From an optimization exercise on the open Yosys and OpenROAD flow, aimed at small area, a short achievable clock period and few clock cycles; shortcuts taken in it are not production practice. RTL that was checked went through simulation tests only; none was proved equivalent to the original. Not every run is shown, and edits may drop behaviour that the tests do not exercise. Function not checked in runs 2 and 12: the RTL went through the layout flow alone.

===== design/flow/config.mk =====
export PLATFORM = sky130hd
export DESIGN_NAME = sha256_reduced
export DESIGN_NICKNAME = sha256_reduced
export VERILOG_FILES = /design/flow/design.v
export SDC_FILE = /design/flow/constraint.sdc
export NUM_CORES = 8
export LEC_CHECK = 0
export CAP_MARGIN = 20
export CORE_MARGIN = 2
export CORE_UTILIZATION = 40
export SLEW_MARGIN = 20
export SYNTH_MEMORY_MAX_BITS = 4096

===== design/flow/constraint.sdc =====
create_clock -name core_clock -period 15.0 [get_ports {clk}]
set_input_delay 3.0000 -clock core_clock [delete_from_list [all_inputs] [get_ports {clk}]]
set_output_delay 3.0000 -clock core_clock [all_outputs]
set_load 0.01 [all_outputs]

===== design/flow/design.v =====
module k_rom (
    input  logic [5:0] kSel,
    output logic [31:0] kBus
);
    always_comb begin
        case (kSel)
                00: kBus = 32'h428a2f98;
                01: kBus = 32'h71374491;
                02: kBus = 32'hb5c0fbcf;
                03: kBus = 32'he9b5dba5;
                04: kBus = 32'h3956c25b;
                05: kBus = 32'h59f111f1;
                06: kBus = 32'h923f82a4;
                07: kBus = 32'hab1c5ed5;
                08: kBus = 32'hd807aa98;
                09: kBus = 32'h12835b01;
                10: kBus = 32'h243185be;
                11: kBus = 32'h550c7dc3;
                12: kBus = 32'h72be5d74;
                13: kBus = 32'h80deb1fe;
                14: kBus = 32'h9bdc06a7;
                15: kBus = 32'hc19bf174;
                16: kBus = 32'he49b69c1;
                17: kBus = 32'hefbe4786;
                18: kBus = 32'h0fc19dc6;
                19: kBus = 32'h240ca1cc;
                20: kBus = 32'h2de92c6f;
                21: kBus = 32'h4a7484aa;
                22: kBus = 32'h5cb0a9dc;
                23: kBus = 32'h76f988da;
                24: kBus = 32'h983e5152;
                25: kBus = 32'ha831c66d;
                26: kBus = 32'hb00327c8;
                27: kBus = 32'hbf597fc7;
                28: kBus = 32'hc6e00bf3;
                29: kBus = 32'hd5a79147;
                30: kBus = 32'h06ca6351;
                31: kBus = 32'h14292967;
                32: kBus = 32'h27b70a85;
                33: kBus = 32'h2e1b2138;
                34: kBus = 32'h4d2c6dfc;
                35: kBus = 32'h53380d13;
                36: kBus = 32'h650a7354;
                37: kBus = 32'h766a0abb;
                38: kBus = 32'h81c2c92e;
                39: kBus = 32'h92722c85;
                40: kBus = 32'ha2bfe8a1;
                41: kBus = 32'ha81a664b;
                42: kBus = 32'hc24b8b70;
                43: kBus = 32'hc76c51a3;
                44: kBus = 32'hd192e819;
                45: kBus = 32'hd6990624;
                46: kBus = 32'hf40e3585;
                47: kBus = 32'h106aa070;
                48: kBus = 32'h19a4c116;
                49: kBus = 32'h1e376c08;
                50: kBus = 32'h2748774c;
                51: kBus = 32'h34b0bcb5;
                52: kBus = 32'h391c0cb3;
                53: kBus = 32'h4ed8aa4a;
                54: kBus = 32'h5b9cca4f;
                55: kBus = 32'h682e6ff3;
                56: kBus = 32'h748f82ee;
                57: kBus = 32'h78a5636f;
                58: kBus = 32'h84c87814;
                59: kBus = 32'h8cc70208;
                60: kBus = 32'h90befffa;
                61: kBus = 32'ha4506ceb;
                62: kBus = 32'hbef9a3f7;
                63: kBus = 32'hc67178f2;
            default: kBus = 32'h00000000;
        endcase
    end
endmodule: k_rom
module sha256_reduced (
    input  logic        clk,
    input  logic        rst_n,
    input  logic        enable,
    input  logic [7:0]  data_in,
    input  logic        data_valid,
    input  logic        end_of_file,
    output logic        ready,
    output logic [31:0] hash_out,
    output logic        hash_valid
);
    localparam int FD = 13;    
    function automatic logic [31:0] rotr(input logic [31:0] x, input int n);
        rotr = (x >> n) | (x << (32 - n));
    endfunction
    function automatic logic [31:0] bsig0(input logic [31:0] x);
        bsig0 = rotr(x, 2) ^ rotr(x, 13) ^ rotr(x, 22);
    endfunction
    function automatic logic [31:0] bsig1(input logic [31:0] x);
        bsig1 = rotr(x, 6) ^ rotr(x, 11) ^ rotr(x, 25);
    endfunction
    function automatic logic [31:0] ssig0(input logic [31:0] x);
        ssig0 = rotr(x, 7) ^ rotr(x, 18) ^ (x >> 3);
    endfunction
    function automatic logic [31:0] ssig1(input logic [31:0] x);
        ssig1 = rotr(x, 17) ^ rotr(x, 19) ^ (x >> 10);
    endfunction
    logic        started;     
    logic        rx;          
    logic        eof_done;    
    logic        pad80;       
    logic [1:0]  bc;          
    logic [7:0]  nbytes;      
    logic [23:0] asm_q;
    assign ready = ~started;
    wire start  = ~started & data_valid & enable;
    wire byte_v = rx & data_valid;
    wire push   = byte_v & ((bc == 2'd3) | end_of_file);
    logic [31:0] wdata;
    always_comb begin
        case (bc)
            2'd0:    wdata = {data_in, 8'h80, 16'h0000};
            2'd1:    wdata = {asm_q[7:0], data_in, 8'h80, 8'h00};
            2'd2:    wdata = {asm_q[15:0], data_in, 8'h80};
            default: wdata = {asm_q, data_in};
        endcase
    end
    always_ff @(posedge clk) begin
        if (byte_v) asm_q <= {asm_q[15:0], data_in};
    end
    logic [FD-1:0][31:0] fq;
    logic [FD-1:0]       occ;      
    logic                fne;      
    logic                pop;
    always_ff @(posedge clk) begin
        if (push) fq <= {fq[FD-2:0], wdata};
    end
    logic [31:0] fhead;
    always_comb begin
        fhead = '0;
        for (int i = 0; i < FD; i++) fhead |= fq[i] & {32{occ[i]}};
    end
    always_ff @(posedge clk or negedge rst_n) begin
        if (!rst_n) begin
            occ <= '0;
            fne <= 1'b0;
        end else if (push & ~pop) begin
            occ <= {occ[FD-2:0], ~fne};
            fne <= 1'b1;
        end else if (pop & ~push) begin
            occ <= {1'b0, occ[FD-1:1]};
            fne <= ~occ[0];
        end
    end
    localparam logic [1:0] P_IDLE = 2'd0, P_RUN = 2'd1, P_OUT = 2'd2, P_DONE = 2'd3;
    logic [1:0]  ph;
    logic [6:0]  st;
    logic        zero_op;    
    logic        pad14;      
    logic        lastblk;    
    logic [31:0] a, b, c, d, e, f, g, h;
    logic [31:0] dl;         
    logic [3:0][31:0] xa, xe;   
    logic [15:0][31:0] w;
    logic [7:0]  osel;
    wire run     = (ph == P_RUN);
    wire srcm    = (st <= 7'd14) | (st == 7'd64);
    wire needm   = (st <= 7'd14) | ((st == 7'd64) & ~lastblk);
    wire adv     = run & ~(needm & ~fne & ~eof_done);
    wire ffstep  = adv & ((st >= 7'd62) | (st == 7'd0));
    wire bound   = (st == 7'd0);
    assign pop = adv & srcm & fne;
    logic [31:0] padword;
    always_comb begin
        if (pad80)                       padword = 32'h80000000;
        else if ((st == 7'd14) & pad14)  padword = {21'b0, nbytes, 3'b000};
        else                             padword = 32'h0;
    end
    wire [31:0] mval = fne ? fhead : padword;
    wire [31:0] wsch = ssig1(w[14]) + w[9] + ssig0(w[1]) + w[0];
    wire [31:0] wnew = srcm ? mval : wsch;
    logic [31:0] kbus;
    k_rom krom (.kSel(st[5:0]), .kBus(kbus));
    wire [31:0] ch  = (e & f) ^ (~e & g);
    wire [31:0] maj = (a & b) ^ (a & c) ^ (b & c);
    wire [31:0] t1  = dl + bsig1(e) + ch;
    wire [31:0] t2  = bsig0(a) + maj;
    wire [31:0] an  = t1 + t2;
    wire [31:0] en  = d + t1;
    wire [31:0] suma = xa[0] + (zero_op ? 32'h0 : a);
    wire [31:0] sume = xe[0] + (zero_op ? 32'h0 : e);
    wire [31:0] hsrc = bound ? xe[1] : g;
    always_ff @(posedge clk) begin
        if (adv) begin
            w  <= {wnew, w[15:1]};
            dl <= hsrc + kbus + w[15];
            if (bound) begin
                a <= suma;  b <= xa[3]; c <= xa[2]; d <= xa[1];
                e <= sume;  f <= xe[3]; g <= xe[2]; h <= xe[1];
            end else begin
                a <= an;    b <= a;     c <= b;     d <= c;
                e <= en;    f <= e;     g <= f;     h <= g;
            end
        end
    end
    always_ff @(posedge clk or negedge rst_n) begin
        if (!rst_n) begin
            xa <= {32'h3c6ef372, 32'ha54ff53a, 32'h6a09e667, 32'hbb67ae85};
            xe <= {32'h1f83d9ab, 32'h5be0cd19, 32'h510e527f, 32'h9b05688c};
        end else if (ffstep) begin
            xa <= {suma, xa[3:1]};
            xe <= {sume, xe[3:1]};
        end
    end
    always_ff @(posedge clk or negedge rst_n) begin
        if (!rst_n) begin
            started    <= 1'b0;
            rx         <= 1'b0;
            eof_done   <= 1'b0;
            pad80      <= 1'b0;
            bc         <= 2'd0;
            nbytes     <= 8'd0;
            ph         <= P_IDLE;
            st         <= 7'd0;
            zero_op    <= 1'b0;
            pad14      <= 1'b0;
            lastblk    <= 1'b0;
            osel       <= 8'd0;
            hash_valid <= 1'b0;
        end else begin
            if (start) begin
                started <= 1'b1;
                ph      <= P_RUN;
                st      <= 7'd64;
                zero_op <= 1'b1;
                if (end_of_file) begin
                    eof_done <= 1'b1;
                    pad80    <= 1'b1;
                end else begin
                    rx <= 1'b1;
                end
            end
            if (byte_v) begin
                bc     <= bc + 2'd1;
                nbytes <= nbytes + 8'd1;
                if (end_of_file) begin
                    rx       <= 1'b0;
                    eof_done <= 1'b1;
                    pad80    <= (bc == 2'd3);
                end
            end
            if (adv) begin
                st <= (st == 7'd64) ? 7'd0 : st + 7'd1;
                if (srcm & ~fne & pad80) pad80 <= 1'b0;
                if (st == 7'd13) pad14 <= ~fne & ~pad80;
                if ((st == 7'd14) & ~fne & pad14) lastblk <= 1'b1;
                if (bound) begin
                    zero_op <= 1'b0;
                    if (lastblk) begin
                        ph         <= P_OUT;
                        osel       <= 8'd1;
                        hash_valid <= 1'b1;
                    end
                end
            end
            if (ph == P_OUT) begin
                osel <= {osel[6:0], 1'b0};
                if (osel[7]) begin
                    ph         <= P_DONE;
                    hash_valid <= 1'b0;
                end
            end
        end
    end
    always_comb begin
        hash_out = ({32{osel[0]}} & a) | ({32{osel[1]}} & b) |
                   ({32{osel[2]}} & c) | ({32{osel[3]}} & d) |
                   ({32{osel[4]}} & e) | ({32{osel[5]}} & f) |
                   ({32{osel[6]}} & g) | ({32{osel[7]}} & h);
    end
endmodule

===== design/flow/run.sh =====
#!/bin/bash
# synth_recipe.tcl (not shown) runs the flow's synth.tcl, then flattens the netlist and writes it again
# the make line also repeats each setting of config.mk as NAME=value (left out here)
make -C /OpenROAD-flow-scripts/flow DESIGN_CONFIG=/design/flow/config.mk WORK_HOME=/design/flow/orfs CLKGATE_MAP_FILE= SYNTH_SCRIPT=/design/flow/synth_recipe.tcl finish

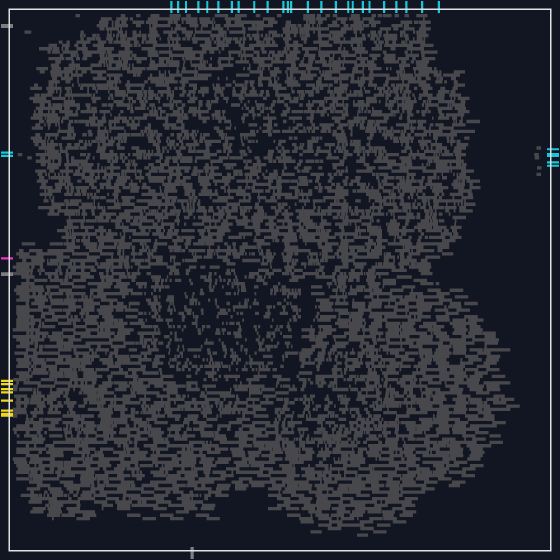
Run 1: pin map
Pins as bars across the die edge, other pins in gray.
| color | port | pins | direction | edge |
|---|---|---|---|---|
| yellow | data_in | 8 | input | left |
| magenta | hash_valid | 1 | output | left |
| cyan | hash_out | 32 | output | 25 top, 5 right, 2 left |
all pins by edge: 25 top, 15 left, 5 right, 2 bottom

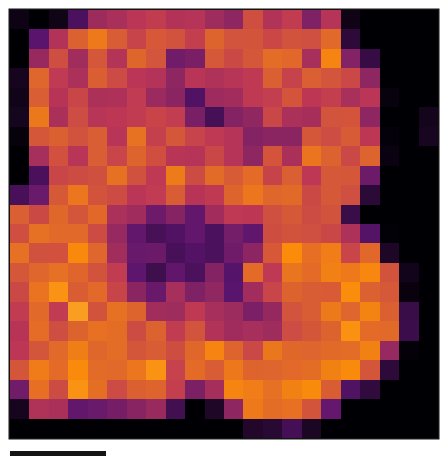
Run 1: local utilization
The bar under the picture is 100 um long. The die is cut into 22 by 22 equal tiles; black is low, pale yellow is high, 0 to 100% covered.
mean over tiles: 42%
fullest tile: 79%
nearly empty tiles: 16%
emptiest ninth of the die: top right

==> notes.md, run 1 <==
* WHS at 0.399 ns
* CTS max path bufs at 3
* Final HPWL DP at 159,000 um
* Cells on worst reg2reg path at 22
* CP max FO at 104
* Worst Path Class, Setup: reg2reg
* Reg2reg end: dl[31]$_DFFE_PP_
* Largest net degree at the start of global routing at 195
* Number of setup buffers added after CTS at 0
* Area share of the largest cell type after synthesis at 0.481
* Max-slew headroom at 0.162
* Launch point of the worst reg-to-reg path: st[0]$_DFFE_PN0P_
* Critical Path RT at 15.60 ns
* Grt met3 use at 0.0425
* Port bufs at 46
* Hold-fix buffers at CTS at 0
* Run status: finished clean
* Startpoint Class: flop
* Final clock period utilization by the worst path at 0.517
* Antenna violations before repair at 6
* Syn Nets at 6,693
* Worst Hold Class: reg2reg
* Post-route DRC at 0
* Max-cap violation count at 0
* Clk root buf: clkbuf_16
* GR peak layer: met2
* Num CTS Buffers at 166
* Tightest Pin Transition at 1.24 ns
* First-pass GRT wire length at 335,000 um
* Vias in the first global route at 49,000
* H-tree depth at 4
* Worst skew pair latency at 0.86 ns
* Avg Cell Area, Syn at 12.3 sq um
* Clock skew at 0.0627 ns
* Post-Syn Area at 77,400 sq um
* Top FF cell, synth: edfxtp_1
* Total global-route track usage at 0.229
* Seq/Total Area, Yosys at 0.582
* Worst setup path start: st[0]$_DFFE_PN0P_
* Setup_tns at 0 ns
* Initial Util at 0.402
* Core area at 192,000 sq um
* Clk sinks at 1,545
* Yosys warnings at 2
* Global-route met2 utilization at 0.342
* #FFs+latches synth at 1,545
* TritonCTS clock tree: yes
* Syn-to-layout area delta at 11.1%
* Resized cells post-CTS at 0
* Number of synthesized flops with an enable pin at 1,240
Testbench counts for the RTL of run 1, summed over its fixed seeds: cycles 20,321.
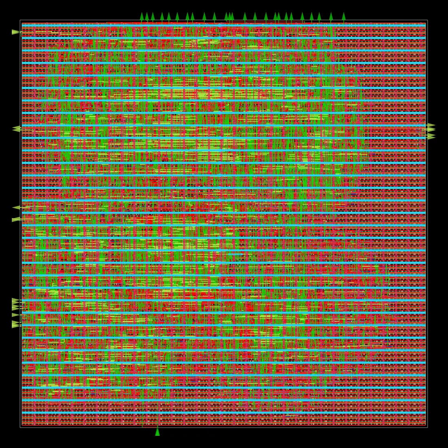
Run 1: the whole layout, all layers
Die ar.: 197,000 sq um
Chip Width: 444 um
Top Ports: 47
row count: 161
Final Cell Area: 86,000 sq um

==> run 1: logic make-up after synthesis <==
kind of cell    synth area share
fa+ha+maj                 0.0802
buf+inv                   0.0380
xor+xnor                  0.0505
flops                      0.582
mux                       0.0471
compound gates             0.120
simple gates              0.0821
==> run 1: registers in the layout (all words and copies together), names as in the netlist, 7 cells and up, named ones only <==
| name | count |
|---|---|
| asm_q | 24 |
| w | 512 |
| osel | 8 |
| h | 32 |
| nbytes | 8 |
| st | 7 |
| dl | 32 |
| d | 32 |
| g | 32 |
| a | 32 |
| occ | 13 |
| c | 32 |
| b | 32 |
| f | 32 |
| e | 32 |
| fq | 416 |
| xe | 128 |
| xa | 128 |
==> run 1: worst max-delay path: stages (launching register included) <==
cell and delay [ns]:
dfrtp_1 0.69, clkinv_1 0.44, ha_1 0.66, nand2_1 0.33, nor4_2 0.21, buf_4 0.64
buf_12 0.48, mux2i_1 0.40, fa_1 0.47, inv_1 0.07, ha_1 0.18, inv_1 0.07
fa_1 0.46, nor2b_1 0.12, o21ai_0 0.10, a21boi_0 0.41, o21a_1 0.24, a311oi_1 0.21
nor3_1 0.41, nor3_1 0.13, o41ai_1 0.36, a21oi_1 0.13, xnor2_1 0.13
==> run 1: metrics by stage <==
stage / instance area (sq um) / instances / worst slack, ns / utilization
floorplan: 77400 / 6282 / 2.51 / -
global placement: 80300 / 8584 / 7.36 / 0.418
detailed placement: 80300 / 8584 / 7.34 / 0.418
CTS: 86000 / 8894 / 7.34 / 0.447
global route: 86000 / 8894 / 6.73 / 0.447
finish: 86000 / 8895 / 7.25 / 0.447
==> run 1: worst min path at each step <==
stage / to / slack, ns / cells past startpoint
floorplan: w[100]$_DFFE_PP_ / 0.40 / 0
global placement: w[166]$_DFFE_PP_ / 0.40 / 0
detailed placement: w[124]$_DFFE_PP_ / 0.40 / 0
CTS: w[357]$_DFFE_PP_ / 0.40 / 0
global route: w[73]$_DFFE_PP_ / 0.41 / 0
finish: w[357]$_DFFE_PP_ / 0.40 / 0
==> run 1: metal layers <==
layer	vias up	share of wire
met2	2049	0.44
met4	2	0.024
li1	22700	-
met5	-	0.000057
met1	25800	0.45
met3	346	0.081
==> run 1: placed cells by master, fill, tap and decap left out, drive strengths merged, types with 67 or more instances in the layout <==
cell	synthesis	layout
ha	237	237
nand3	111	111
mux2i	67	67
a22oi	255	255
inv	410	418
nand2	782	782
edfxtp	1240	1240
xor2	158	158
dfrtp	169	169
fa	161	161
o21ai	307	307
clkbuf	289	219
buf	62	82
nor2b	98	98
xnor2	288	288
a21oi	269	269
mux2	250	250
nor2	177	177
a21o	136	136
dfstp	136	136
==> run 1: cell usage after synthesis, types with 8 or more instances <==
master and n:
a2111oi_0 8, a22o_1 27, inv_1 407, o21bai_1 20, nor3_1 40, mux2_2 250
a31oi_1 37, or3_1 19, and2_1 21, mux2i_1 67, buf_2 14, o21a_1 39
a21o_1 136, dfstp_2 136, a222oi_1 39, o311ai_0 18, a221oi_1 33, nand4_1 57
ha_1 237, buf_1 31, o22ai_1 23, o31ai_1 16, or2_2 13, dfrtp_1 169
o211ai_1 31, a31o_2 9, fa_1 161, clkbuf_1 289, nand2_1 782, edfxtp_1 1240
buf_4 17, a211oi_1 28, nand3_1 111, nand2b_1 39, xnor2_1 288, xor2_1 158
and3_1 23, a221o_1 10, nor2b_1 98, nor2_1 177, a21oi_1 266, o21ai_0 300
a32oi_1 8, a22oi_1 255
==> run 1: final cells by class <==
type / count / area (sq um)
diodes: 1 / 2.50
clock buffers: 219 / 4450
clock inverters: 91 / 1170
fillers: 17400 / 106000
inverters: 412 / 1550
multi-input cells: 3974 / 29500
flip-flops and latches: 1545 / 45000
well taps: 2526 / 3160
repair buffers: 127 / 1120
==> run 2: a larger rewrite; changed files in full <==
==> design/flow/design.v <==
module k_rom (
    input  logic [5:0] kSel,
    output logic [31:0] kBus
);
    always_comb begin
        case (kSel)
                00: kBus = 32'h428a2f98;
                01: kBus = 32'h71374491;
                02: kBus = 32'hb5c0fbcf;
                03: kBus = 32'he9b5dba5;
                04: kBus = 32'h3956c25b;
                05: kBus = 32'h59f111f1;
                06: kBus = 32'h923f82a4;
                07: kBus = 32'hab1c5ed5;
                08: kBus = 32'hd807aa98;
                09: kBus = 32'h12835b01;
                10: kBus = 32'h243185be;
                11: kBus = 32'h550c7dc3;
                12: kBus = 32'h72be5d74;
                13: kBus = 32'h80deb1fe;
                14: kBus = 32'h9bdc06a7;
                15: kBus = 32'hc19bf174;
                16: kBus = 32'he49b69c1;
                17: kBus = 32'hefbe4786;
                18: kBus = 32'h0fc19dc6;
                19: kBus = 32'h240ca1cc;
                20: kBus = 32'h2de92c6f;
                21: kBus = 32'h4a7484aa;
                22: kBus = 32'h5cb0a9dc;
                23: kBus = 32'h76f988da;
                24: kBus = 32'h983e5152;
                25: kBus = 32'ha831c66d;
                26: kBus = 32'hb00327c8;
                27: kBus = 32'hbf597fc7;
                28: kBus = 32'hc6e00bf3;
                29: kBus = 32'hd5a79147;
                30: kBus = 32'h06ca6351;
                31: kBus = 32'h14292967;
                32: kBus = 32'h27b70a85;
                33: kBus = 32'h2e1b2138;
                34: kBus = 32'h4d2c6dfc;
                35: kBus = 32'h53380d13;
                36: kBus = 32'h650a7354;
                37: kBus = 32'h766a0abb;
                38: kBus = 32'h81c2c92e;
                39: kBus = 32'h92722c85;
                40: kBus = 32'ha2bfe8a1;
                41: kBus = 32'ha81a664b;
                42: kBus = 32'hc24b8b70;
                43: kBus = 32'hc76c51a3;
                44: kBus = 32'hd192e819;
                45: kBus = 32'hd6990624;
                46: kBus = 32'hf40e3585;
                47: kBus = 32'h106aa070;
                48: kBus = 32'h19a4c116;
                49: kBus = 32'h1e376c08;
                50: kBus = 32'h2748774c;
                51: kBus = 32'h34b0bcb5;
                52: kBus = 32'h391c0cb3;
                53: kBus = 32'h4ed8aa4a;
                54: kBus = 32'h5b9cca4f;
                55: kBus = 32'h682e6ff3;
                56: kBus = 32'h748f82ee;
                57: kBus = 32'h78a5636f;
                58: kBus = 32'h84c87814;
                59: kBus = 32'h8cc70208;
                60: kBus = 32'h90befffa;
                61: kBus = 32'ha4506ceb;
                62: kBus = 32'hbef9a3f7;
                63: kBus = 32'hc67178f2;
            default: kBus = 32'h00000000;
        endcase
    end
endmodule: k_rom
module sha256_reduced (
    input  logic        clk,
    input  logic        rst_n,
    input  logic        enable,
    input  logic [7:0]  data_in,
    input  logic        data_valid,
    input  logic        end_of_file,
    output logic        ready,
    output logic [31:0] hash_out,
    output logic        hash_valid
);
    localparam int FD = 14;    
    localparam int TH = 12;    
    function automatic logic [31:0] rotr(input logic [31:0] x, input int n);
        rotr = (x >> n) | (x << (32 - n));
    endfunction
    function automatic logic [31:0] bsig0(input logic [31:0] x);
        bsig0 = rotr(x, 2) ^ rotr(x, 13) ^ rotr(x, 22);
    endfunction
    function automatic logic [31:0] bsig1(input logic [31:0] x);
        bsig1 = rotr(x, 6) ^ rotr(x, 11) ^ rotr(x, 25);
    endfunction
    function automatic logic [31:0] ssig0(input logic [31:0] x);
        ssig0 = rotr(x, 7) ^ rotr(x, 18) ^ (x >> 3);
    endfunction
    function automatic logic [31:0] ssig1(input logic [31:0] x);
        ssig1 = rotr(x, 17) ^ rotr(x, 19) ^ (x >> 10);
    endfunction
    function automatic logic [31:0] csum(input logic [31:0] x, input logic [31:0] y, input logic [31:0] z);
        csum = x ^ y ^ z;
    endfunction
    function automatic logic [31:0] ccar(input logic [31:0] x, input logic [31:0] y, input logic [31:0] z);
        ccar = {((x[30:0] & y[30:0]) | (x[30:0] & z[30:0]) | (y[30:0] & z[30:0])), 1'b0};
    endfunction
    logic       iv, ie, ien;
    logic [7:0] id;
    always_ff @(posedge clk or negedge rst_n) begin
        if (!rst_n) begin
            iv  <= 1'b0;
            ie  <= 1'b0;
            ien <= 1'b0;
        end else begin
            iv  <= data_valid;
            ie  <= end_of_file;
            ien <= enable;
        end
    end
    always_ff @(posedge clk) id <= data_in;
    logic        started;     
    logic        rx;          
    logic        eof_done;    
    logic        pad80;       
    logic [1:0]  bc;          
    logic [7:0]  nbytes;      
    logic [23:0] asm_q;
    assign ready = ~started;
    wire start  = ~started & iv & ien;
    wire byte_v = rx & iv;
    wire push   = byte_v & ((bc == 2'd3) | ie);
    logic [31:0] wdata;
    always_comb begin
        case (bc)
            2'd0:    wdata = {id, 8'h80, 16'h0000};
            2'd1:    wdata = {asm_q[7:0], id, 8'h80, 8'h00};
            2'd2:    wdata = {asm_q[15:0], id, 8'h80};
            default: wdata = {asm_q, id};
        endcase
    end
    always_ff @(posedge clk) begin
        if (byte_v) asm_q <= {asm_q[15:0], id};
    end
    logic [FD-1:0][31:0] fq;
    logic [FD-1:0]       occ;      
    logic                fne;      
    logic                pop;
    always_ff @(posedge clk) begin
        if (push) fq <= {fq[FD-2:0], wdata};
    end
    logic [31:0] fhead;
    always_comb begin
        fhead = '0;
        for (int i = 0; i < FD; i++) fhead |= fq[i] & {32{occ[i]}};
    end
    always_ff @(posedge clk or negedge rst_n) begin
        if (!rst_n) begin
            occ <= '0;
            fne <= 1'b0;
        end else if (push & ~pop) begin
            occ <= {occ[FD-2:0], ~fne};
            fne <= 1'b1;
        end else if (pop & ~push) begin
            occ <= {1'b0, occ[FD-1:1]};
            fne <= ~occ[0];
        end
    end
    localparam logic [1:0] P_IDLE = 2'd0, P_RUN = 2'd1, P_OUT = 2'd2, P_DONE = 2'd3;
    logic [1:0]  ph;
    logic [6:0]  st;
    logic        bnd;        
    logic        srcm;       
    logic        nm;         
    logic        ffq;        
    logic        zero_op;    
    logic        pad14;      
    logic        lastblk;    
    logic [1:0]  stl;        
    logic [31:0] a, b, c, d, e, f, g, h;
    logic [31:0] kq;         
    logic [31:0] dl;         
    logic [3:0][31:0] xa, xe;   
    logic [15:0][31:0] w;
    logic [7:0]  osel;
    logic [31:0] hout;
    logic        hv;
    wire run      = (ph == P_RUN);
    wire avail    = fne | eof_done;
    wire stalling = (stl != 2'd0);
    wire stall    = stalling | (run & nm & ~avail);
    wire adv      = run & ~stall;
    wire ffstep   = adv & ffq;
    wire ld_r     = adv & ~bnd;
    wire ld_b     = adv & bnd;
    assign pop = adv & srcm & fne;
    wire [6:0] st_next = (st == 7'd64) ? 7'd0 : st + 7'd1;
    logic [31:0] padword;
    always_comb begin
        if (pad80)                       padword = 32'h80000000;
        else if ((st == 7'd14) & pad14)  padword = {21'b0, nbytes, 3'b000};
        else                             padword = 32'h0;
    end
    wire [31:0] mval = fne ? fhead : padword;
    wire [31:0] ws1  = ssig1(w[14]);
    wire [31:0] ws0  = ssig0(w[1]);
    wire [31:0] wx1  = csum(ws1, w[9], ws0);
    wire [31:0] wy1  = ccar(ws1, w[9], ws0);
    wire [31:0] wx2  = csum(wx1, wy1, w[0]);
    wire [31:0] wy2  = ccar(wx1, wy1, w[0]);
    wire [31:0] wsch = wx2 + wy2;
    wire [31:0] wnew = srcm ? mval : wsch;
    logic [31:0] knext;
    k_rom krom (.kSel(st_next[5:0]), .kBus(knext));
    wire [31:0] s1  = bsig1(e);
    wire [31:0] s0  = bsig0(a);
    wire [31:0] ch  = (e & f) | (~e & g);
    wire [31:0] maj = (a & b) | (c & (a | b));
    wire [31:0] ax1 = csum(dl, ch, maj);
    wire [31:0] ay1 = ccar(dl, ch, maj);
    wire [31:0] ax2 = csum(ax1, ay1, s0);
    wire [31:0] ay2 = ccar(ax1, ay1, s0);
    wire [31:0] ax3 = csum(ax2, ay2, s1);
    wire [31:0] ay3 = ccar(ax2, ay2, s1);
    wire [31:0] an  = ax3 + ay3;
    wire [31:0] ex1 = csum(dl, ch, s1);
    wire [31:0] ey1 = ccar(dl, ch, s1);
    wire [31:0] ex2 = csum(ex1, ey1, d);
    wire [31:0] ey2 = ccar(ex1, ey1, d);
    wire [31:0] en  = ex2 + ey2;
    wire [31:0] hsrc = bnd ? xe[1] : g;
    wire [31:0] px1  = csum(hsrc, kq, w[15]);
    wire [31:0] py1  = ccar(hsrc, kq, w[15]);
    logic [31:0] iva, ive;
    always_comb begin
        case (st)
            7'd62:   begin iva = 32'ha54ff53a; ive = 32'h5be0cd19; end
            7'd63:   begin iva = 32'h3c6ef372; ive = 32'h1f83d9ab; end
            7'd64:   begin iva = 32'hbb67ae85; ive = 32'h9b05688c; end
            default: begin iva = 32'h6a09e667; ive = 32'h510e527f; end
        endcase
    end
    wire [31:0] suma = zero_op ? iva : xa[0] + a;
    wire [31:0] sume = zero_op ? ive : xe[0] + e;
    wire [31:0] a_alt = ld_b ? suma : d;
    wire [31:0] e_alt = ld_b ? sume : h;
    always_ff @(posedge clk) begin
        w <= {(adv ? wnew  : w[12]), w[15:13],
              (adv ? w[12] : w[8]),  w[11:9],
              (adv ? w[8]  : w[4]),  w[7:5],
              (adv ? w[4]  : w[0]),  w[3:1]};
        a <= ld_r ? an : a_alt;
        b <= ld_b ? xa[3] : a;
        c <= ld_b ? xa[2] : b;
        d <= ld_b ? xa[1] : c;
        e <= ld_r ? en : e_alt;
        f <= ld_b ? xe[3] : e;
        g <= ld_b ? xe[2] : f;
        h <= ld_b ? xe[1] : g;
        if (adv) begin
            kq  <= knext;
            dl  <= px1 + py1;
        end
        if (ffstep) begin
            xa <= {suma, xa[3:1]};
            xe <= {sume, xe[3:1]};
        end
    end
    always_ff @(posedge clk) begin
        hout <= ({32{osel[0] | osel[2]}} & a) | ({32{osel[1] | osel[3]}} & c) |
                ({32{osel[4] | osel[6]}} & e) | ({32{osel[5] | osel[7]}} & g);
    end
    assign hash_out   = hout;
    assign hash_valid = hv;
    wire thr = |occ[FD-1:TH-1];
    always_ff @(posedge clk or negedge rst_n) begin
        if (!rst_n) begin
            started  <= 1'b0;
            rx       <= 1'b0;
            eof_done <= 1'b0;
            pad80    <= 1'b0;
            bc       <= 2'd0;
            nbytes   <= 8'd0;
            ph       <= P_IDLE;
            st       <= 7'd0;
            bnd      <= 1'b0;
            srcm     <= 1'b0;
            nm       <= 1'b0;
            ffq      <= 1'b0;
            zero_op  <= 1'b0;
            pad14    <= 1'b0;
            lastblk  <= 1'b0;
            stl      <= 2'd0;
            osel     <= 8'd0;
            hv       <= 1'b0;
        end else begin
            if (start) begin
                started <= 1'b1;
                if (ie) begin
                    eof_done <= 1'b1;
                    pad80    <= 1'b1;
                end else begin
                    rx <= 1'b1;
                end
            end
            if (byte_v) begin
                bc     <= bc + 2'd1;
                nbytes <= nbytes + 8'd1;
                if (ie) begin
                    rx       <= 1'b0;
                    eof_done <= 1'b1;
                    pad80    <= (bc == 2'd3);
                end
            end
            if ((ph == P_IDLE) & started & (thr | eof_done)) begin
                ph      <= P_RUN;
                st      <= 7'd62;
                bnd     <= 1'b0;
                srcm    <= 1'b0;
                nm      <= 1'b0;
                ffq     <= 1'b1;
                zero_op <= 1'b1;
            end
            stl <= stall ? stl + 2'd1 : 2'd0;
            if (adv) begin
                st   <= st_next;
                bnd  <= (st_next == 7'd0);
                srcm <= (st_next <= 7'd14) | (st_next == 7'd64);
                nm   <= (st_next <= 7'd14) | ((st_next == 7'd64) & ~lastblk);
                ffq  <= (st_next >= 7'd62) | (st_next == 7'd0);
                if (srcm & ~fne & pad80) pad80 <= 1'b0;
                if (st == 7'd13) pad14 <= ~fne & ~pad80;
                if ((st == 7'd14) & ~fne & pad14) lastblk <= 1'b1;
                if (bnd) begin
                    zero_op <= 1'b0;
                    if (lastblk) begin
                        ph   <= P_OUT;
                        osel <= 8'd1;
                    end
                end
            end
            if (ph == P_OUT) begin
                osel <= {osel[6:0], 1'b0};
                if (osel[7]) ph <= P_DONE;
            end
            hv <= |osel;
        end
    end
endmodule
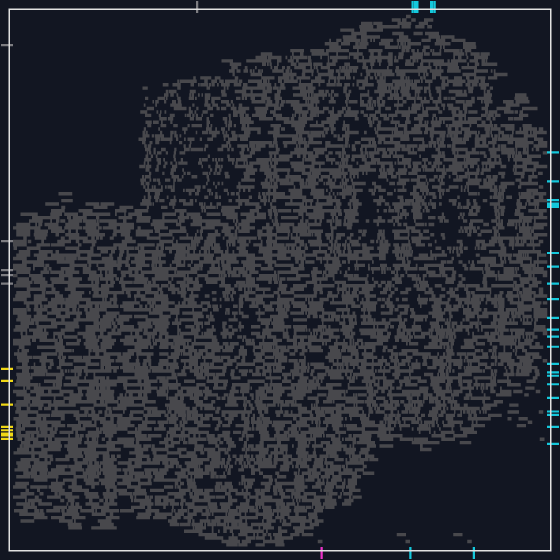
Run 2: pin map
Pins as bars across the die edge, other pins in gray.
| color | port | pins | direction | edge |
|---|---|---|---|---|
| magenta | hash_valid | 1 | output | bottom |
| cyan | hash_out | 32 | output | 23 right, 7 top, 2 bottom |
| yellow | data_in | 8 | input | left |
all pins by edge: 23 right, 13 left, 8 top, 3 bottom
Chip Width: 431 um
port bufs: 46
Chip Height: 431 um

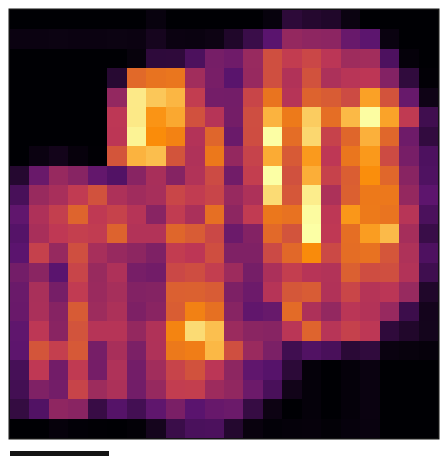
Run 2: signal metal coverage by tile
The bar under the picture is 100 um long. The die is cut into 22 by 22 equal tiles; black is low, pale yellow is high, scaled to the fullest tile. Values are wire area over tile area, all layers added.
tiles over half the peak: 32%
fullest tile: 0.53
mean over tiles: 0.19
nearly empty tiles: 18%
DR vias: 49,500
DRT Wirelength: 219,000 um
WL/cell: 24.6 um
total global-route track usage: 0.233

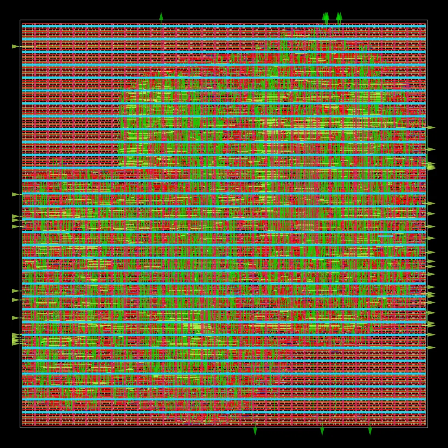
Run 2: the whole layout, all layers
Final Non-Filler Cells: 8,903
Die ar.: 186,000 sq um
Layout Utilization: 0.451
row count: 156
Final Cell Area: 81,700 sq um

==> notes.md, run 2 <==
* Max-cap violation count at 0 (unchanged)
* Max Freq at 172 MHz
* Clk root buf: clkbuf_16
* Most frequent cells after synthesis: nand2_1 (1,228), dfxtp_1 (808), edfxtp_1 (792)
* Final HPWL DP at 156,000 um (-2.4%)
* #FFs+latches synth at 1,659 (+7.4%)
* Final Hold Viols at 0
* Cells on worst reg2reg path at 20 (-9.1%)
* Num CTS Buffers at 171 (+3.0%)
* Count leader, synth: nand2_1
* Vias in the first global route at 48,000 (-2.0%)
* Critical Path RT at 15.64 ns (+0.04 ns)
* Hold-fix buffers at CTS at 0 (unchanged)
* Clk sinks at 1,659 (+7.4%)
* Post-route DRC at 0 (unchanged)
* Largest registers: w (512), fq (448)
* CTS max path bufs at 3 (unchanged)
* Most flops, register: w
* Antenna-violating nets left at 0
* Worst setup path start: e[0]$_DFF_P_
* H-tree depth at 4 (unchanged)
* Top FF cell, synth: dfxtp_1
* Syn Nets at 6,904 (+3.2%)
* Yosys warnings at 2 (unchanged)
* Clock skew at 0.0678 ns (+0.00516 ns)
* Avg Cell Area, Syn at 11.3 sq um (-8.0%)
* Number of synthesized flops with an enable pin at 792 (-36%)
* Tightest Pin Transition at 1.26 ns (+0.0163 ns)
* Top Ports at 47 (unchanged)
* First-pass GRT wire length at 322,000 um (-4.0%)
* Commonest non-fill, non-tap cell in the layout: nand2_1
* Worst Hold Class: reg2reg
* Initial Util at 0.403 (+0.000477)
* Max-slew headroom at 0.159 (-0.00303)
* Run status: finished clean
* Antenna violations before repair at 3 (-3)
* Startpoint Class: flop
* Launch point of the worst reg-to-reg path: e[0]$_DFF_P_
* Max reg flops at 512 (unchanged)
* Commonest non-fill, non-tap cells in the layout: nand2_1 (1,227), dfxtp_1 (808), edfxtp_1 (792)
* CP max FO at 7 (-93%)
* Reg2reg end: a[31]$_DFF_P_
* Syn-to-layout area delta at 12.1%
* Worst Path Class, Setup: reg2reg
* Number of setup buffers added after CTS at 0 (unchanged)
* Shortest period the worst path allows at 5.81 ns
* TritonCTS clock tree: yes
* Resized cells post-CTS at 0 (unchanged)
* Post-place instance area at 75,800 sq um (-5.7%)
* Setup_tns at 0 ns (unchanged)
* Core area at 181,000 sq um (-5.9%)
* Unrepaired setup endpoints after global routing: false
* Worst skew pair latency at 0.83 ns (-0.03 ns)
* Largest net degree at the start of global routing at 223 (+14%)
==> run 2: cell count changes after synthesis, moves of 90 or more <==
cell	delta
dfrtp_1	-110
dfstp_2	-136
dfxtp_1	+808
edfxtp_1	-448
fa_1	+90
inv_1	-168
mux2_2	-220
nand2_1	+446
==> run 2: cell families (layout without fill, tap and decap cells) <==
| group | Yosys count | after routing | share of synthesized area |
|---|---|---|---|
| adder cells (fa/ha/maj) | 467 | 467 | 0.106 |
| XOR/XNOR | 417 | 417 | 0.0501 |
| AO/OA/AOI/OAI | 1425 | 1425 | 0.131 |
| multiplexers | 93 | 93 | 0.0135 |
| buffers and inverters | 589 | 692 | 0.0305 |
| flip-flops | 1659 | 1659 | 0.568 |
| other | 0 | 3 | 0 |
| AND/OR/NAND/NOR | 1777 | 1777 | 0.101 |
==> run 2: layout make-up <==
| type | instances | area, sq um |
|---|---|---|
| Tap cell | 2370 | 2970 |
| Antenna cell | 3 | 7.51 |
| Multi-Input combinational cell | 4179 | 29400 |
| Clock inverter | 89 | 1040 |
| Sequential cell | 1659 | 41400 |
| Fill cell | 16500 | 99300 |
| Timing Repair Buffer | 125 | 1120 |
| Inverter | 244 | 923 |
| Clock buffer | 234 | 4800 |
==> run 2: worst max-delay path: stages (launching register included) <==
cell and delay [ns]:
dfxtp_1 0.55, mux2i_1 0.35, inv_1 0.10, fa_1 0.37
inv_1 0.09, fa_1 0.44, fa_1 0.52, inv_1 0.05
ha_1 0.23, inv_1 0.09, fa_1 0.19, nor2b_1 0.07
o31a_1 0.28, o31ai_1 0.45, a31oi_1 0.30, o21ai_0 0.58
a31oi_1 0.33, o21ai_0 0.31, xnor2_1 0.11, mux2i_1 0.15
o21ai_1 0.07
==> run 2: how the worst min path moves through the flow <==
stage          slack, ns           start  cells past startpoint             end
6_report            0.31  w[419]$_DFF_P_                      0  w[387]$_DFF_P_
5_1_grt             0.32  w[197]$_DFF_P_                      0  w[165]$_DFF_P_
4_1_cts             0.31  w[197]$_DFF_P_                      0  w[165]$_DFF_P_
3_5_place_dp        0.31  w[218]$_DFF_P_                      0  w[186]$_DFF_P_
3_3_place_gp        0.31  w[437]$_DFF_P_                      0  w[405]$_DFF_P_
2_1_floorplan       0.31  w[160]$_DFF_P_                      0  w[128]$_DFF_P_
==> run 2: through the flow <==
stage | setup WS (ns) | instances | hold WS [ns]
after floorplan | 0.208 | 6427 | 0.310
after global placement | 9.28 | 8575 | 0.310
after detailed placement | 9.28 | 8575 | 0.312
after CTS | 9.23 | 8898 | 0.307
after global routing | 8.92 | 8900 | 0.316
final | 9.19 | 8903 | 0.309
==> run 2: metal layers <==
metal | GRT usage | vias to the layer above | wire length, um
met5 | 0 | - | 13
met3 | 0.0338 | 378 | 14300
met2 | 0.369 | 1924 | 101000
met1 | 0.320 | 24600 | 94600
met4 | 0.0961 | 2 | 9520
li1 | - | 22600 | -
==> inputs of run 3 (changes only) <==
--- a/design/flow/design.v
+++ b/design/flow/design.v
@@ -85,5 +85,5 @@
 );
     localparam int FD = 14;    
-    localparam int TH = 12;    
+    localparam int NB = 46;    
     function automatic logic [31:0] rotr(input logic [31:0] x, input int n);
         rotr = (x >> n) | (x << (32 - n));
@@ -184,5 +184,5 @@
     logic [3:0][31:0] xa, xe;   
     logic [15:0][31:0] w;
-    logic [7:0]  osel;
+    logic [7:1]  osel;
     logic [31:0] hout;
     logic        hv;
@@ -268,11 +268,13 @@
         end
     end
+    wire fin = ld_b & lastblk;
     always_ff @(posedge clk) begin
-        hout <= ({32{osel[0] | osel[2]}} & a) | ({32{osel[1] | osel[3]}} & c) |
-                ({32{osel[4] | osel[6]}} & e) | ({32{osel[5] | osel[7]}} & g);
+        hout <= ({32{fin}} & suma) |
+                ({32{osel[1] | osel[3]}} & b) | ({32{osel[2]}} & d) |
+                ({32{osel[4] | osel[6]}} & h) | ({32{osel[5] | osel[7]}} & f);
     end
     assign hash_out   = hout;
     assign hash_valid = hv;
-    wire thr = |occ[FD-1:TH-1];
+    wire thr = (nbytes >= 8'(NB));
     always_ff @(posedge clk or negedge rst_n) begin
         if (!rst_n) begin
@@ -293,5 +295,5 @@
             lastblk  <= 1'b0;
             stl      <= 2'd0;
-            osel     <= 8'd0;
+            osel     <= 7'd0;
             hv       <= 1'b0;
         end else begin
@@ -335,15 +337,10 @@
                 if (bnd) begin
                     zero_op <= 1'b0;
-                    if (lastblk) begin
-                        ph   <= P_OUT;
-                        osel <= 8'd1;
-                    end
+                    if (lastblk) ph <= P_OUT;
                 end
             end
-            if (ph == P_OUT) begin
-                osel <= {osel[6:0], 1'b0};
-                if (osel[7]) ph <= P_DONE;
-            end
-            hv <= |osel;
+            osel <= {osel[6:1], fin};
+            if (osel[7]) ph <= P_DONE;
+            hv <= fin | (|osel);
         end
     end
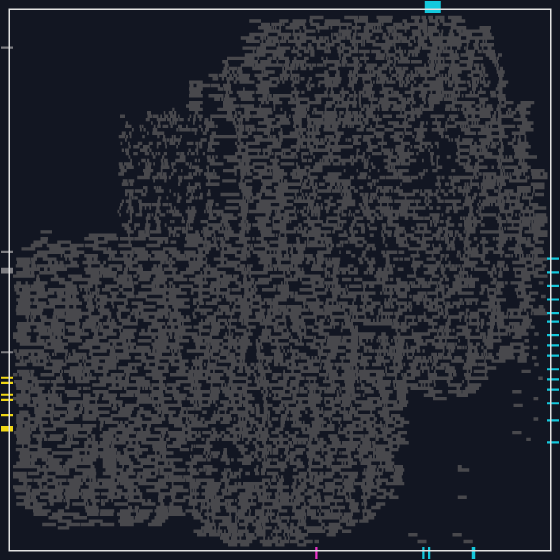
Run 3: pin map
Pins as bars across the die edge, other pins in gray.
| color | port | pins | direction | edge |
|---|---|---|---|---|
| yellow | data_in | 8 | input | left |
| magenta | hash_valid | 1 | output | bottom |
| cyan | hash_out | 32 | output | 15 right, 13 top, 4 bottom |

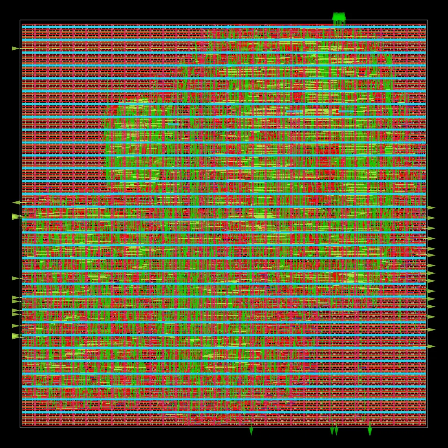
Run 3: the whole layout, all layers
Layout Utilization: 0.451
Chip Width: 432 um
Die ar.: 186,000 sq um

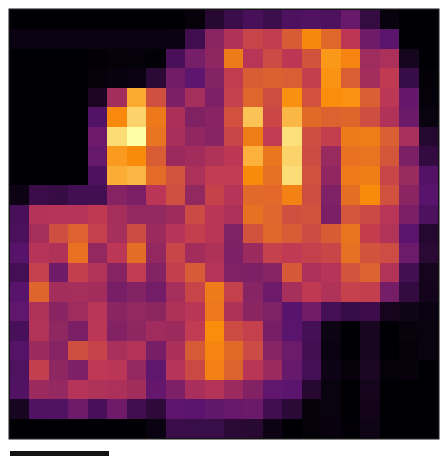
Run 3: signal metal coverage by tile
The bar under the picture is 100 um long. The die is cut into 22 by 22 equal tiles; black is low, pale yellow is high, scaled to the fullest tile. Values are wire area over tile area, all layers added.
tiles over half the peak: 30%
emptiest ninth of the die: bottom right
mean over tiles: 0.19
nearly empty tiles: 17%
DR vias: 49,500
total global-route track usage: 0.237

==> notes.md, run 3 <==
* Max Freq at 174 MHz (+1.1%)
* Global-route met2 utilization at 0.361 (-0.00796)
* Top Ports at 47 (unchanged)
* Reg area at 41,400 sq um (about the same)
* Main combinational cell family by area after synthesis: compound AO/OA/AOI/OAI gates
* GR peak layer: met2
* Largest registers: w (512), fq (448)
* CTS max path bufs at 3 (unchanged)
* Most flops, register: w
* Clock skew at 0.0809 ns (+0.0131 ns)
* Resized cells post-CTS at 0 (unchanged)
* Max reg flops at 512 (unchanged)
* Max-cap violation count at 0 (unchanged)
* Syn Nets at 6,940 (+0.52%)
* Row count at 156 (unchanged)
* Most frequent CP cell: fa_1
* Clk root buf: clkbuf_16
* Commonest non-fill, non-tap cells in the layout: nand2_1 (1,239), dfxtp_1 (808), edfxtp_1 (792)
* Commonest non-fill, non-tap cell in the layout: nand2_1
* Adder-cell share of the synthesized area at 0.105 (-0.000569)
* Number of synthesized flops with an enable pin at 792 (unchanged)
* Largest net degree at the start of global routing at 196 (-12%)
* Filler cell count at 16,600 (+0.44%)
* Post-route DRC at 0 (unchanged)
* Antenna-violating nets left at 0 (unchanged)
* Max-slew headroom at 0.230 (+0.0714)
* Startpoint Class: flop
* Post-place instance area at 75,900 sq um (+0.12%)
* Worst skew pair latency at 0.85 ns (+0.02 ns)
* Final Hold Viols at 0 (unchanged)
* Tightest Pin Transition at 1.15 ns (-0.106 ns)
* First-pass GRT wire length at 327,000 um (+1.7%)
* Cells on worst reg2reg path at 18 (-10%)
* Final Cell Area at 81,700 sq um (about the same)
* Mux share of post-synthesis cell area at 0.0143 (+0.000890)
* Worst Hold Class: reg2reg
* WHS at 0.291 ns (-0.0182 ns)
* WL/cell at 24.9 um (+1.1%)
* Final HPWL DP at 158,000 um (+1.5%)
* Post-Synth XOR/XNOR Area at 0.0503 (+0.000171)
* Yosys warnings at 2 (unchanged)
* Run status: finished clean
* Top FF cell, synth: dfxtp_1
Testbench counts for the RTL of run 3, summed over its fixed seeds: cycles 20,631.
## run 3: changes by cell type after synthesis, sizes merged, moves of 16 or more
cell    delta
a22oi     -34
a21oi     +26
a221oi    +19
buf       +19
o21bai    +17
nor3      -16
## run 3: final timing paths
check | start | end
max in group asynchronous | rst_n | bnd$_DFFE_PN0P_
min in group asynchronous | rst_n | bc[0]$_DFFE_PN0P_
max reg2reg | e[1]$_DFF_P_ | a[31]$_DFF_P_
min | w[362]$_DFF_P_ | w[330]$_DFF_P_
min reg2reg | w[362]$_DFF_P_ | w[330]$_DFF_P_
max | e[1]$_DFF_P_ | a[31]$_DFF_P_
## run 3: cells by family after synthesis
logic type                 count (synthesis)
and+or+nand+nor                         1771
DFF                                     1658
xor gates and xnor gates                 420
muxes                                     96
buffers and inverters                    609
adders and majority gates                466
AOI/OAI and AO/OA                       1444
## run 3: cell type report
type | count | area share
Sequential cell | 1658 | 0.507
Multi-Input combinational cell | 4197 | 0.362
Clock buffer | 246 | 0.0594
Tap cell | 2370 | 0.0363
Timing Repair Buffer | 115 | 0.0124
Clock inverter | 82 | 0.0120
Inverter | 252 | 0.0117
Antenna cell | 3 | 0.0000918
## run 3: worst max-delay path: cells and delay by family, from the launching register on
family,cells,cell delay (ns)
buffers and inverters,2,0.15
xor gates and xnor gates,1,0.18
muxes,1,0.41
and+or+nand+nor,3,0.47
DFF,1,0.55
AOI/OAI and AO/OA,6,1.73
adders and majority gates,5,2.12
## run 3: metrics by stage
| stage | setup WS (ns) |
|---|---|
| after floorplan | 0.210 |
| after global placement | 9.46 |
| after detailed placement | 9.36 |
| after CTS | 9.29 |
| after global routing | 9.00 |
| final | 9.25 |
## run 3: per-layer routing
metal	vias to the layer above	part of all wire
li1	22700	-
met1	24500	0.45
met2	1982	0.45
met3	351	0.073
met4	6	0.034
met5	-	0.00017
==> inputs of run 4 (changes only) <==
==> design/flow/flow/run.sh (new file) <==
#!/bin/bash
# Standard synthesis, then the standard flow's own layout with a larger setup margin for
# timing repair, so that repair keeps working past the constraint's period.
set -euo pipefail
bash standard.sh synth > synth.log 2>&1
bash standard.sh SETUP_SLACK_MARGIN=10.4 TNS_END_PERCENT=100 finish > layout.log 2>&1
==> design/flow/standard.sh (new file) <==
#!/bin/bash
# synth_recipe.tcl (not shown) runs the flow's synth.tcl, then flattens the netlist and writes it again
# the make line also repeats each setting of config.mk as NAME=value (left out here)
make -C /OpenROAD-flow-scripts/flow DESIGN_CONFIG=/design/flow/config.mk WORK_HOME=/design/flow/orfs CLKGATE_MAP_FILE= SYNTH_SCRIPT=/design/flow/synth_recipe.tcl "${@:-finish}"
removed: design/flow/run.sh
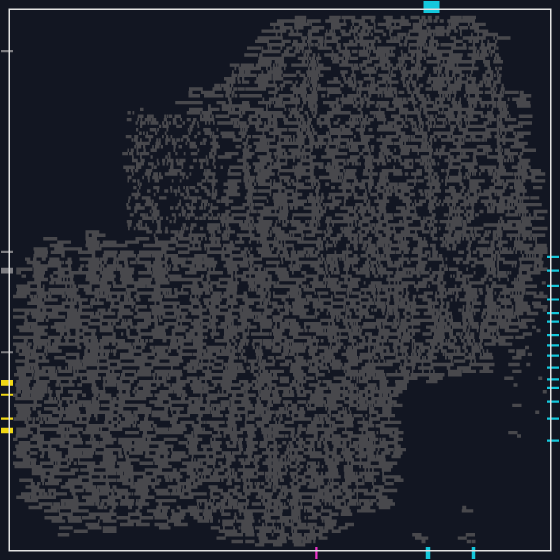
Run 4: pin map
Pins as bars across the die edge, other pins in gray.
| color | port | pins | direction | edge |
|---|---|---|---|---|
| yellow | data_in | 8 | input | left |
| cyan | hash_out | 32 | output | 15 right, 13 top, 4 bottom |
| magenta | hash_valid | 1 | output | bottom |
all pins by edge: 15 right, 14 left, 13 top, 5 bottom
Chip Height: 432 um

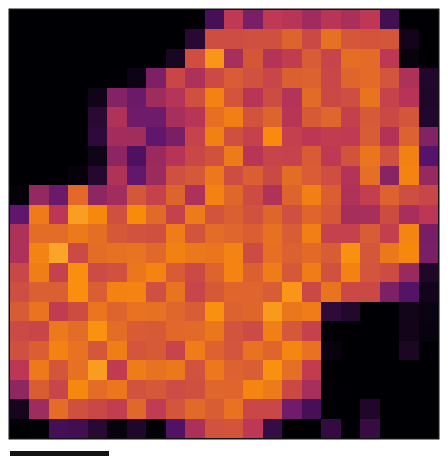
Run 4: local utilization
The bar under the picture is 100 um long. The die is cut into 22 by 22 equal tiles; black is low, pale yellow is high, 0 to 100% covered.
mean over tiles: 43%
fullest tile: 80%
emptiest ninth of the die: top left
nearly empty tiles: 19%
tiles over 75% full: 2.5%
Initial Util: 0.404
core area: 181,000 sq um
Layout Utilization: 0.460

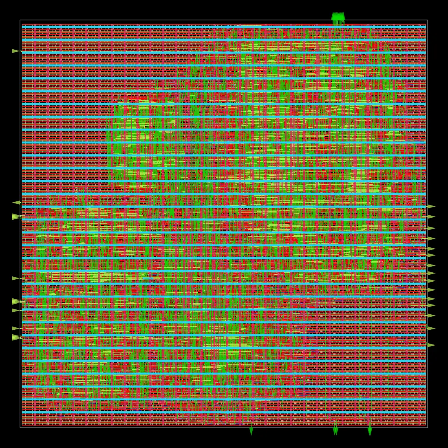
Run 4: the whole layout, all layers
Final Non-Filler Cells: 8,978
Final Cell Area: 83,400 sq um
DRT Wirelength: 223,000 um

==> notes.md, run 4 <==
* Run status: finished clean
* Final HPWL DP at 155,000 um (-1.7%)
* Syn-to-layout area delta at 14.0%
* Total global-route track usage at 0.235 (-0.00177)
* Port bufs at 46
* Gpl congestion at 0.977
* Hold-fix buffers at CTS at 0
* Chip Width at 432 um (unchanged)
* CTS max path bufs at 3 (unchanged)
* Clk root buf: clkbuf_16
* TritonCTS clock tree: yes
* DR iter-0 viols at 5,824
* Most flops, register: w
* Max-cap violation count at 0 (unchanged)
* WL/cell at 24.8 um (-0.46%)
* Top FF cell, synth: dfxtp_1
* Die ar. at 186,000 sq um (unchanged)
* Max reg flops at 512 (unchanged)
* Commonest non-fill, non-tap cells in the layout: nand2_1 (1,237), edfxtp_1 (792), dfxtp_1 (729)
* Cell family with most CP delay: compound AO/OA/AOI/OAI gates
* Largest net degree at the start of global routing at 221 (+13%)
* Post-place instance area at 75,900 sq um (about the same)
* Reg area at 41,600 sq um (+0.46%)
* DR vias at 50,700 (+2.4%)
* Clock skew at 0.0586 ns (-0.0223 ns)
* Final Hold Viols at 0 (unchanged)
* Worst skew pair latency at 0.83 ns (-0.02 ns)
* Worst Path Class, Setup: reg2reg
* Filler cell count at 16,400 (-1.4%)
* H-tree depth at 4
* Worst Hold Class: reg2reg
* Setup violators final at 0
* Avg Cell Area, Syn at 11.3 sq um
* Commonest non-fill, non-tap cell in the layout: nand2_1
* First-pass GRT wire length at 326,000 um (-0.45%)
* Setup crit end kind: flop
* Most frequent CP cell: fa_1
* Max-slew headroom at 0.202 (-0.0284)
* Top Ports at 47 (unchanged)
* Max Freq at 211 MHz (+21%)
* Tightest Pin Transition at 1.20 ns (+0.0426 ns)
* Row count at 156 (unchanged)
* First-pass DRT Iterations at 6
* Startpoint Class: flop
* Syn Nets at 6,940 (unchanged)
* Number of synthesized flops with an enable pin at 792 (unchanged)
* Post-route DRC at 0 (unchanged)
* Bufs and invs on worst path at 1 (-1)
* Antenna-violating nets left at 0 (unchanged)
==> run 4: metal layers <==
metal  GRT usage  vias up  part of all wire
met2       0.360     2298              0.44
met5           0        -          0.000040
met1       0.335    25200              0.44
met3      0.0418      407             0.084
met4      0.0816        2             0.037
li1            -    22800                 -
==> run 4: cell type report <==
class / instances / area share
clock inverter: 98 / 0.0137
clock buffer: 223 / 0.0575
antenna: 3 / 0.0000900
sequential: 1658 / 0.499
multi-input combinational: 4198 / 0.365
timing repair buffer: 176 / 0.0183
tap: 2370 / 0.0356
inverter: 252 / 0.0115
==> run 4: logic make-up (layout without fill, tap and decap cells) <==
| logic type | Yosys count | count (layout) | synth area share |
|---|---|---|---|
| AO/OA/AOI/OAI | 1444 | 1444 | 0.133 |
| XOR/XNOR | 420 | 420 | 0.0503 |
| adder cells (fa/ha/maj) | 466 | 466 | 0.105 |
| buffers and inverters | 609 | 749 | 0.0316 |
| flip-flops | 1658 | 1658 | 0.566 |
| multiplexers | 96 | 96 | 0.0143 |
| other | 0 | 3 | 0 |
| AND/OR/NAND/NOR | 1771 | 1772 | 0.0998 |
==> run 4: what timing repair did <==
action | in CTS | in global routing
gates resized for setup | 207 | 141
pin swaps | 32 | 60
buffers inserted | 29 | 33
cloned | 0 | 1
endpoints found under the setup margin | 168 | 184
==> run 4: metrics by stage <==
stage	setup slack (ns)	hold WS, ns	instances
after global routing	10.13	0.311	8975
after CTS	10.23	0.305	8940
after global placement	9.46	0.310	8590
after detailed placement	9.43	0.312	8590
final	10.27	0.309	8978
after floorplan	6.19	0.310	6464
==> run 4: worst paths after layout <==
path                           startpoint  cells after the start  slack, ns                end
max reg2reg                  e[2]$_DFF_P_                     16      10.27      a[30]$_DFF_P_
max                          e[2]$_DFF_P_                     16      10.27      a[30]$_DFF_P_
max in group asynchronous           rst_n                      2      11.94    bnd$_DFFE_PN0P_
min reg2reg                w[382]$_DFF_P_                      0       0.31     w[350]$_DFF_P_
min                        w[382]$_DFF_P_                      0       0.31     w[350]$_DFF_P_
min in group asynchronous           rst_n                      1       2.02  bc[0]$_DFFE_PN0P_
==> run 4: worst reg2reg max path, cell delays in order (launching register included) <==
cell and delay (ns):
dfxtp_4 0.36, mux2i_4 0.28, fa_1 0.48, fa_2 0.55, fa_1 0.45, inv_2 0.09
ha_4 0.19, a211o_1 0.32, a21o_1 0.20, o2111a_2 0.30, nor2_4 0.21, a221oi_4 0.12
a221oi_2 0.32, a22oi_1 0.16, a21oi_1 0.17, a31oi_1 0.06, a2111oi_1 0.31
==> inputs of run 5 (changes only) <==
--- a/design/flow/config.mk
+++ b/design/flow/config.mk
@@ -8,5 +8,7 @@
 export CAP_MARGIN = 20
 export CORE_MARGIN = 2
-export CORE_UTILIZATION = 40
+export CORE_UTILIZATION = 55
+export CTS_CLUSTER_DIAMETER = 100
+export CTS_CLUSTER_SIZE = 25
 export SLEW_MARGIN = 20
 export SYNTH_MEMORY_MAX_BITS = 4096
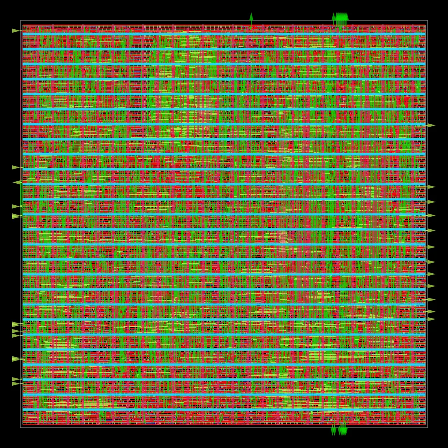
Run 5: the whole layout, all layers
row count: 133
Chip Height: 369 um
Layout Utilization: 0.603

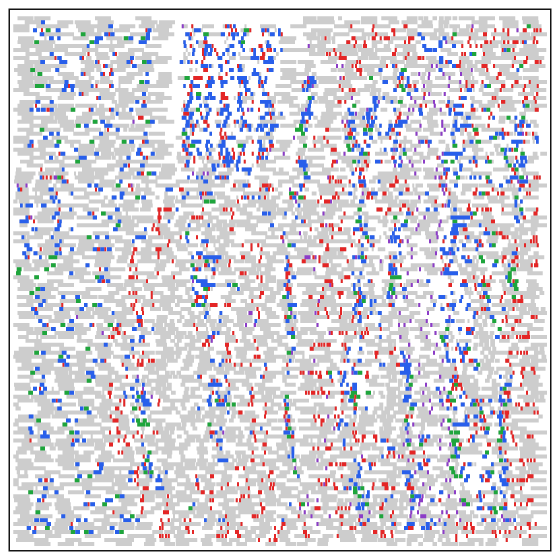
Run 5: gate-type map
| color | family | cells | most used |
|---|---|---|---|
| purple | inverters | 252 | inv_1 |
| blue | inverting AOI/OAI gates | 1,190 | o21ai_0 |
| red | NAND gates | 1,376 | nand2_1 |
| green | AND-OR and OR-AND gates | 254 | a21o_1 |
commonest non-fill, non-tap cell in the layout: nand2_1
Final Non-Filler Cells: 8,193
fraction of area in multi-input gates: 0.385

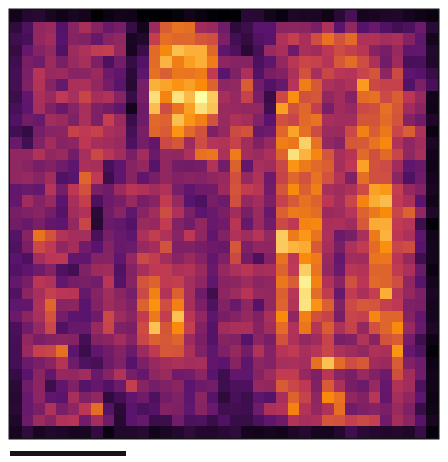
Run 5: signal metal coverage by tile
The bar under the picture is 100 um long. The die is cut into 37 by 37 equal tiles; black is low, pale yellow is high, scaled to the fullest tile. Values are wire area over tile area, all layers added.
mean over tiles: 0.26
tiles over half the peak: 26%
fullest tile: 0.66
nearly empty tiles: 0.80%

==> notes.md, run 5 <==
* Chip Width at 369 um (-15%)
* Cells on worst reg2reg path at 18 (+2)
* WL/cell at 26.8 um (+7.9%)
* Initial Util at 0.555 (+0.152)
* Setup crit end kind: flop
* Reg2reg end: a[31]$_DFF_P_
* Commonest non-fill, non-tap cells in the layout: nand2_1 (1,237), edfxtp_1 (792), dfxtp_1 (728)
* Final HPWL DP at 157,000 um (+1.1%)
* Most flops, register: w
* Max-slew headroom at 0.274 (+0.0724)
* Worst R2R Setup Slack at 10.39 ns (+0.13 ns)
* Syn Nets at 6,940 (unchanged)
* H-tree depth at 3 (-1)
* Post-route DRC at 0 (unchanged)
* Final Hold Viols at 0 (unchanged)
* Worst Hold End: w[178]$_DFF_P_
* Hold Path Depth at 0 (unchanged)
* Filler cell count at 10,800 (-34%)
* First-pass DRT Iterations at 8 (+2)
* Total global-route track usage at 0.320 (+0.0848)
* CTS max path bufs at 3 (unchanged)
* Max Freq at 217 MHz (+2.8%)
* Top FF cell, synth: dfxtp_1
* Gpl congestion at 0.986 (+0.86%)
* Syn-to-layout area delta at 8.59%
* Tightest Pin Transition at 1.08 ns (-0.120 ns)
* Clk root buf: clkbuf_16
* Top Ports at 47 (unchanged)
* DRT Wirelength at 219,000 um (-1.5%)
* Die ar. at 136,000 sq um (-27%)
* Hold-fix buffers at CTS at 0 (unchanged)
* Worst skew pair latency at 0.75 ns (-0.08 ns)
* Port bufs at 46 (unchanged)
* Clock skew at 0.0616 ns (+0.00298 ns)
* Worst Hold Class: reg2reg
* Avg Cell Area, Syn at 11.3 sq um (unchanged)
* Worst Path Class, Setup: reg2reg
* Max reg flops at 512 (unchanged)
* Startpoint Class: flop
* First-pass GRT wire length at 320,000 um (-1.7%)
* Setup violators final at 0 (unchanged)
* Number of synthesized flops with an enable pin at 792 (unchanged)
* Run status: finished clean
* Antenna-violating nets left at 0 (unchanged)
* Core area at 132,000 sq um (-27%)
* DR vias at 49,500 (-2.5%)
* DR iter-0 viols at 5,227 (-10%)
* WHS at 0.323 ns (+0.0143 ns)
run 5: what timing repair did:
item | 4_1_cts | 5_1_grt
setup endpoints to repair | 107 | 43
pin swaps | 46 | 46
resized for setup | 262 | 113
buffers inserted | 37 | 34
run 5: worst max path at each step:
stage                            from                 end  slack, ns  depth (start not counted)
floorplan           bc[0]$_DFFE_PN0P_  occ[9]$_DFFE_PN0P_       6.19                         10
global placement         e[1]$_DFF_P_       a[31]$_DFF_P_       9.41                         18
detailed placement       e[1]$_DFF_P_       a[31]$_DFF_P_       9.33                         18
CTS                      c[1]$_DFF_P_       a[30]$_DFF_P_      10.35                         17
global route             e[1]$_DFF_P_       a[31]$_DFF_P_      10.21                         18
finish                   e[1]$_DFF_P_       a[31]$_DFF_P_      10.39                         18
run 5: layout make-up:
class,instances,area [sq um],share of cell area
clock buffers,122,2170,0.0273
inverters,252,956,0.0120
flip-flops and latches,1658,41600,0.524
repair buffers,191,1620,0.0203
well taps,1755,2200,0.0276
multi-input cells,4197,30600,0.385
clock inverters,15,284,0.00357
diodes,3,7.51,0.0000945
run 5: cells by family after synthesis:
family | after synthesis | share of synthesized area
muxes | 96 | 0.0143
adders and majority gates | 466 | 0.105
and+or+nand+nor | 1771 | 0.0998
xor gates and xnor gates | 420 | 0.0503
buffers and inverters | 609 | 0.0316
AOI/OAI and AO/OA | 1444 | 0.133
DFF | 1658 | 0.566
run 5: critical path, delay by kind of cell, from the launching register on:
family | cells | cell delay (ns)
fa+ha+maj | 5 | 1.98
flops | 1 | 0.38
buf+inv | 2 | 0.11
compound gates | 6 | 1.25
simple gates | 3 | 0.27
xor+xnor | 1 | 0.17
mux | 1 | 0.29
run 5: per-stage QoR:
step	setup slack, ns	instance area (sq um)	cells
after floorplan	6.19	73300	6464
after global placement	9.41	75200	7981
after detailed placement	9.33	75200	7981
after CTS	10.35	78700	8155
after global routing	10.21	79400	8190
final	10.39	79500	8193
run 5: per-layer routing:
| metal | share of wire | vias up | global-route usage | wire length (um) |
|---|---|---|---|---|
| met5 | 0 | - | 0 | 0 |
| met4 | 0.052 | 0 | 0.139 | 11500 |
| met3 | 0.057 | 422 | 0.0323 | 12400 |
| met2 | 0.48 | 1922 | 0.535 | 105000 |
| met1 | 0.41 | 24600 | 0.424 | 89900 |
| li1 | - | 22500 | - | - |
==> inputs of run 6 (changes only) <==
--- a/design/flow/design.v
+++ b/design/flow/design.v
@@ -107,4 +107,29 @@
         ccar = {((x[30:0] & y[30:0]) | (x[30:0] & z[30:0]) | (y[30:0] & z[30:0])), 1'b0};
     endfunction
+    function automatic logic [63:0] comp42(input logic [31:0] x1, input logic [31:0] x2,
+                                           input logic [31:0] x3, input logic [31:0] x4);
+        logic [31:0] p, t, co, ss, cc;
+        p  = x1 ^ x2;
+        t  = p ^ (x3 ^ x4);
+        co = {(p[30:0] & x3[30:0]) | (~p[30:0] & x1[30:0]), 1'b0};
+        ss = t ^ co;
+        cc = {(t[30:0] & co[30:0]) | (~t[30:0] & x4[30:0]), 1'b0};
+        comp42 = {ss, cc};
+    endfunction
+    function automatic logic [31:0] skadd(input logic [31:0] x, input logic [31:0] y);
+        logic [31:0] gg, pp, g2, p2;
+        gg = x & y; pp = x ^ y;
+        for (int k = 1; k < 32; k = k * 2) begin
+            g2 = gg; p2 = pp;
+            for (int i = 0; i < 32; i++) begin
+                if ((i / k) % 2 == 1) begin
+                    g2[i] = gg[i] | (pp[i] & gg[(i / k) * k - 1]);
+                    p2[i] = pp[i] & pp[(i / k) * k - 1];
+                end
+            end
+            gg = g2; pp = p2;
+        end
+        skadd = (x ^ y) ^ {gg[30:0], 1'b0};
+    endfunction
     logic       iv, ie, ien;
     logic [7:0] id;
@@ -128,5 +153,6 @@
     logic [7:0]  nbytes;      
     logic [23:0] asm_q;
-    assign ready = ~started;
+    logic        nrdy;        
+    assign ready = ~nrdy;
     wire start  = ~started & iv & ien;
     wire byte_v = rx & iv;
@@ -206,28 +232,19 @@
     wire [31:0] ws1  = ssig1(w[14]);
     wire [31:0] ws0  = ssig0(w[1]);
-    wire [31:0] wx1  = csum(ws1, w[9], ws0);
-    wire [31:0] wy1  = ccar(ws1, w[9], ws0);
-    wire [31:0] wx2  = csum(wx1, wy1, w[0]);
-    wire [31:0] wy2  = ccar(wx1, wy1, w[0]);
-    wire [31:0] wsch = wx2 + wy2;
+    wire [63:0] wc   = comp42(w[9], w[0], ws0, ws1);
+    wire [31:0] wsch = wc[63:32] + wc[31:0];
     wire [31:0] wnew = srcm ? mval : wsch;
     logic [31:0] knext;
-    k_rom krom (.kSel(st_next[5:0]), .kBus(knext));
+    k_rom krom (.kSel(adv ? st_next[5:0] : st[5:0]), .kBus(knext));
     wire [31:0] s1  = bsig1(e);
     wire [31:0] s0  = bsig0(a);
     wire [31:0] ch  = (e & f) | (~e & g);
     wire [31:0] maj = (a & b) | (c & (a | b));
-    wire [31:0] ax1 = csum(dl, ch, maj);
-    wire [31:0] ay1 = ccar(dl, ch, maj);
-    wire [31:0] ax2 = csum(ax1, ay1, s0);
-    wire [31:0] ay2 = ccar(ax1, ay1, s0);
-    wire [31:0] ax3 = csum(ax2, ay2, s1);
-    wire [31:0] ay3 = ccar(ax2, ay2, s1);
-    wire [31:0] an  = ax3 + ay3;
-    wire [31:0] ex1 = csum(dl, ch, s1);
-    wire [31:0] ey1 = ccar(dl, ch, s1);
-    wire [31:0] ex2 = csum(ex1, ey1, d);
-    wire [31:0] ey2 = ccar(ex1, ey1, d);
-    wire [31:0] en  = ex2 + ey2;
+    wire [63:0] ac  = comp42(dl, maj, ch, s0);
+    wire [31:0] ax3 = csum(ac[63:32], ac[31:0], s1);
+    wire [31:0] ay3 = ccar(ac[63:32], ac[31:0], s1);
+    wire [31:0] an  = skadd(ax3, ay3);
+    wire [63:0] ec  = comp42(dl, d, ch, s1);
+    wire [31:0] en  = skadd(ec[63:32], ec[31:0]);
     wire [31:0] hsrc = bnd ? xe[1] : g;
     wire [31:0] px1  = csum(hsrc, kq, w[15]);
@@ -259,6 +276,6 @@
         g <= ld_b ? xe[2] : f;
         h <= ld_b ? xe[1] : g;
+        kq <= knext;
         if (adv) begin
-            kq  <= knext;
             dl  <= px1 + py1;
         end
@@ -280,4 +297,5 @@
         if (!rst_n) begin
             started  <= 1'b0;
+            nrdy     <= 1'b0;
             rx       <= 1'b0;
             eof_done <= 1'b0;
@@ -300,4 +318,5 @@
             if (start) begin
                 started <= 1'b1;
+                nrdy    <= 1'b1;
                 if (ie) begin
                     eof_done <= 1'b1;
==> design/flow/flow/run.sh (replaced) <==
#!/bin/bash
# Standard synthesis, then the standard flow's own layout with two changes: timing repair
# gets a larger setup margin, so that it keeps working past the constraint's
# period, and the port buffers are plain buffers (sky130_fd_sc_hd__buf_2)
# instead of the delay cells that buffer_ports picks by default.
set -euo pipefail
bash standard.sh synth > synth.log 2>&1
bash standard.sh SETUP_SLACK_MARGIN=10.7 TNS_END_PERCENT=100 \
  "BUFFER_PORTS_ARGS=-buffer_cell sky130_fd_sc_hd__buf_2" finish > layout.log 2>&1
--- a/design/flow/config.mk
+++ b/design/flow/config.mk
@@ -11,4 +11,5 @@
 export CTS_CLUSTER_DIAMETER = 100
 export CTS_CLUSTER_SIZE = 25
+export GPL_TIMING_DRIVEN = 1
 export SLEW_MARGIN = 20
 export SYNTH_MEMORY_MAX_BITS = 4096
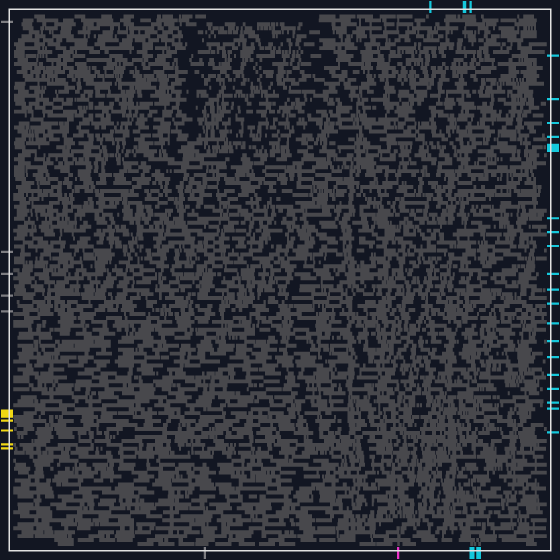
Run 6: pin map
Pins as bars across the die edge, other pins in gray.
| color | port | pins | direction | edge |
|---|---|---|---|---|
| cyan | hash_out | 32 | output | 22 right, 6 bottom, 4 top |
| magenta | hash_valid | 1 | output | bottom |
| yellow | data_in | 8 | input | left |

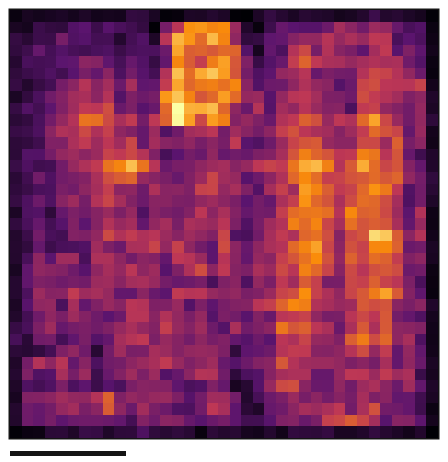
Run 6: signal metal coverage by tile
The bar under the picture is 100 um long. The die is cut into 37 by 37 equal tiles; black is low, pale yellow is high, scaled to the fullest tile. Values are wire area over tile area, all layers added.
nearly empty tiles: 0.60%
mean over tiles: 0.27
densest ninth of the die: right middle
fullest tile: 0.72
tiles over half the peak: 21%

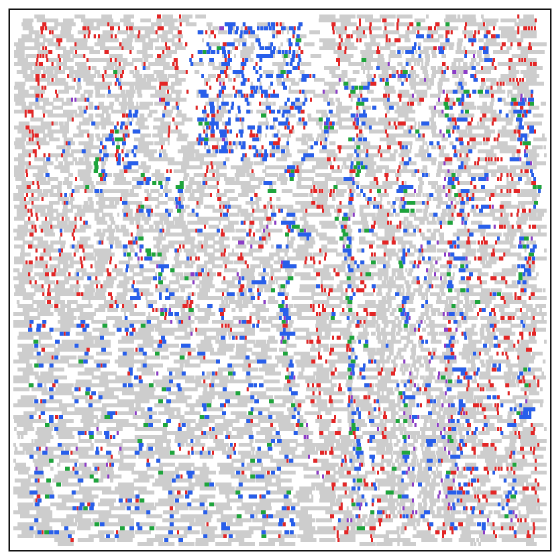
Run 6: gate-type map
| color | family | cells | most used |
|---|---|---|---|
| blue | inverting AOI/OAI gates | 1,175 | o21ai_0 |
| red | NAND gates | 1,412 | nand2_1 |
| green | AND-OR and OR-AND gates | 221 | a21o_1 |
| purple | inverters | 177 | inv_1 |
fraction of area in multi-input gates: 0.400
Final Non-Filler Cells: 8,510

==> notes.md, run 6 <==
* Max reg flops at 512 (unchanged)
* Syn Nets at 7,059 (+1.7%)
* WL/cell at 26.1 um (-2.4%)
* Final Hold Viols at 0 (unchanged)
* Post-route DRC at 0 (unchanged)
* Layout Utilization at 0.600 (-0.00267)
* Worst Hold End: w[43]$_DFF_P_
* Run status: finished clean
* First-pass DRT Iterations at 6 (-2)
* DR vias at 51,300 (+3.7%)
* Max Freq at 223 MHz (+2.6%)
* First-pass GRT wire length at 324,000 um (+1.2%)
* Syn-to-layout area delta at 8.44%
* Most flops, register: w
* Worst Path Class, Setup: reg2reg
* Commonest non-fill, non-tap cells in the layout: nand2_1 (1,256), dfxtp_1 (771), edfxtp_1 (760)
* CTS max path bufs at 3 (unchanged)
* Final HPWL DP at 157,000 um (-0.32%)
* Tightest Pin Transition at 1.12 ns (+0.0411 ns)
* Chip Height at 370 um (+0.40%)
* Bufs and invs on worst path at 1 (-1)
* Row count at 134 (+0.75%)
* Hold Path Depth at 0 (unchanged)
* Worst R2R Setup Slack at 10.51 ns (+0.12 ns)
Testbench counts for the RTL of run 6, summed over its fixed seeds: cycles 20,631.
run 6: cell count changes after synthesis, moves of 19 or more:
cell      before  now
a22oi_1      155  202
xnor2_1      289  466
nor2_1       229  320
inv_1        249  172
dfxtp_1      808  840
a221oi_1     106   87
nor3_1        47   66
maj3_1         3  121
fa_1         251   73
xor2_1       131  232
xor3_1         0   19
a21o_1       112   93
edfxtp_1     792  760
a21oi_1      292  260
run 6: logic make-up after synthesis:
group,synth area share
buf+inv,0.0284
simple gates,0.111
xor+xnor,0.0890
compound gates,0.128
fa+ha+maj,0.0720
mux,0.0149
flops,0.557
run 6: stage by stage:
stage          setup WS, ns  area, sq um  cells
2_1_floorplan          6.19        73900   6762
3_3_place_gp           9.89        75500   8293
3_5_place_dp           9.84        75500   8293
4_1_cts               10.57        79300   8487
5_1_grt               10.30        80000   8508
6_report              10.51        80000   8510
run 6: repair_timing:
action / in CTS / in global routing
gates cloned: 3 / 1
endpoints found under the setup margin: 162 / 285
gates resized for setup: 252 / 120
hold buffers: 0 / 0
buffers inserted: 57 / 20
pin swaps: 62 / 44
run 6: metal layers:
| layer | global-route usage | up-vias | share of wire |
|---|---|---|---|
| li1 | - | 23600 | - |
| met1 | 0.437 | 25200 | 0.43 |
| met2 | 0.513 | 1972 | 0.46 |
| met3 | 0.0410 | 403 | 0.062 |
| met4 | 0.137 | 2 | 0.051 |
| met5 | 0 | - | 0.000054 |
run 6: area by class of cell:
cell class	count	area, sq um
clock buffers	120	2130
clock inverters	14	249
inverters	177	682
multi-input cells	4575	32000
fillers	11100	53300
well taps	1768	2210
diodes	2	5.00
repair buffers	196	1510
flip-flops and latches	1658	41200
run 6: worst max-delay path by stage:
stage,end,from,cells after the start,slack [ns]
after floorplan,occ[9]$_DFFE_PN0P_,bc[0]$_DFFE_PN0P_,10,6.19
after global placement,a[22]$_DFF_P_,e[6]$_DFF_P_,17,9.89
after detailed placement,dl[31]$_DFFE_PP_,bnd$_DFFE_PN0P_,14,9.84
after CTS,a[17]$_DFF_P_,e[3]$_DFF_P_,21,10.57
after global routing,a[17]$_DFF_P_,e[3]$_DFF_P_,21,10.30
final,a[17]$_DFF_P_,e[3]$_DFF_P_,21,10.51
==> inputs of run 7 (changes only) <==
--- a/design/flow/config.mk
+++ b/design/flow/config.mk
@@ -11,5 +11,4 @@
 export CTS_CLUSTER_DIAMETER = 100
 export CTS_CLUSTER_SIZE = 25
-export GPL_TIMING_DRIVEN = 1
 export SLEW_MARGIN = 20
 export SYNTH_MEMORY_MAX_BITS = 4096
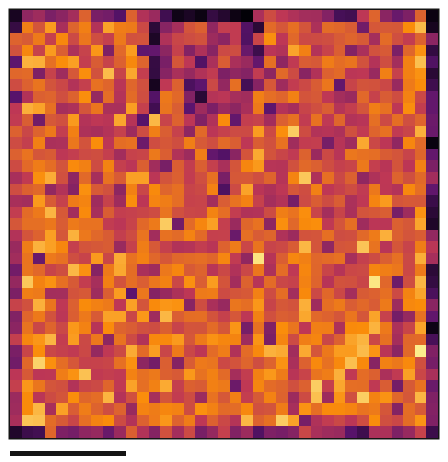
Run 7: local utilization
The bar under the picture is 100 um long. The die is cut into 37 by 37 equal tiles; black is low, pale yellow is high, 0 to 100% covered.
nearly empty tiles: 0.10%
tiles over 75% full: 11%
emptiest ninth of the die: top middle

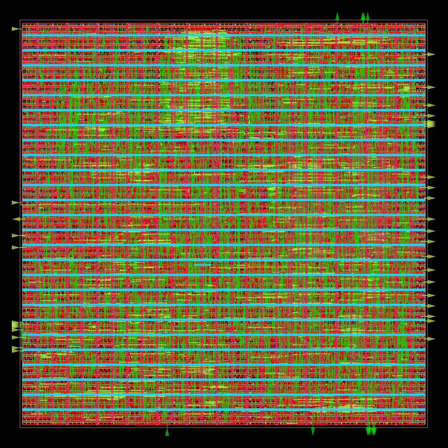
Run 7: the whole layout, all layers
Layout Utilization: 0.600
Chip Height: 370 um
DRT Wirelength: 222,000 um

==> notes.md, run 7 <==
* Post-route DRC at 0 (unchanged)
* Clk sinks at 1,658
* Worst R2R Setup Slack at 10.51 ns (about the same)
* Top Ports at 47
* Post-place instance area at 75,500 sq um (unchanged)
* Main combinational cell family by area after synthesis: compound AO/OA/AOI/OAI gates
* CP max FO at 3
* Arrival @ worst endpoint at 5.11 ns
* Final Max Slew Viols at 0
* First-pass GRT wire length at 324,000 um (unchanged)
* Adder-cell share of the synthesized area at 0.0720 (unchanged)
* Hold-fix buffers at CTS at 0 (unchanged)
* Simple-gate share of the synthesized area at 0.111 (unchanged)
* Final Hold Viols at 0 (unchanged)
* Number of synthesized flops with an enable pin at 760
* WL/cell at 26.1 um (unchanged)
* Commonest non-fill, non-tap cells in the layout: nand2_1 (1,256), dfxtp_1 (771), edfxtp_1 (760)
* Final Cell Area at 80,000 sq um (unchanged)
* Worst Path Class, Setup: reg2reg
* Max reg flops at 512 (unchanged)
* Unrepaired setup endpoints after global routing: true
* Max-cap violation count at 0
* Count leader, synth: nand2_1
* DR iter-0 viols at 5,521
* Syn-to-layout area delta at 8.44% (unchanged)
* Chip Width at 370 um
* Top FF cell, synth: dfxtp_1
* Placed cell count at 8,293 (unchanged)
* Commonest non-fill, non-tap cell in the layout: nand2_1
* Core area at 133,000 sq um
* Tightest Pin Transition at 1.12 ns (unchanged)
* Run status: finished clean
* Clk root buf: clkbuf_16
* Yosys warnings at 2
* Setup_tns at 0 ns
* Compound-gate portion of the synthesized area at 0.128 (unchanged)
* Setup violators final at 0
* Antenna violations before repair at 3
* Cell count after synthesis at 6,762
* Syn Nets at 7,059 (unchanged)
* Final HPWL DP at 157,000 um (unchanged)
* DR vias at 51,300 (unchanged)
* Post-Synth XOR/XNOR Area at 0.0890 (unchanged)
* Shortest period the worst path allows at 4.49 ns
* Final Non-Filler Cells at 8,510 (unchanged)
* Mux share of post-synthesis cell area at 0.0149 (unchanged)
* Most flops, register: w
* Setup crit end kind: flop
* CTS max path bufs at 3 (unchanged)
* Async SR Flop Fraction at 0.0350
* Row count at 134 (unchanged)
* Max-slew headroom at 0.252
* Reg clk slew, reported paths at 0.11 ns
* Max Freq at 223 MHz (unchanged)
* Critical Path RT at 15.62 ns
* First-pass DRT Iterations at 6 (unchanged)
-- run 7: cell counts after synthesis --
No cell type changed its count.
-- run 7: final cells by class --
| cell class | instances | area [sq um] |
|---|---|---|
| antenna | 2 | 5.00 |
| clock buffer | 120 | 2130 |
| clock inverter | 14 | 249 |
| fill | 11100 | 53300 |
| inverter | 177 | 682 |
| multi-input combinational | 4575 | 32000 |
| sequential | 1658 | 41200 |
| tap | 1768 | 2210 |
| timing repair buffer | 196 | 1510 |
-- run 7: critical path, stage by stage, from the launching register on --
cell      delay, ns
dfxtp_4        0.36
mux2_4         0.32
xor2_2         0.18
xor2_1         0.28
xnor2_1        0.18
xor2_1         0.22
fa_1           0.46
inv_2          0.08
ha_4           0.22
a21oi_4        0.13
a211o_1        0.22
nand2_1        0.09
o21bai_1       0.18
nand3b_1       0.14
a21oi_2        0.19
o21bai_1       0.10
a21o_1         0.18
fa_2           0.34
xor2_1         0.15
nor2_1         0.13
a211oi_2       0.05
a21o_1         0.17
-- run 7: logic make-up (layout without fill, tap and decap cells) --
family | after synthesis | in the layout
buf+inv | 532 | 507
flops | 1658 | 1658
xor+xnor | 717 | 718
compound gates | 1396 | 1396
mux | 102 | 102
fa+ha+maj | 405 | 405
other cells | 0 | 2
simple gates | 1952 | 1954
-- run 7: per-stage QoR --
step	hold slack, ns	utilization	setup WS (ns)
2_1_floorplan	0.310	-	6.19
3_3_place_gp	0.310	0.566	9.89
3_5_place_dp	0.312	0.566	9.84
4_1_cts	0.313	0.595	10.57
5_1_grt	0.325	0.600	10.30
6_report	0.307	0.600	10.51
-- run 7: worst paths after layout --
path,from,endpoint,cells past startpoint
worst max-delay path,e[3]$_DFF_P_,a[17]$_DFF_P_,21
worst min-delay path,w[75]$_DFF_P_,w[43]$_DFF_P_,0
worst max register to register,e[3]$_DFF_P_,a[17]$_DFF_P_,21
worst min register to register,w[75]$_DFF_P_,w[43]$_DFF_P_,0
max in group asynchronous,rst_n,bnd$_DFFE_PN0P_,1
min in group asynchronous,rst_n,iv$_DFF_PN0_,1
-- run 7: timing repair --
action / CTS / global route
gates cloned: 3 / 1
gates resized for setup: 252 / 120
pin swaps: 62 / 44
setup buffers: 57 / 20
endpoints found under the setup margin: 162 / 285
-- run 7: routing by layer --
metal | routed length [um] | vias to the layer above | GRT usage
met5 | 12 | - | 0
met4 | 11200 | 2 | 0.137
li1 | - | 23600 | -
met3 | 13800 | 403 | 0.0410
met1 | 94600 | 25200 | 0.437
met2 | 102000 | 1972 | 0.513
==> inputs of run 8 (changes only) <==
--- a/design/flow/config.mk
+++ b/design/flow/config.mk
@@ -8,5 +8,5 @@
 export CAP_MARGIN = 20
 export CORE_MARGIN = 2
-export CORE_UTILIZATION = 55
+export CORE_UTILIZATION = 65
 export CTS_CLUSTER_DIAMETER = 100
 export CTS_CLUSTER_SIZE = 25
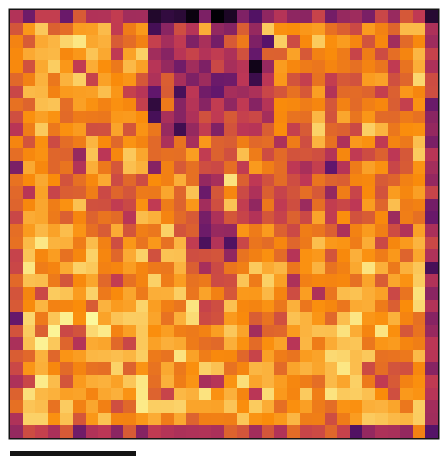
Run 8: local utilization
The bar under the picture is 100 um long. The die is cut into 34 by 34 equal tiles; black is low, pale yellow is high, 0 to 100% covered.
fullest tile: 99%
emptiest ninth of the die: top middle
mean over tiles: 67%
Initial Util: 0.656
Layout Utilization: 0.706
core area: 112,000 sq um

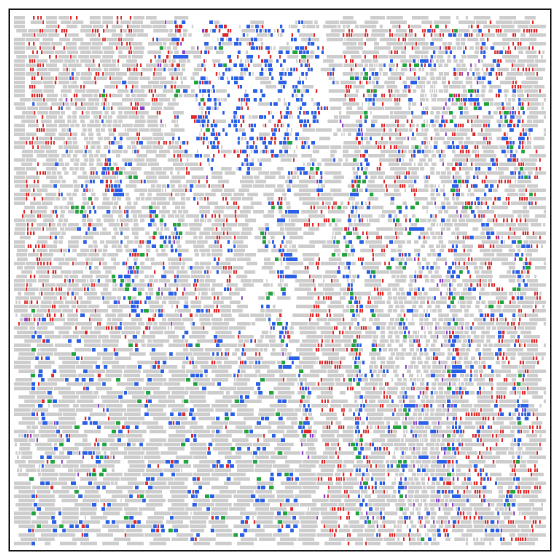
Run 8: gate-type map
| color | family | cells | most used | where |
|---|---|---|---|---|
| green | AND-OR and OR-AND gates | 221 | a21o_1 | widely spread |
| blue | inverting AOI/OAI gates | 1,175 | o21ai_0 | widely spread |
| red | NAND gates | 1,412 | nand2_1 | widely spread |
| purple | inverters | 177 | inv_1 | widely spread |
Final Non-Filler Cells: 8,226
fraction of area in multi-input gates: 0.400

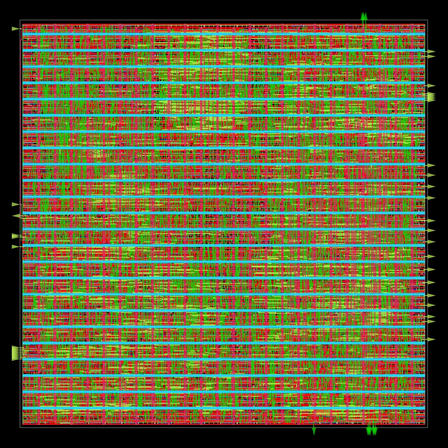
Run 8: the whole layout, all layers
row count: 123
DRT Wirelength: 217,000 um

==> notes.md, run 8 <==
* Run status: finished clean
* DR iter-0 viols at 6,523 (+18%)
* Max Freq at 222 MHz (-0.48%)
* Grt met3 use at 0.0553 (+0.0143)
* Shortest period the worst path allows at 4.51 ns (+0.0219 ns)
* Crit-path max cell delay at 0.75 ns (+0.29 ns)
* Yosys warnings at 2 (unchanged)
* Worst Path Class, Setup: reg2reg
* Setup_tns at 0 ns (unchanged)
* GR peak layer: met2
* Critical Path RT at 15.60 ns (-0.02 ns)
* Unrepaired setup endpoints after global routing: true
* CP max FO at 6 (+3)
* Chip Width at 341 um (-7.9%)
* Setup crit end kind: flop
* Syn Nets at 7,059 (unchanged)
* Arrival @ worst endpoint at 5.11 ns (about the same)
* Post-route DRC at 0 (unchanged)
* First-pass DRT Iterations at 8 (+2)
* First-pass GRT wire length at 317,000 um (-2.1%)
* Cell count after synthesis at 6,762 (unchanged)
* Tightest Pin Transition at 1.12 ns (-0.00196 ns)
* Antenna violations before repair at 6 (+3)
* CTS max path bufs at 3 (unchanged)
* Hold-fix buffers at CTS at 0 (unchanged)
* Critical-path cell list: xnor2_2 > xnor2_1 > xor2_1 > fa_1 > inv_2 > ha_4 > a21oi_4 > a211o_1 > nand2_1 > o21bai_1 > nand3b_1 > a21oi_2 > o21bai_2 > buf_4 > buf_6 > buf_6 > buf_6 > buf_6 > xor2_2 > a221o_1
* Async SR Flop Fraction at 0.0350 (unchanged)
* Commonest non-fill, non-tap cell in the layout: nand2_1
* Final Hold Viols at 0 (unchanged)
* Final HPWL DP at 150,000 um (-4.1%)
* Place WS at 9.82 ns (-0.0200 ns)
* Chip Height at 341 um (-7.9%)
* Placed cell count at 8,018 (-3.3%)
* Top Ports at 47 (unchanged)
* Most frequent CP cell: buf_6
* Number of synthesized flops with an enable pin at 760 (unchanged)
* WL/cell at 26.3 um (+0.86%)
* Clk sinks at 1,658 (unchanged)
* Top FF cell, synth: dfxtp_1
* Global-route met2 utilization at 0.572 (+0.0590)
* GRT met1 Usage at 0.499 (+0.0625)
* Count leader, synth: nand2_1
* Setup violators final at 0 (unchanged)
## run 8: cell counts after synthesis
No cell type changed its count.
## run 8: path summary, 6_finish.rpt
check	from	endpoint	slack, ns	cells past startpoint
worst max-delay path	a[25]$_DFF_P_	a[15]$_DFF_P_	10.49	20
worst min-delay path	w[441]$_DFF_P_	w[409]$_DFF_P_	0.31	0
worst max register to register	a[25]$_DFF_P_	a[15]$_DFF_P_	10.49	20
worst min register to register	w[441]$_DFF_P_	w[409]$_DFF_P_	0.31	0
max in group asynchronous	rst_n	bnd$_DFFE_PN0P_	11.66	2
min in group asynchronous	rst_n	bc[0]$_DFFE_PN0P_	2.10	1
## run 8: worst max-delay path: cells and delay by family (launching register included)
kind,cells,cell delay [ns]
AO/OA/AOI/OAI,6,1.15
XOR/XNOR,4,0.88
adder cells (fa/ha/maj),2,0.68
buffers and inverters,6,0.64
flip-flops,1,0.75
AND/OR/NAND/NOR,2,0.24
## run 8: layout make-up
| cell class | instances | area [sq um] | area share |
|---|---|---|---|
| sequential | 1658 | 41200 | 0.519 |
| multi-input combinational | 4574 | 31700 | 0.400 |
| clock buffer | 122 | 2180 | 0.0275 |
| tap | 1500 | 1880 | 0.0236 |
| timing repair buffer | 179 | 1460 | 0.0183 |
| inverter | 177 | 677 | 0.00853 |
| clock inverter | 11 | 204 | 0.00257 |
| antenna | 5 | 12.5 | 0.000158 |
## run 8: cell families (layout without fill, tap and decap cells)
family | count (synthesis) | count (layout) | synth area share
other | 0 | 5 | 0
muxes | 102 | 102 | 0.0149
and+or+nand+nor | 1952 | 1954 | 0.111
adders and majority gates | 405 | 405 | 0.0720
xor gates and xnor gates | 717 | 717 | 0.0890
buffers and inverters | 532 | 489 | 0.0284
DFF | 1658 | 1658 | 0.557
AOI/OAI and AO/OA | 1396 | 1396 | 0.128
## run 8: layer usage
layer | vias to the layer above | share of wire
li1 | 23600 | -
met1 | 25500 | 0.40
met2 | 2587 | 0.45
met3 | 527 | 0.088
met4 | 0 | 0.064
met5 | - | 0
## run 8: repair_timing
action	CTS	global route
cloned	3	2
pin swaps	54	41
resized for setup	222	107
setup buffers	52	13
endpoints found under the setup margin	282	143
hold endpoints to repair	0	0
## run 8: stage by stage
stage	cell area [sq um]	hold slack (ns)
after global placement	75100	0.310
final	79400	0.313
after detailed placement	75100	0.312
after floorplan	73900	0.310
after global routing	79400	0.322
after CTS	78700	0.319
==> inputs of run 9 (changes only) <==
--- a/design/flow/flow/run.sh
+++ b/design/flow/flow/run.sh
@@ -6,4 +6,4 @@
 set -euo pipefail
 bash standard.sh synth > synth.log 2>&1
-bash standard.sh SETUP_SLACK_MARGIN=10.7 TNS_END_PERCENT=100 \
+bash standard.sh SETUP_SLACK_MARGIN=11.0 TNS_END_PERCENT=100 \
   "BUFFER_PORTS_ARGS=-buffer_cell sky130_fd_sc_hd__buf_2" finish > layout.log 2>&1
--- a/design/flow/config.mk
+++ b/design/flow/config.mk
@@ -8,5 +8,5 @@
 export CAP_MARGIN = 20
 export CORE_MARGIN = 2
-export CORE_UTILIZATION = 65
+export CORE_UTILIZATION = 55
 export CTS_CLUSTER_DIAMETER = 100
 export CTS_CLUSTER_SIZE = 25
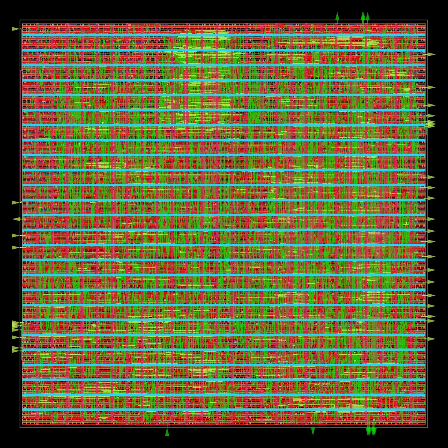
Run 9: the whole layout, all layers
Chip Width: 370 um
row count: 134
Final Cell Area: 81,400 sq um
DRT Wirelength: 225,000 um
Final Non-Filler Cells: 8,554

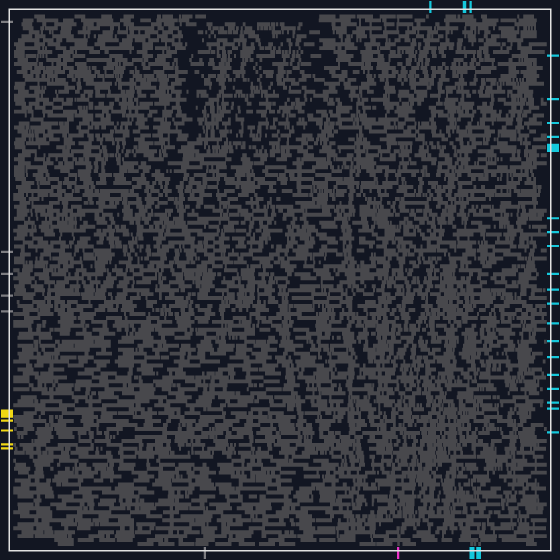
Run 9: pin map
Pins as bars across the die edge, other pins in gray.
| color | port | pins | direction | edge |
|---|---|---|---|---|
| yellow | data_in | 8 | input | left |
| cyan | hash_out | 32 | output | 22 right, 6 bottom, 4 top |
| magenta | hash_valid | 1 | output | bottom |

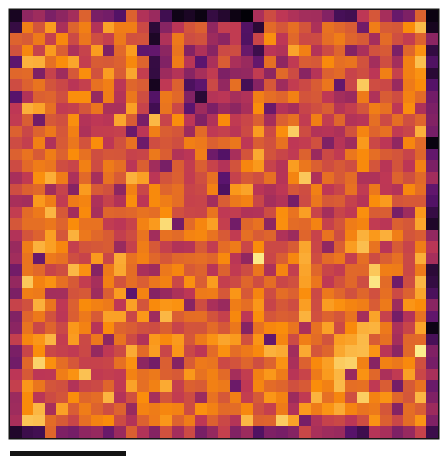
Run 9: local utilization
The bar under the picture is 100 um long. The die is cut into 37 by 37 equal tiles; black is low, pale yellow is high, 0 to 100% covered.
fullest tile: 96%
emptiest ninth of the die: top middle
tiles over 75% full: 14%
mean over tiles: 58%
nearly empty tiles: 0.10%
Layout Utilization: 0.611
Initial Util: 0.553
core area: 133,000 sq um

==> notes.md, run 9 <==
* Run status: finished clean
* Top FF cell, synth: dfxtp_1
* Clk sinks at 1,658 (unchanged)
* Setup violators final at 0 (unchanged)
* Setup crit end kind: flop
* Antenna violations before repair at 3 (-3)
* Top Metal Used: met4
* WL met1 at 95,300 um (+11%)
* Commonest non-fill, non-tap cell in the layout: nand2_1
* Worst Path Class, Setup: reg2reg
* First-pass DRT Iterations at 6 (-2)
* Top Ports at 47 (unchanged)
* Met2 wire len at 104,000 um (+6.1%)
* Setup_tns at 0 ns (unchanged)
* Number of synthesized flops with an enable pin at 760 (unchanged)
* Final Hold Viols at 0 (unchanged)
* Count leader, synth: nand2_1
* CP max FO at 3 (-3)
* Shortest period the worst path allows at 4.46 ns (-0.0494 ns)
* WHS at 0.306 ns (-0.00731 ns)
* DR WL met3 at 14,100 um (-26%)
* Critical Path RT at 15.62 ns (+0.02 ns)
* First-pass GRT wire length at 326,000 um (+2.7%)
## run 9: cell type report
type | count | area (sq um)
clock buffers | 120 | 2130
fillers | 11000 | 51900
multi-input cells | 4576 | 32800
flip-flops and latches | 1658 | 41300
inverters | 177 | 689
clock inverters | 14 | 249
repair buffers | 241 | 2070
well taps | 1768 | 2210
## run 9: cells by family after synthesis
| logic type | count (synthesis) | share of synthesized area |
|---|---|---|
| simple gates | 1952 | 0.111 |
| flops | 1658 | 0.557 |
| compound gates | 1396 | 0.128 |
| xor+xnor | 717 | 0.0890 |
| buf+inv | 532 | 0.0284 |
| fa+ha+maj | 405 | 0.0720 |
| mux | 102 | 0.0149 |
## run 9: per-layer routing
| layer | vias to the layer above | track usage |
|---|---|---|
| met5 | - | 0 |
| met4 | 0 | 0.138 |
| met3 | 408 | 0.0408 |
| met2 | 2000 | 0.517 |
| met1 | 25500 | 0.438 |
| li1 | 23700 | - |
## run 9: stage by stage
stage | cell area, sq um | std cells | utilization | worst slack, ns
2_1_floorplan | 73900 | 6762 | - | 6.19
3_3_place_gp | 75500 | 8293 | 0.566 | 9.89
3_5_place_dp | 75500 | 8293 | 0.566 | 9.84
4_1_cts | 80100 | 8515 | 0.601 | 10.58
5_1_grt | 81400 | 8554 | 0.611 | 10.30
6_report | 81400 | 8554 | 0.611 | 10.54
## run 9: path summary, 6_finish.rpt
check                      slack [ns]  depth (start not counted)              end          start
setup / recovery                10.54                         21    a[17]$_DFF_P_   e[3]$_DFF_P_
hold / removal                   0.31                          0    w[43]$_DFF_P_  w[75]$_DFF_P_
setup reg to reg                10.54                         21    a[17]$_DFF_P_   e[3]$_DFF_P_
hold reg to reg                  0.31                          0    w[43]$_DFF_P_  w[75]$_DFF_P_
max in group asynchronous       11.79                          1  bnd$_DFFE_PN0P_          rst_n
min in group asynchronous        2.39                          1     iv$_DFF_PN0_          rst_n
## run 9: worst max-delay path, cell delays in order, from the launching register on
cell and delay (ns):
dfxtp_4 0.36, mux2_4 0.34, xor2_4 0.17, xor2_2 0.17, xnor2_1 0.23, xor2_1 0.13, fa_1 0.56, inv_2 0.05
ha_4 0.25, a21oi_4 0.13, a211o_1 0.24, nand2_2 0.11, o21bai_4 0.16, nand3b_1 0.13, a21oi_2 0.17, o21bai_1 0.10
a21o_1 0.20, fa_2 0.35, xor2_1 0.15, nor2_1 0.12, a211oi_2 0.06, a21o_1 0.16
## run 9: what timing repair did
| item | CTS | global route |
|---|---|---|
| endpoints found under the setup margin | 459 | 510 |
| gates cloned | 4 | 4 |
| pin swaps | 94 | 77 |
| resized for setup | 386 | 207 |
| setup buffers | 84 | 35 |
==> inputs of run 10 (changes only) <==
--- a/design/flow/design.v
+++ b/design/flow/design.v
@@ -85,5 +85,5 @@
 );
     localparam int FD = 14;    
-    localparam int NB = 46;    
+    localparam int NB = 45;    
     function automatic logic [31:0] rotr(input logic [31:0] x, input int n);
         rotr = (x >> n) | (x << (32 - n));
@@ -157,5 +157,7 @@
     wire start  = ~started & iv & ien;
     wire byte_v = rx & iv;
-    wire push   = byte_v & ((bc == 2'd3) | ie);
+    wire wrd    = byte_v & ((bc == 2'd3) | ie);    
+    logic byp;                                      
+    wire push   = wrd & ~byp;                       
     logic [31:0] wdata;
     always_comb begin
@@ -214,5 +216,5 @@
     logic        hv;
     wire run      = (ph == P_RUN);
-    wire avail    = fne | eof_done;
+    wire avail    = fne | eof_done | wrd;
     wire stalling = (stl != 2'd0);
     wire stall    = stalling | (run & nm & ~avail);
@@ -222,4 +224,5 @@
     wire ld_b     = adv & bnd;
     assign pop = adv & srcm & fne;
+    assign byp = adv & srcm & ~fne & wrd;
     wire [6:0] st_next = (st == 7'd64) ? 7'd0 : st + 7'd1;
     logic [31:0] padword;
@@ -229,5 +232,5 @@
         else                             padword = 32'h0;
     end
-    wire [31:0] mval = fne ? fhead : padword;
+    wire [31:0] mval = fne ? fhead : wrd ? wdata : padword;
     wire [31:0] ws1  = ssig1(w[14]);
     wire [31:0] ws0  = ssig0(w[1]);
@@ -351,7 +354,7 @@
                 nm   <= (st_next <= 7'd14) | ((st_next == 7'd64) & ~lastblk);
                 ffq  <= (st_next >= 7'd62) | (st_next == 7'd0);
-                if (srcm & ~fne & pad80) pad80 <= 1'b0;
-                if (st == 7'd13) pad14 <= ~fne & ~pad80;
-                if ((st == 7'd14) & ~fne & pad14) lastblk <= 1'b1;
+                if (srcm & ~fne & ~wrd & pad80) pad80 <= 1'b0;
+                if (st == 7'd13) pad14 <= ~fne & ~wrd & ~pad80;
+                if ((st == 7'd14) & ~fne & ~wrd & pad14) lastblk <= 1'b1;
                 if (bnd) begin
                     zero_op <= 1'b0;
--- a/design/flow/flow/run.sh
+++ b/design/flow/flow/run.sh
@@ -6,4 +6,4 @@
 set -euo pipefail
 bash standard.sh synth > synth.log 2>&1
-bash standard.sh SETUP_SLACK_MARGIN=11.0 TNS_END_PERCENT=100 \
+bash standard.sh SETUP_SLACK_MARGIN=10.7 TNS_END_PERCENT=100 \
   "BUFFER_PORTS_ARGS=-buffer_cell sky130_fd_sc_hd__buf_2" finish > layout.log 2>&1
--- a/design/flow/config.mk
+++ b/design/flow/config.mk
@@ -8,5 +8,5 @@
 export CAP_MARGIN = 20
 export CORE_MARGIN = 2
-export CORE_UTILIZATION = 55
+export CORE_UTILIZATION = 65
 export CTS_CLUSTER_DIAMETER = 100
 export CTS_CLUSTER_SIZE = 25
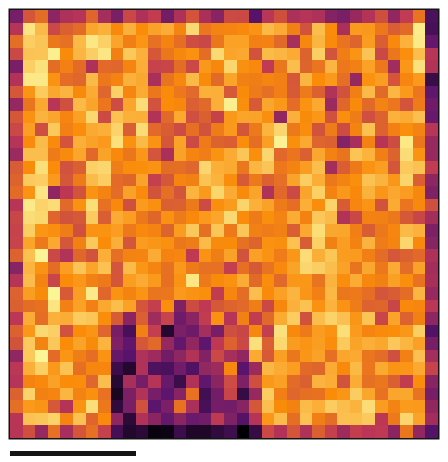
Run 10: local utilization
The bar under the picture is 100 um long. The die is cut into 34 by 34 equal tiles; black is low, pale yellow is high, 0 to 100% covered.
mean over tiles: 67%
tiles over 75% full: 40%
fullest tile: 98%
Layout Utilization: 0.712
core area: 112,000 sq um
Initial Util: 0.654

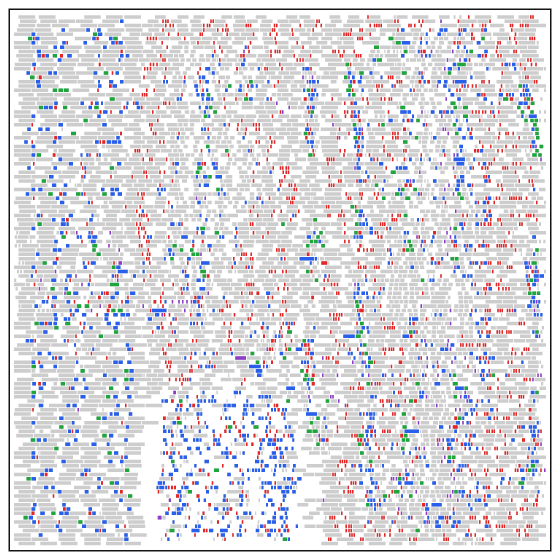
Run 10: gate-type map
| color | family | cells | most used |
|---|---|---|---|
| red | NAND gates | 1,424 | nand2_1 |
| purple | inverters | 163 | inv_1 |
| blue | inverting AOI/OAI gates | 1,158 | o21ai_0 |
| green | AND-OR and OR-AND gates | 242 | a21o_1 |
fraction of area in multi-input gates: 0.400
Final Non-Filler Cells: 8,232

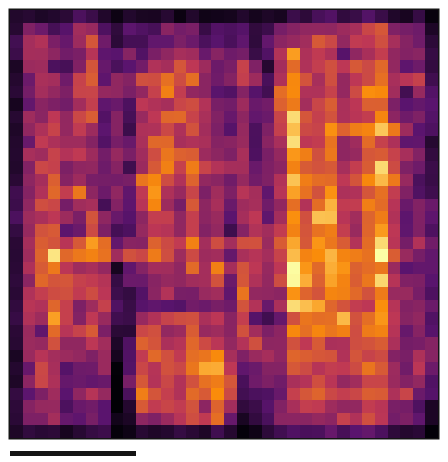
Run 10: signal metal coverage by tile
The bar under the picture is 100 um long. The die is cut into 34 by 34 equal tiles; black is low, pale yellow is high, scaled to the fullest tile. Values are wire area over tile area, all layers added.
tiles over half the peak: 33%
mean over tiles: 0.31
densest ninth of the die: right middle
nearly empty tiles: 0.60%
fullest tile: 0.74

==> notes.md, run 10 <==
* Worst setup path start: nrdy$_DFFE_PN0P_
* DRT Wirelength at 214,000 um (-4.7%)
* Cells on worst reg2reg path at 18 (-14%)
* Commonest non-fill, non-tap cell in the layout: nand2_1
* Cell count after synthesis at 6,737
* Count leader, synth: nand2_1
* TritonCTS clock tree: yes
* Final Cell Area at 79,900 sq um (-1.8%)
* Share of cells above drive strength 1 at 0.107
* Crit. path cell count at 2 (-90%)
* Compound-gate portion of the synthesized area at 0.127 (-0.000859)
* Bufs and invs on worst path at 2 (+1)
* Chip Width at 340 um (-8.1%)
* Post-place instance area at 74,900 sq um (-0.73%)
* Hold Path Depth at 0 (unchanged)
* Simple-gate share of the synthesized area at 0.110 (-0.000138)
* CP max FO at 2 (-1)
* Post-Synth XOR/XNOR Area at 0.0902 (+0.00118)
* Final Hold Viols at 0 (unchanged)
* WHS at 0.312 ns (+0.00602 ns)
* Mux share of post-synthesis cell area at 0.0141 (-0.000765)
* Worst Path Class, Setup: reg2out
* DR WL met3 at 16,500 um (+16%)
* Crit-path slowest cell: dfrtp_1
* Critical-path cell list: clkinvlp_4 > buf_6
* Crit-path max cell delay at 0.40 ns (-0.16 ns)
* Top Metal Used: met5
* Antenna violations before repair at 4 (+1)
* Top FF cell, synth: dfxtp_1
* Row count at 123 (-8.2%)
* Reg2reg end: a[30]$_DFF_P_
* Top Ports at 47 (unchanged)
* Total global-route track usage at 0.360
* First-pass DRT Iterations at 9 (+3)
* Setup violators final at 0 (unchanged)
* Adder-cell share of the synthesized area at 0.0716 (-0.000393)
* WL met1 at 83,800 um (-12%)
* Setup_tns at 0 ns (unchanged)
* Launch point of the worst reg-to-reg path: a[7]$_DFF_P_
* Clk sinks at 1,658 (unchanged)
* First-pass GRT wire length at 313,000 um (-4.1%)
* Run status: finished clean
* Cell family with most CP delay: flip-flops
* Critical Path Sink: ready
* Max-slew headroom at 0.266
* Main combinational cell family by area after synthesis: compound AO/OA/AOI/OAI gates
* Critical Path RT at 12.00 ns (-3.62 ns)
Testbench counts for the RTL of run 10, summed over its fixed seeds: cycles 20,554.
-- run 10: changes by cell type in the layout (fill, tap and decap cells not counted), sizes merged, moves of 14 or more --
cell    delta
a211oi    -17
a21o      +16
a21oi     +15
buf       -35
inv       -16
nand2     -18
nand3     +24
nor2      -24
o21ai     +15
xnor2     +14
-- run 10: worst min-delay path by stage --
stage,start,end,slack (ns)
finish,w[92]$_DFF_P_,w[60]$_DFF_P_,0.31
global route,w[362]$_DFF_P_,w[330]$_DFF_P_,0.33
CTS,w[178]$_DFF_P_,w[146]$_DFF_P_,0.33
detailed placement,w[177]$_DFF_P_,w[145]$_DFF_P_,0.31
global placement,w[433]$_DFF_P_,w[401]$_DFF_P_,0.31
floorplan,w[160]$_DFF_P_,w[128]$_DFF_P_,0.31
-- run 10: cell families (layout without fill, tap and decap cells) --
group,count (synthesis),in the layout
compound gates,1400,1400
other cells,0,2
fa+ha+maj,400,400
mux,97,97
simple gates,1941,1942
flops,1658,1658
xor+xnor,723,723
buf+inv,518,510
-- run 10: per-stage QoR --
| stage | util | std cells | setup WS [ns] |
|---|---|---|---|
| 3_3_place_gp | 0.667 | 7998 | 9.12 |
| 4_1_cts | 0.700 | 8192 | 10.58 |
| 6_report | 0.712 | 8232 | 10.60 |
| 2_1_floorplan | - | 6737 | 4.12 |
| 3_5_place_dp | 0.667 | 7998 | 8.99 |
| 5_1_grt | 0.711 | 8230 | 10.55 |
-- run 10: repair_timing --
item | 4_1_cts | 5_1_grt
hold endpoints to repair | 0 | 0
hold buffers | 0 | 0
pin swaps | 29 | 73
cloned | 2 | 2
resized for setup | 245 | 240
setup endpoints to repair | 835 | 520
buffers inserted | 53 | 36
-- run 10: final cells by class --
| type | instances | area (sq um) |
|---|---|---|
| Antenna cell | 2 | 5.00 |
| Clock buffer | 128 | 2210 |
| Clock inverter | 11 | 141 |
| Fill cell | 8097 | 32400 |
| Inverter | 163 | 639 |
| Multi-Input combinational cell | 4562 | 32000 |
| Sequential cell | 1658 | 41300 |
| Tap cell | 1500 | 1880 |
| Timing Repair Buffer | 208 | 1800 |
-- run 10: layer usage --
| metal | track usage | vias to the layer above |
|---|---|---|
| li1 | - | 23600 |
| met1 | 0.476 | 25400 |
| met2 | 0.581 | 2563 |
| met3 | 0.0398 | 572 |
| met4 | 0.206 | 4 |
| met5 | 0 | - |
==> inputs of run 11 (changes only) <==
--- a/design/flow/config.mk
+++ b/design/flow/config.mk
@@ -8,5 +8,5 @@
 export CAP_MARGIN = 20
 export CORE_MARGIN = 2
-export CORE_UTILIZATION = 65
+export CORE_UTILIZATION = 55
 export CTS_CLUSTER_DIAMETER = 100
 export CTS_CLUSTER_SIZE = 25
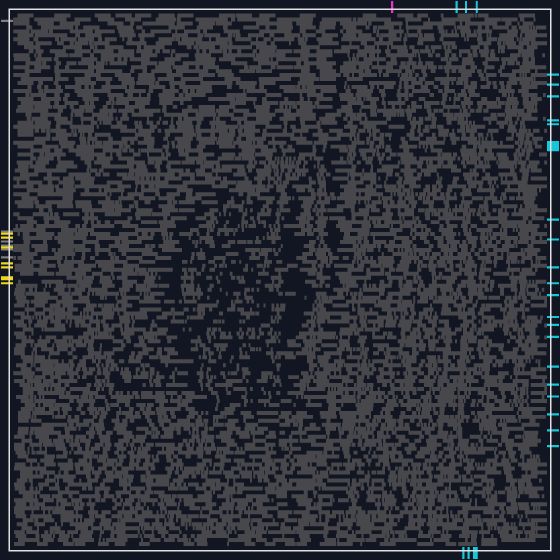
Run 11: pin map
Pins as bars across the die edge, other pins in gray.
| color | port | pins | direction | edge |
|---|---|---|---|---|
| yellow | data_in | 8 | input | left |
| magenta | hash_valid | 1 | output | top |
| cyan | hash_out | 32 | output | 24 right, 5 bottom, 3 top |
all pins by edge: 24 right, 14 left, 5 bottom, 4 top

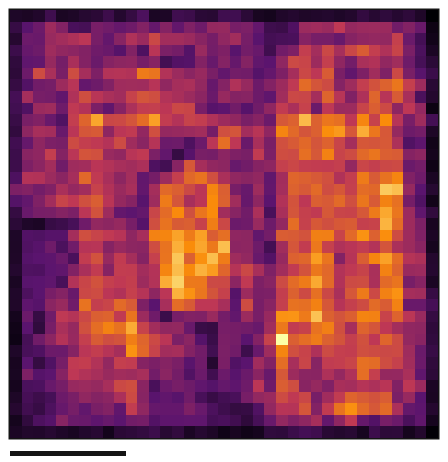
Run 11: signal metal coverage by tile
The bar under the picture is 100 um long. The die is cut into 37 by 37 equal tiles; black is low, pale yellow is high, scaled to the fullest tile. Values are wire area over tile area, all layers added.
tiles over half the peak: 32%
nearly empty tiles: 0.10%
mean over tiles: 0.28
fullest tile: 0.68
DR vias: 51,700
WL/cell: 27.1 um
total global-route track usage: 0.330

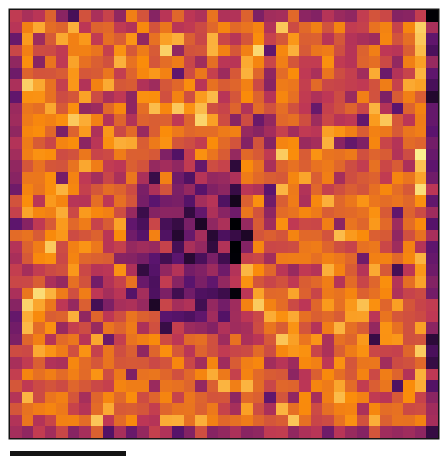
Run 11: local utilization
The bar under the picture is 100 um long. The die is cut into 37 by 37 equal tiles; black is low, pale yellow is high, 0 to 100% covered.
tiles over 75% full: 13%
fullest tile: 96%
mean over tiles: 57%
emptiest ninth of the die: middle
nearly empty tiles: 0.40%

==> notes.md, run 11 <==
* Row count at 134 (+8.9%)
* Count leader, synth: nand2_1
* Worst Path Class, Setup: reg2out
* Critical Path RT at 12.00 ns (about the same)
* Final Hold Viols at 0 (unchanged)
* Final Non-Filler Cells at 8,485 (+3.1%)
* DRT Wirelength at 230,000 um (+7.3%)
* Crit-path slowest cell: dfrtp_1
* Core area at 133,000 sq um (+18%)
* Multi-input gate area at 31,900 sq um (-0.15%)
* First-pass DRT Iterations at 6 (-3)
* Hold-fix buffers at CTS at 0 (unchanged)
* Setup violators final at 0 (unchanged)
* Cell family with most CP delay: flip-flops
* Chip Width at 370 um (+8.6%)
* Top Ports at 47 (unchanged)
* Filler cell count at 11,100 (+38%)
* Critical-path cell list: clkinvlp_4 > buf_6
* Max-slew headroom at 0.193 (-0.0729)
* Antenna violations before repair at 3 (-1)
* Setup_tns at 0 ns (unchanged)
* CP max FO at 2 (unchanged)
* Bufs and invs on worst path at 2 (unchanged)
* Layout Utilization at 0.602 (-0.110)
* TritonCTS clock tree: yes
* Crit-path max cell delay at 0.40 ns (about the same)
* Commonest non-fill, non-tap cell in the layout: nand2_1
* Run status: finished clean
* Reg area at 41,300 sq um (about the same)
* Cell count after synthesis at 6,737 (unchanged)
-- run 11: kinds of logic (layout without fill, tap and decap cells) --
family                     count (synthesis)  in the layout  share of synthesized area
buffers and inverters                    518            497                     0.0274
xor gates and xnor gates                 723            723                     0.0902
muxes                                     97             97                     0.0141
and+or+nand+nor                         1941           1941                      0.110
DFF                                     1658           1658                      0.559
AOI/OAI and AO/OA                       1400           1400                      0.127
other                                      0              1                          0
adders and majority gates                400            400                     0.0716
-- run 11: final cells by class --
| type | instances | area share |
|---|---|---|
| clock inverters | 13 | 0.00281 |
| well taps | 1768 | 0.0276 |
| repair buffers | 204 | 0.0213 |
| multi-input cells | 4561 | 0.399 |
| clock buffers | 117 | 0.0265 |
| diodes | 1 | 0.0000312 |
| inverters | 163 | 0.00792 |
| flip-flops and latches | 1658 | 0.515 |
-- run 11: worst paths after layout --
path | cells past startpoint | from | slack (ns) | to
setup / recovery | 2 | nrdy$_DFFE_PN0P_ | 10.50 | ready
setup reg to reg | 18 | e[10]$_DFF_P_ | 10.60 | a[31]$_DFF_P_
hold / removal | 0 | w[82]$_DFF_P_ | 0.31 | w[50]$_DFF_P_
hold reg to reg | 0 | w[82]$_DFF_P_ | 0.31 | w[50]$_DFF_P_
max in group asynchronous | 2 | rst_n | 11.79 | bnd$_DFFE_PN0P_
min in group asynchronous | 2 | rst_n | 2.42 | ien$_DFF_PN0_
-- run 11: repair_timing --
action	CTS	global route
pin swaps	17	58
resized for setup	245	229
cloned	2	1
setup buffers	45	38
setup endpoints to repair	698	172
-- run 11: through the flow --
stage | setup slack (ns) | instance area [sq um] | hold slack [ns]
global route | 10.47 | 80100 | 0.325
floorplan | 4.12 | 73700 | 0.310
finish | 10.50 | 80100 | 0.312
global placement | 9.61 | 75300 | 0.310
detailed placement | 9.68 | 75300 | 0.312
CTS | 10.48 | 78900 | 0.315
-- run 11: layer usage --
layer / track usage / routed length [um]
met3: 0.0369 / 13700
met2: 0.525 / 105000
met1: 0.450 / 97200
met4: 0.164 / 13500
met5: 0 / 0
==> inputs of run 12 (changes only) <==
--- a/design/flow/design.v
+++ b/design/flow/design.v
@@ -208,5 +208,4 @@
     logic [1:0]  stl;        
     logic [31:0] a, b, c, d, e, f, g, h;
-    logic [31:0] kq;         
     logic [31:0] dl;         
     logic [3:0][31:0] xa, xe;   
@@ -238,6 +237,6 @@
     wire [31:0] wsch = wc[63:32] + wc[31:0];
     wire [31:0] wnew = srcm ? mval : wsch;
-    logic [31:0] knext;
-    k_rom krom (.kSel(adv ? st_next[5:0] : st[5:0]), .kBus(knext));
+    logic [31:0] kq;         
+    k_rom krom (.kSel(st[5:0]), .kBus(kq));
     wire [31:0] s1  = bsig1(e);
     wire [31:0] s0  = bsig0(a);
@@ -279,5 +278,4 @@
         g <= ld_b ? xe[2] : f;
         h <= ld_b ? xe[1] : g;
-        kq <= knext;
         if (adv) begin
             dl  <= px1 + py1;
--- a/design/flow/config.mk
+++ b/design/flow/config.mk
@@ -8,5 +8,5 @@
 export CAP_MARGIN = 20
 export CORE_MARGIN = 2
-export CORE_UTILIZATION = 55
+export CORE_UTILIZATION = 65
 export CTS_CLUSTER_DIAMETER = 100
 export CTS_CLUSTER_SIZE = 25
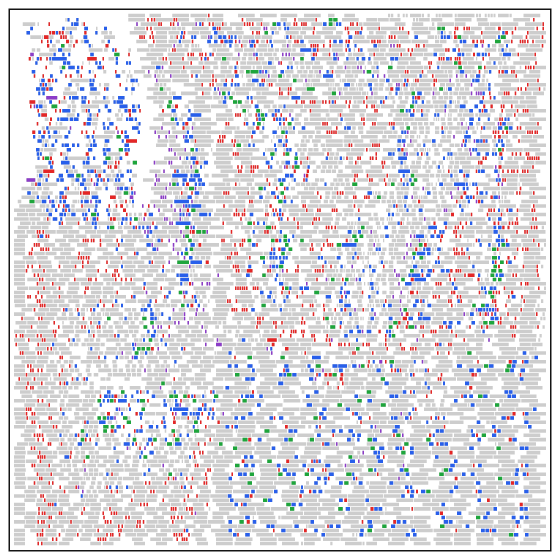
Run 12: gate-type map
| color | family | cells | most used |
|---|---|---|---|
| blue | inverting AOI/OAI gates | 1,175 | o21ai_0 |
| red | NAND gates | 1,420 | nand2_1 |
| green | AND-OR and OR-AND gates | 242 | a21o_1 |
| purple | inverters | 251 | inv_1 |
Final Non-Filler Cells: 8,366
fraction of area in multi-input gates: 0.401

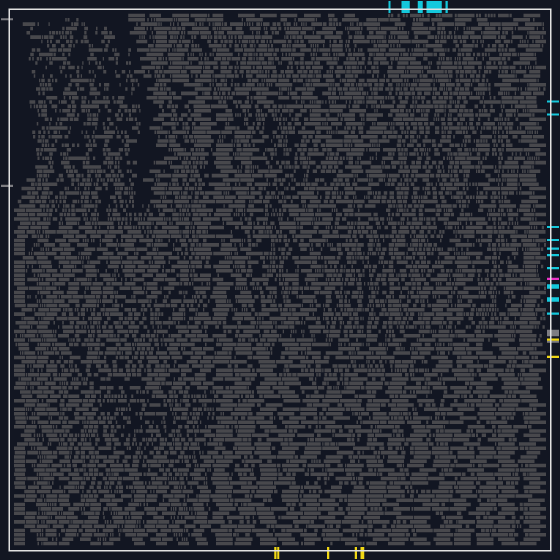
Run 12: pin map
Pins as bars across the die edge, other pins in gray.
| color | port | pins | direction | edge |
|---|---|---|---|---|
| magenta | hash_valid | 1 | output | right |
| cyan | hash_out | 32 | output | 20 top, 12 right |
| yellow | data_in | 8 | input | 6 bottom, 2 right |
all pins by edge: 20 top, 19 right, 6 bottom, 2 left
Chip Width: 339 um
Chip Height: 339 um

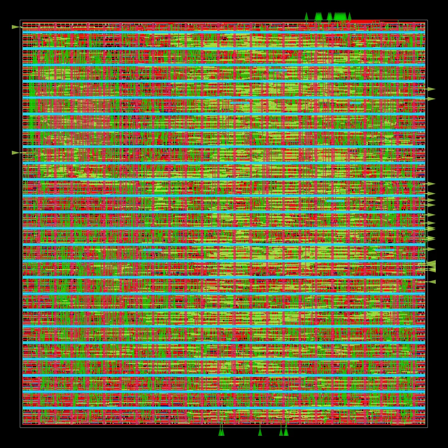
Run 12: the whole layout, all layers
Die ar.: 115,000 sq um
row count: 123
Final Cell Area: 80,400 sq um

==> notes.md, run 12 <==
* Run status: finished clean
* Cell family with most CP delay: compound AO/OA/AOI/OAI gates
* Worst skew pair latency at 0.73 ns
* Final Hold Viols at 0 (unchanged)
* Post-Synth XOR/XNOR Area at 0.0895 (-0.000698)
* Setup_tns at 0 ns (unchanged)
* WL/cell at 26.6 um (-1.7%)
* Antenna violations before repair at 14 (+11)
* Area leader, netlist: edfxtp_1
* Hold Path Depth at 0 (unchanged)
* Setup violators final at 0 (unchanged)
* GR peak layer: met1
* DRT Wirelength at 223,000 um (-3.1%)
* Grt met3 use at 0.0790 (+0.0421)
* Crit-path max cell delay at 0.59 ns (+0.19 ns)
* Global-route met2 utilization at 0.549 (+0.0240)
* DR iter-0 viols at 7,575
* Compound-gate portion of the synthesized area at 0.129 (+0.00122)
* Count leader, synth: nand2_1
* Total global-route track usage at 0.378 (+0.0475)
* Commonest non-fill, non-tap cell in the layout: nand2_1
* Main combinational cell family by area after synthesis: compound AO/OA/AOI/OAI gates
* Core area at 112,000 sq um (-16%)
* Worst Hold End: w[35]$_DFF_P_
* Crit. path cell count at 24 (+22)
* Bufs and invs on worst path at 5 (+3)
* Simple-gate share of the synthesized area at 0.112 (+0.00200)
* First-pass DRT Iterations at 8 (+2)
* Cell count after synthesis at 6,819 (+1.2%)
* Filler cell count at 8,021 (-28%)
* Mux share of post-synthesis cell area at 0.0152 (+0.00107)
* Max-slew headroom at 0.222 (+0.0284)
* Adder-cell share of the synthesized area at 0.0703 (-0.00131)
* HP Start: w[67]$_DFF_P_
run 12: cell count changes after synthesis, moves of 23 or more:
cell / change
inv_1: +90
dfxtp_1: -32
buf_1: +23
o21a_1: +23
a21o_1: -30
mux2i_1: +23
nor2_1: +28
run 12: worst max-delay path by stage:
stage | start | end | slack, ns
after global placement | st[2]$_DFFE_PN0P_ | dl[29]$_DFFE_PP_ | 8.89
final | st[0]$_DFFE_PN0P_ | dl[29]$_DFFE_PP_ | 9.88
after global routing | st[0]$_DFFE_PN0P_ | dl[29]$_DFFE_PP_ | 9.70
after CTS | st[0]$_DFFE_PN0P_ | dl[29]$_DFFE_PP_ | 9.98
after detailed placement | bc[0]$_DFFE_PN0P_ | xa[109]$_DFFE_PP_ | 8.72
after floorplan | bc[1]$_DFFE_PN0P_ | occ[9]$_DFFE_PN0P_ | 4.35
run 12: logic make-up after synthesis:
kind of cell	count (synthesis)
compound gates	1417
mux	103
buf+inv	596
flops	1626
fa+ha+maj	388
xor+xnor	716
simple gates	1973
run 12: cell type report:
type                       count  area (sq um)  area share
multi-input combinational   4599         32200       0.401
antenna                        8          20.0    0.000249
clock inverter                13           230     0.00286
inverter                     251           988      0.0123
timing repair buffer         254          2400      0.0299
tap                         1500          1880      0.0233
sequential                  1626         40600       0.505
clock buffer                 115          2070      0.0257
run 12: worst register-to-register path: stages (launching register included):
cell      delay [ns]
dfrtp_1         0.40
buf_12          0.16
inv_16          0.05
buf_12          0.12
ha_4            0.17
buf_12          0.14
nor2_4          0.15
nor2_4          0.07
nor2_2          0.12
a31oi_2         0.05
a211oi_2        0.27
a311oi_2        0.09
fa_1            0.59
inv_2           0.05
fa_2            0.35
nor2b_1         0.11
o21a_1          0.20
o21ai_4         0.09
a211oi_4        0.31
a31oi_2         0.15
o31a_1          0.31
o311a_4         0.41
o41ai_2         0.30
a21oi_1         0.12
xnor2_1         0.13
run 12: routing by layer:
| layer | wire (um) | share of wire | vias up |
|---|---|---|---|
| li1 | - | - | 23800 |
| met1 | 90500 | 0.41 | 26100 |
| met2 | 94500 | 0.42 | 3235 |
| met3 | 27500 | 0.12 | 534 |
| met4 | 10100 | 0.045 | 12 |
| met5 | 74 | 0.00033 | - |
run 12: what timing repair did:
action                                  4_1_cts  5_1_grt
setup buffers                                97       40
pin swaps                                    81       74
endpoints found under the setup margin      631      250
resized for setup                           328      168
endpoints found under the hold margin         0        0
hold buffers                                  0        0
gates cloned                                  9        0
run 12: metrics by stage:
step / instances / hold WS (ns) / setup slack (ns) / utilization
global placement: 8084 / 0.309 / 8.89 / 0.666
detailed placement: 8084 / 0.312 / 8.72 / 0.666
floorplan: 6819 / 0.310 / 4.35 / -
global route: 8358 / 0.317 / 9.70 / 0.718
finish: 8366 / 0.308 / 9.88 / 0.718
CTS: 8318 / 0.299 / 9.98 / 0.708

what the ideal ports hide:
No port has a modelled driver above. Below, the same layouts with a new extraction and two added sets of constraints. Step 1 assumes that a clkbuf_16 drives the clock port and a buf_2 every other input. Step 2 also shifts input and output timing later by t, the mid clock arrival at the registers, as if the neighbouring blocks saw the same clock. Three values: no drivers, after step 1, after step 2; two values: the first two.
run | t (ns) | setup WS [ns] | worst hold slack (ns) | worst setup path at the end | cell pins on the clock port's net
run 1 | 0.924 | 7.252 / 7.252 / 7.252 | 0.399 / 0.399 / 0.399 | register to register | 1
run 2 | 0.882 | 9.189 / 9.189 / 9.189 | 0.309 / 0.309 / 0.309 | register to register | 1
run 3 | 0.902 | 9.250 / 9.250 / 9.250 | 0.291 / 0.291 / 0.291 | register to register | 1
run 4 | 0.884 | 10.265 / 10.265 / 10.265 | 0.309 / 0.309 / 0.309 | register to register | 1
run 5 | 0.798 | 10.393 / 10.374 / 10.393 | 0.323 / 0.323 / 0.323 | register to register | 1
run 6 | 0.805 | 10.508 / 10.508 / 10.508 | 0.307 / 0.307 / 0.307 | register to register | 1
run 7 | 0.805 | 10.508 / 10.508 / 10.508 | 0.307 / 0.307 / 0.307 | register to register | 1
run 8 | 0.786 | 10.486 / 10.486 / 10.486 | 0.313 / 0.313 / 0.313 | register to register | 1
run 9 | 0.809 | 10.535 / 10.535 / 10.535 | 0.306 / 0.306 / 0.306 | register to register | 1
run 10 | 0.765 | 10.600 / 10.519 / 10.612 | 0.312 / 0.312 / 0.312 | register to register | 1
run 11 | 0.811 | 10.500 / 10.420 / 10.596 | 0.312 / 0.312 / 0.312 | register to register | 1
run 12 | 0.772 | 9.879 / 9.879 / 9.879 | 0.308 / 0.308 / 0.308 | register to register | 1
After both steps every run listed still meets setup and hold.
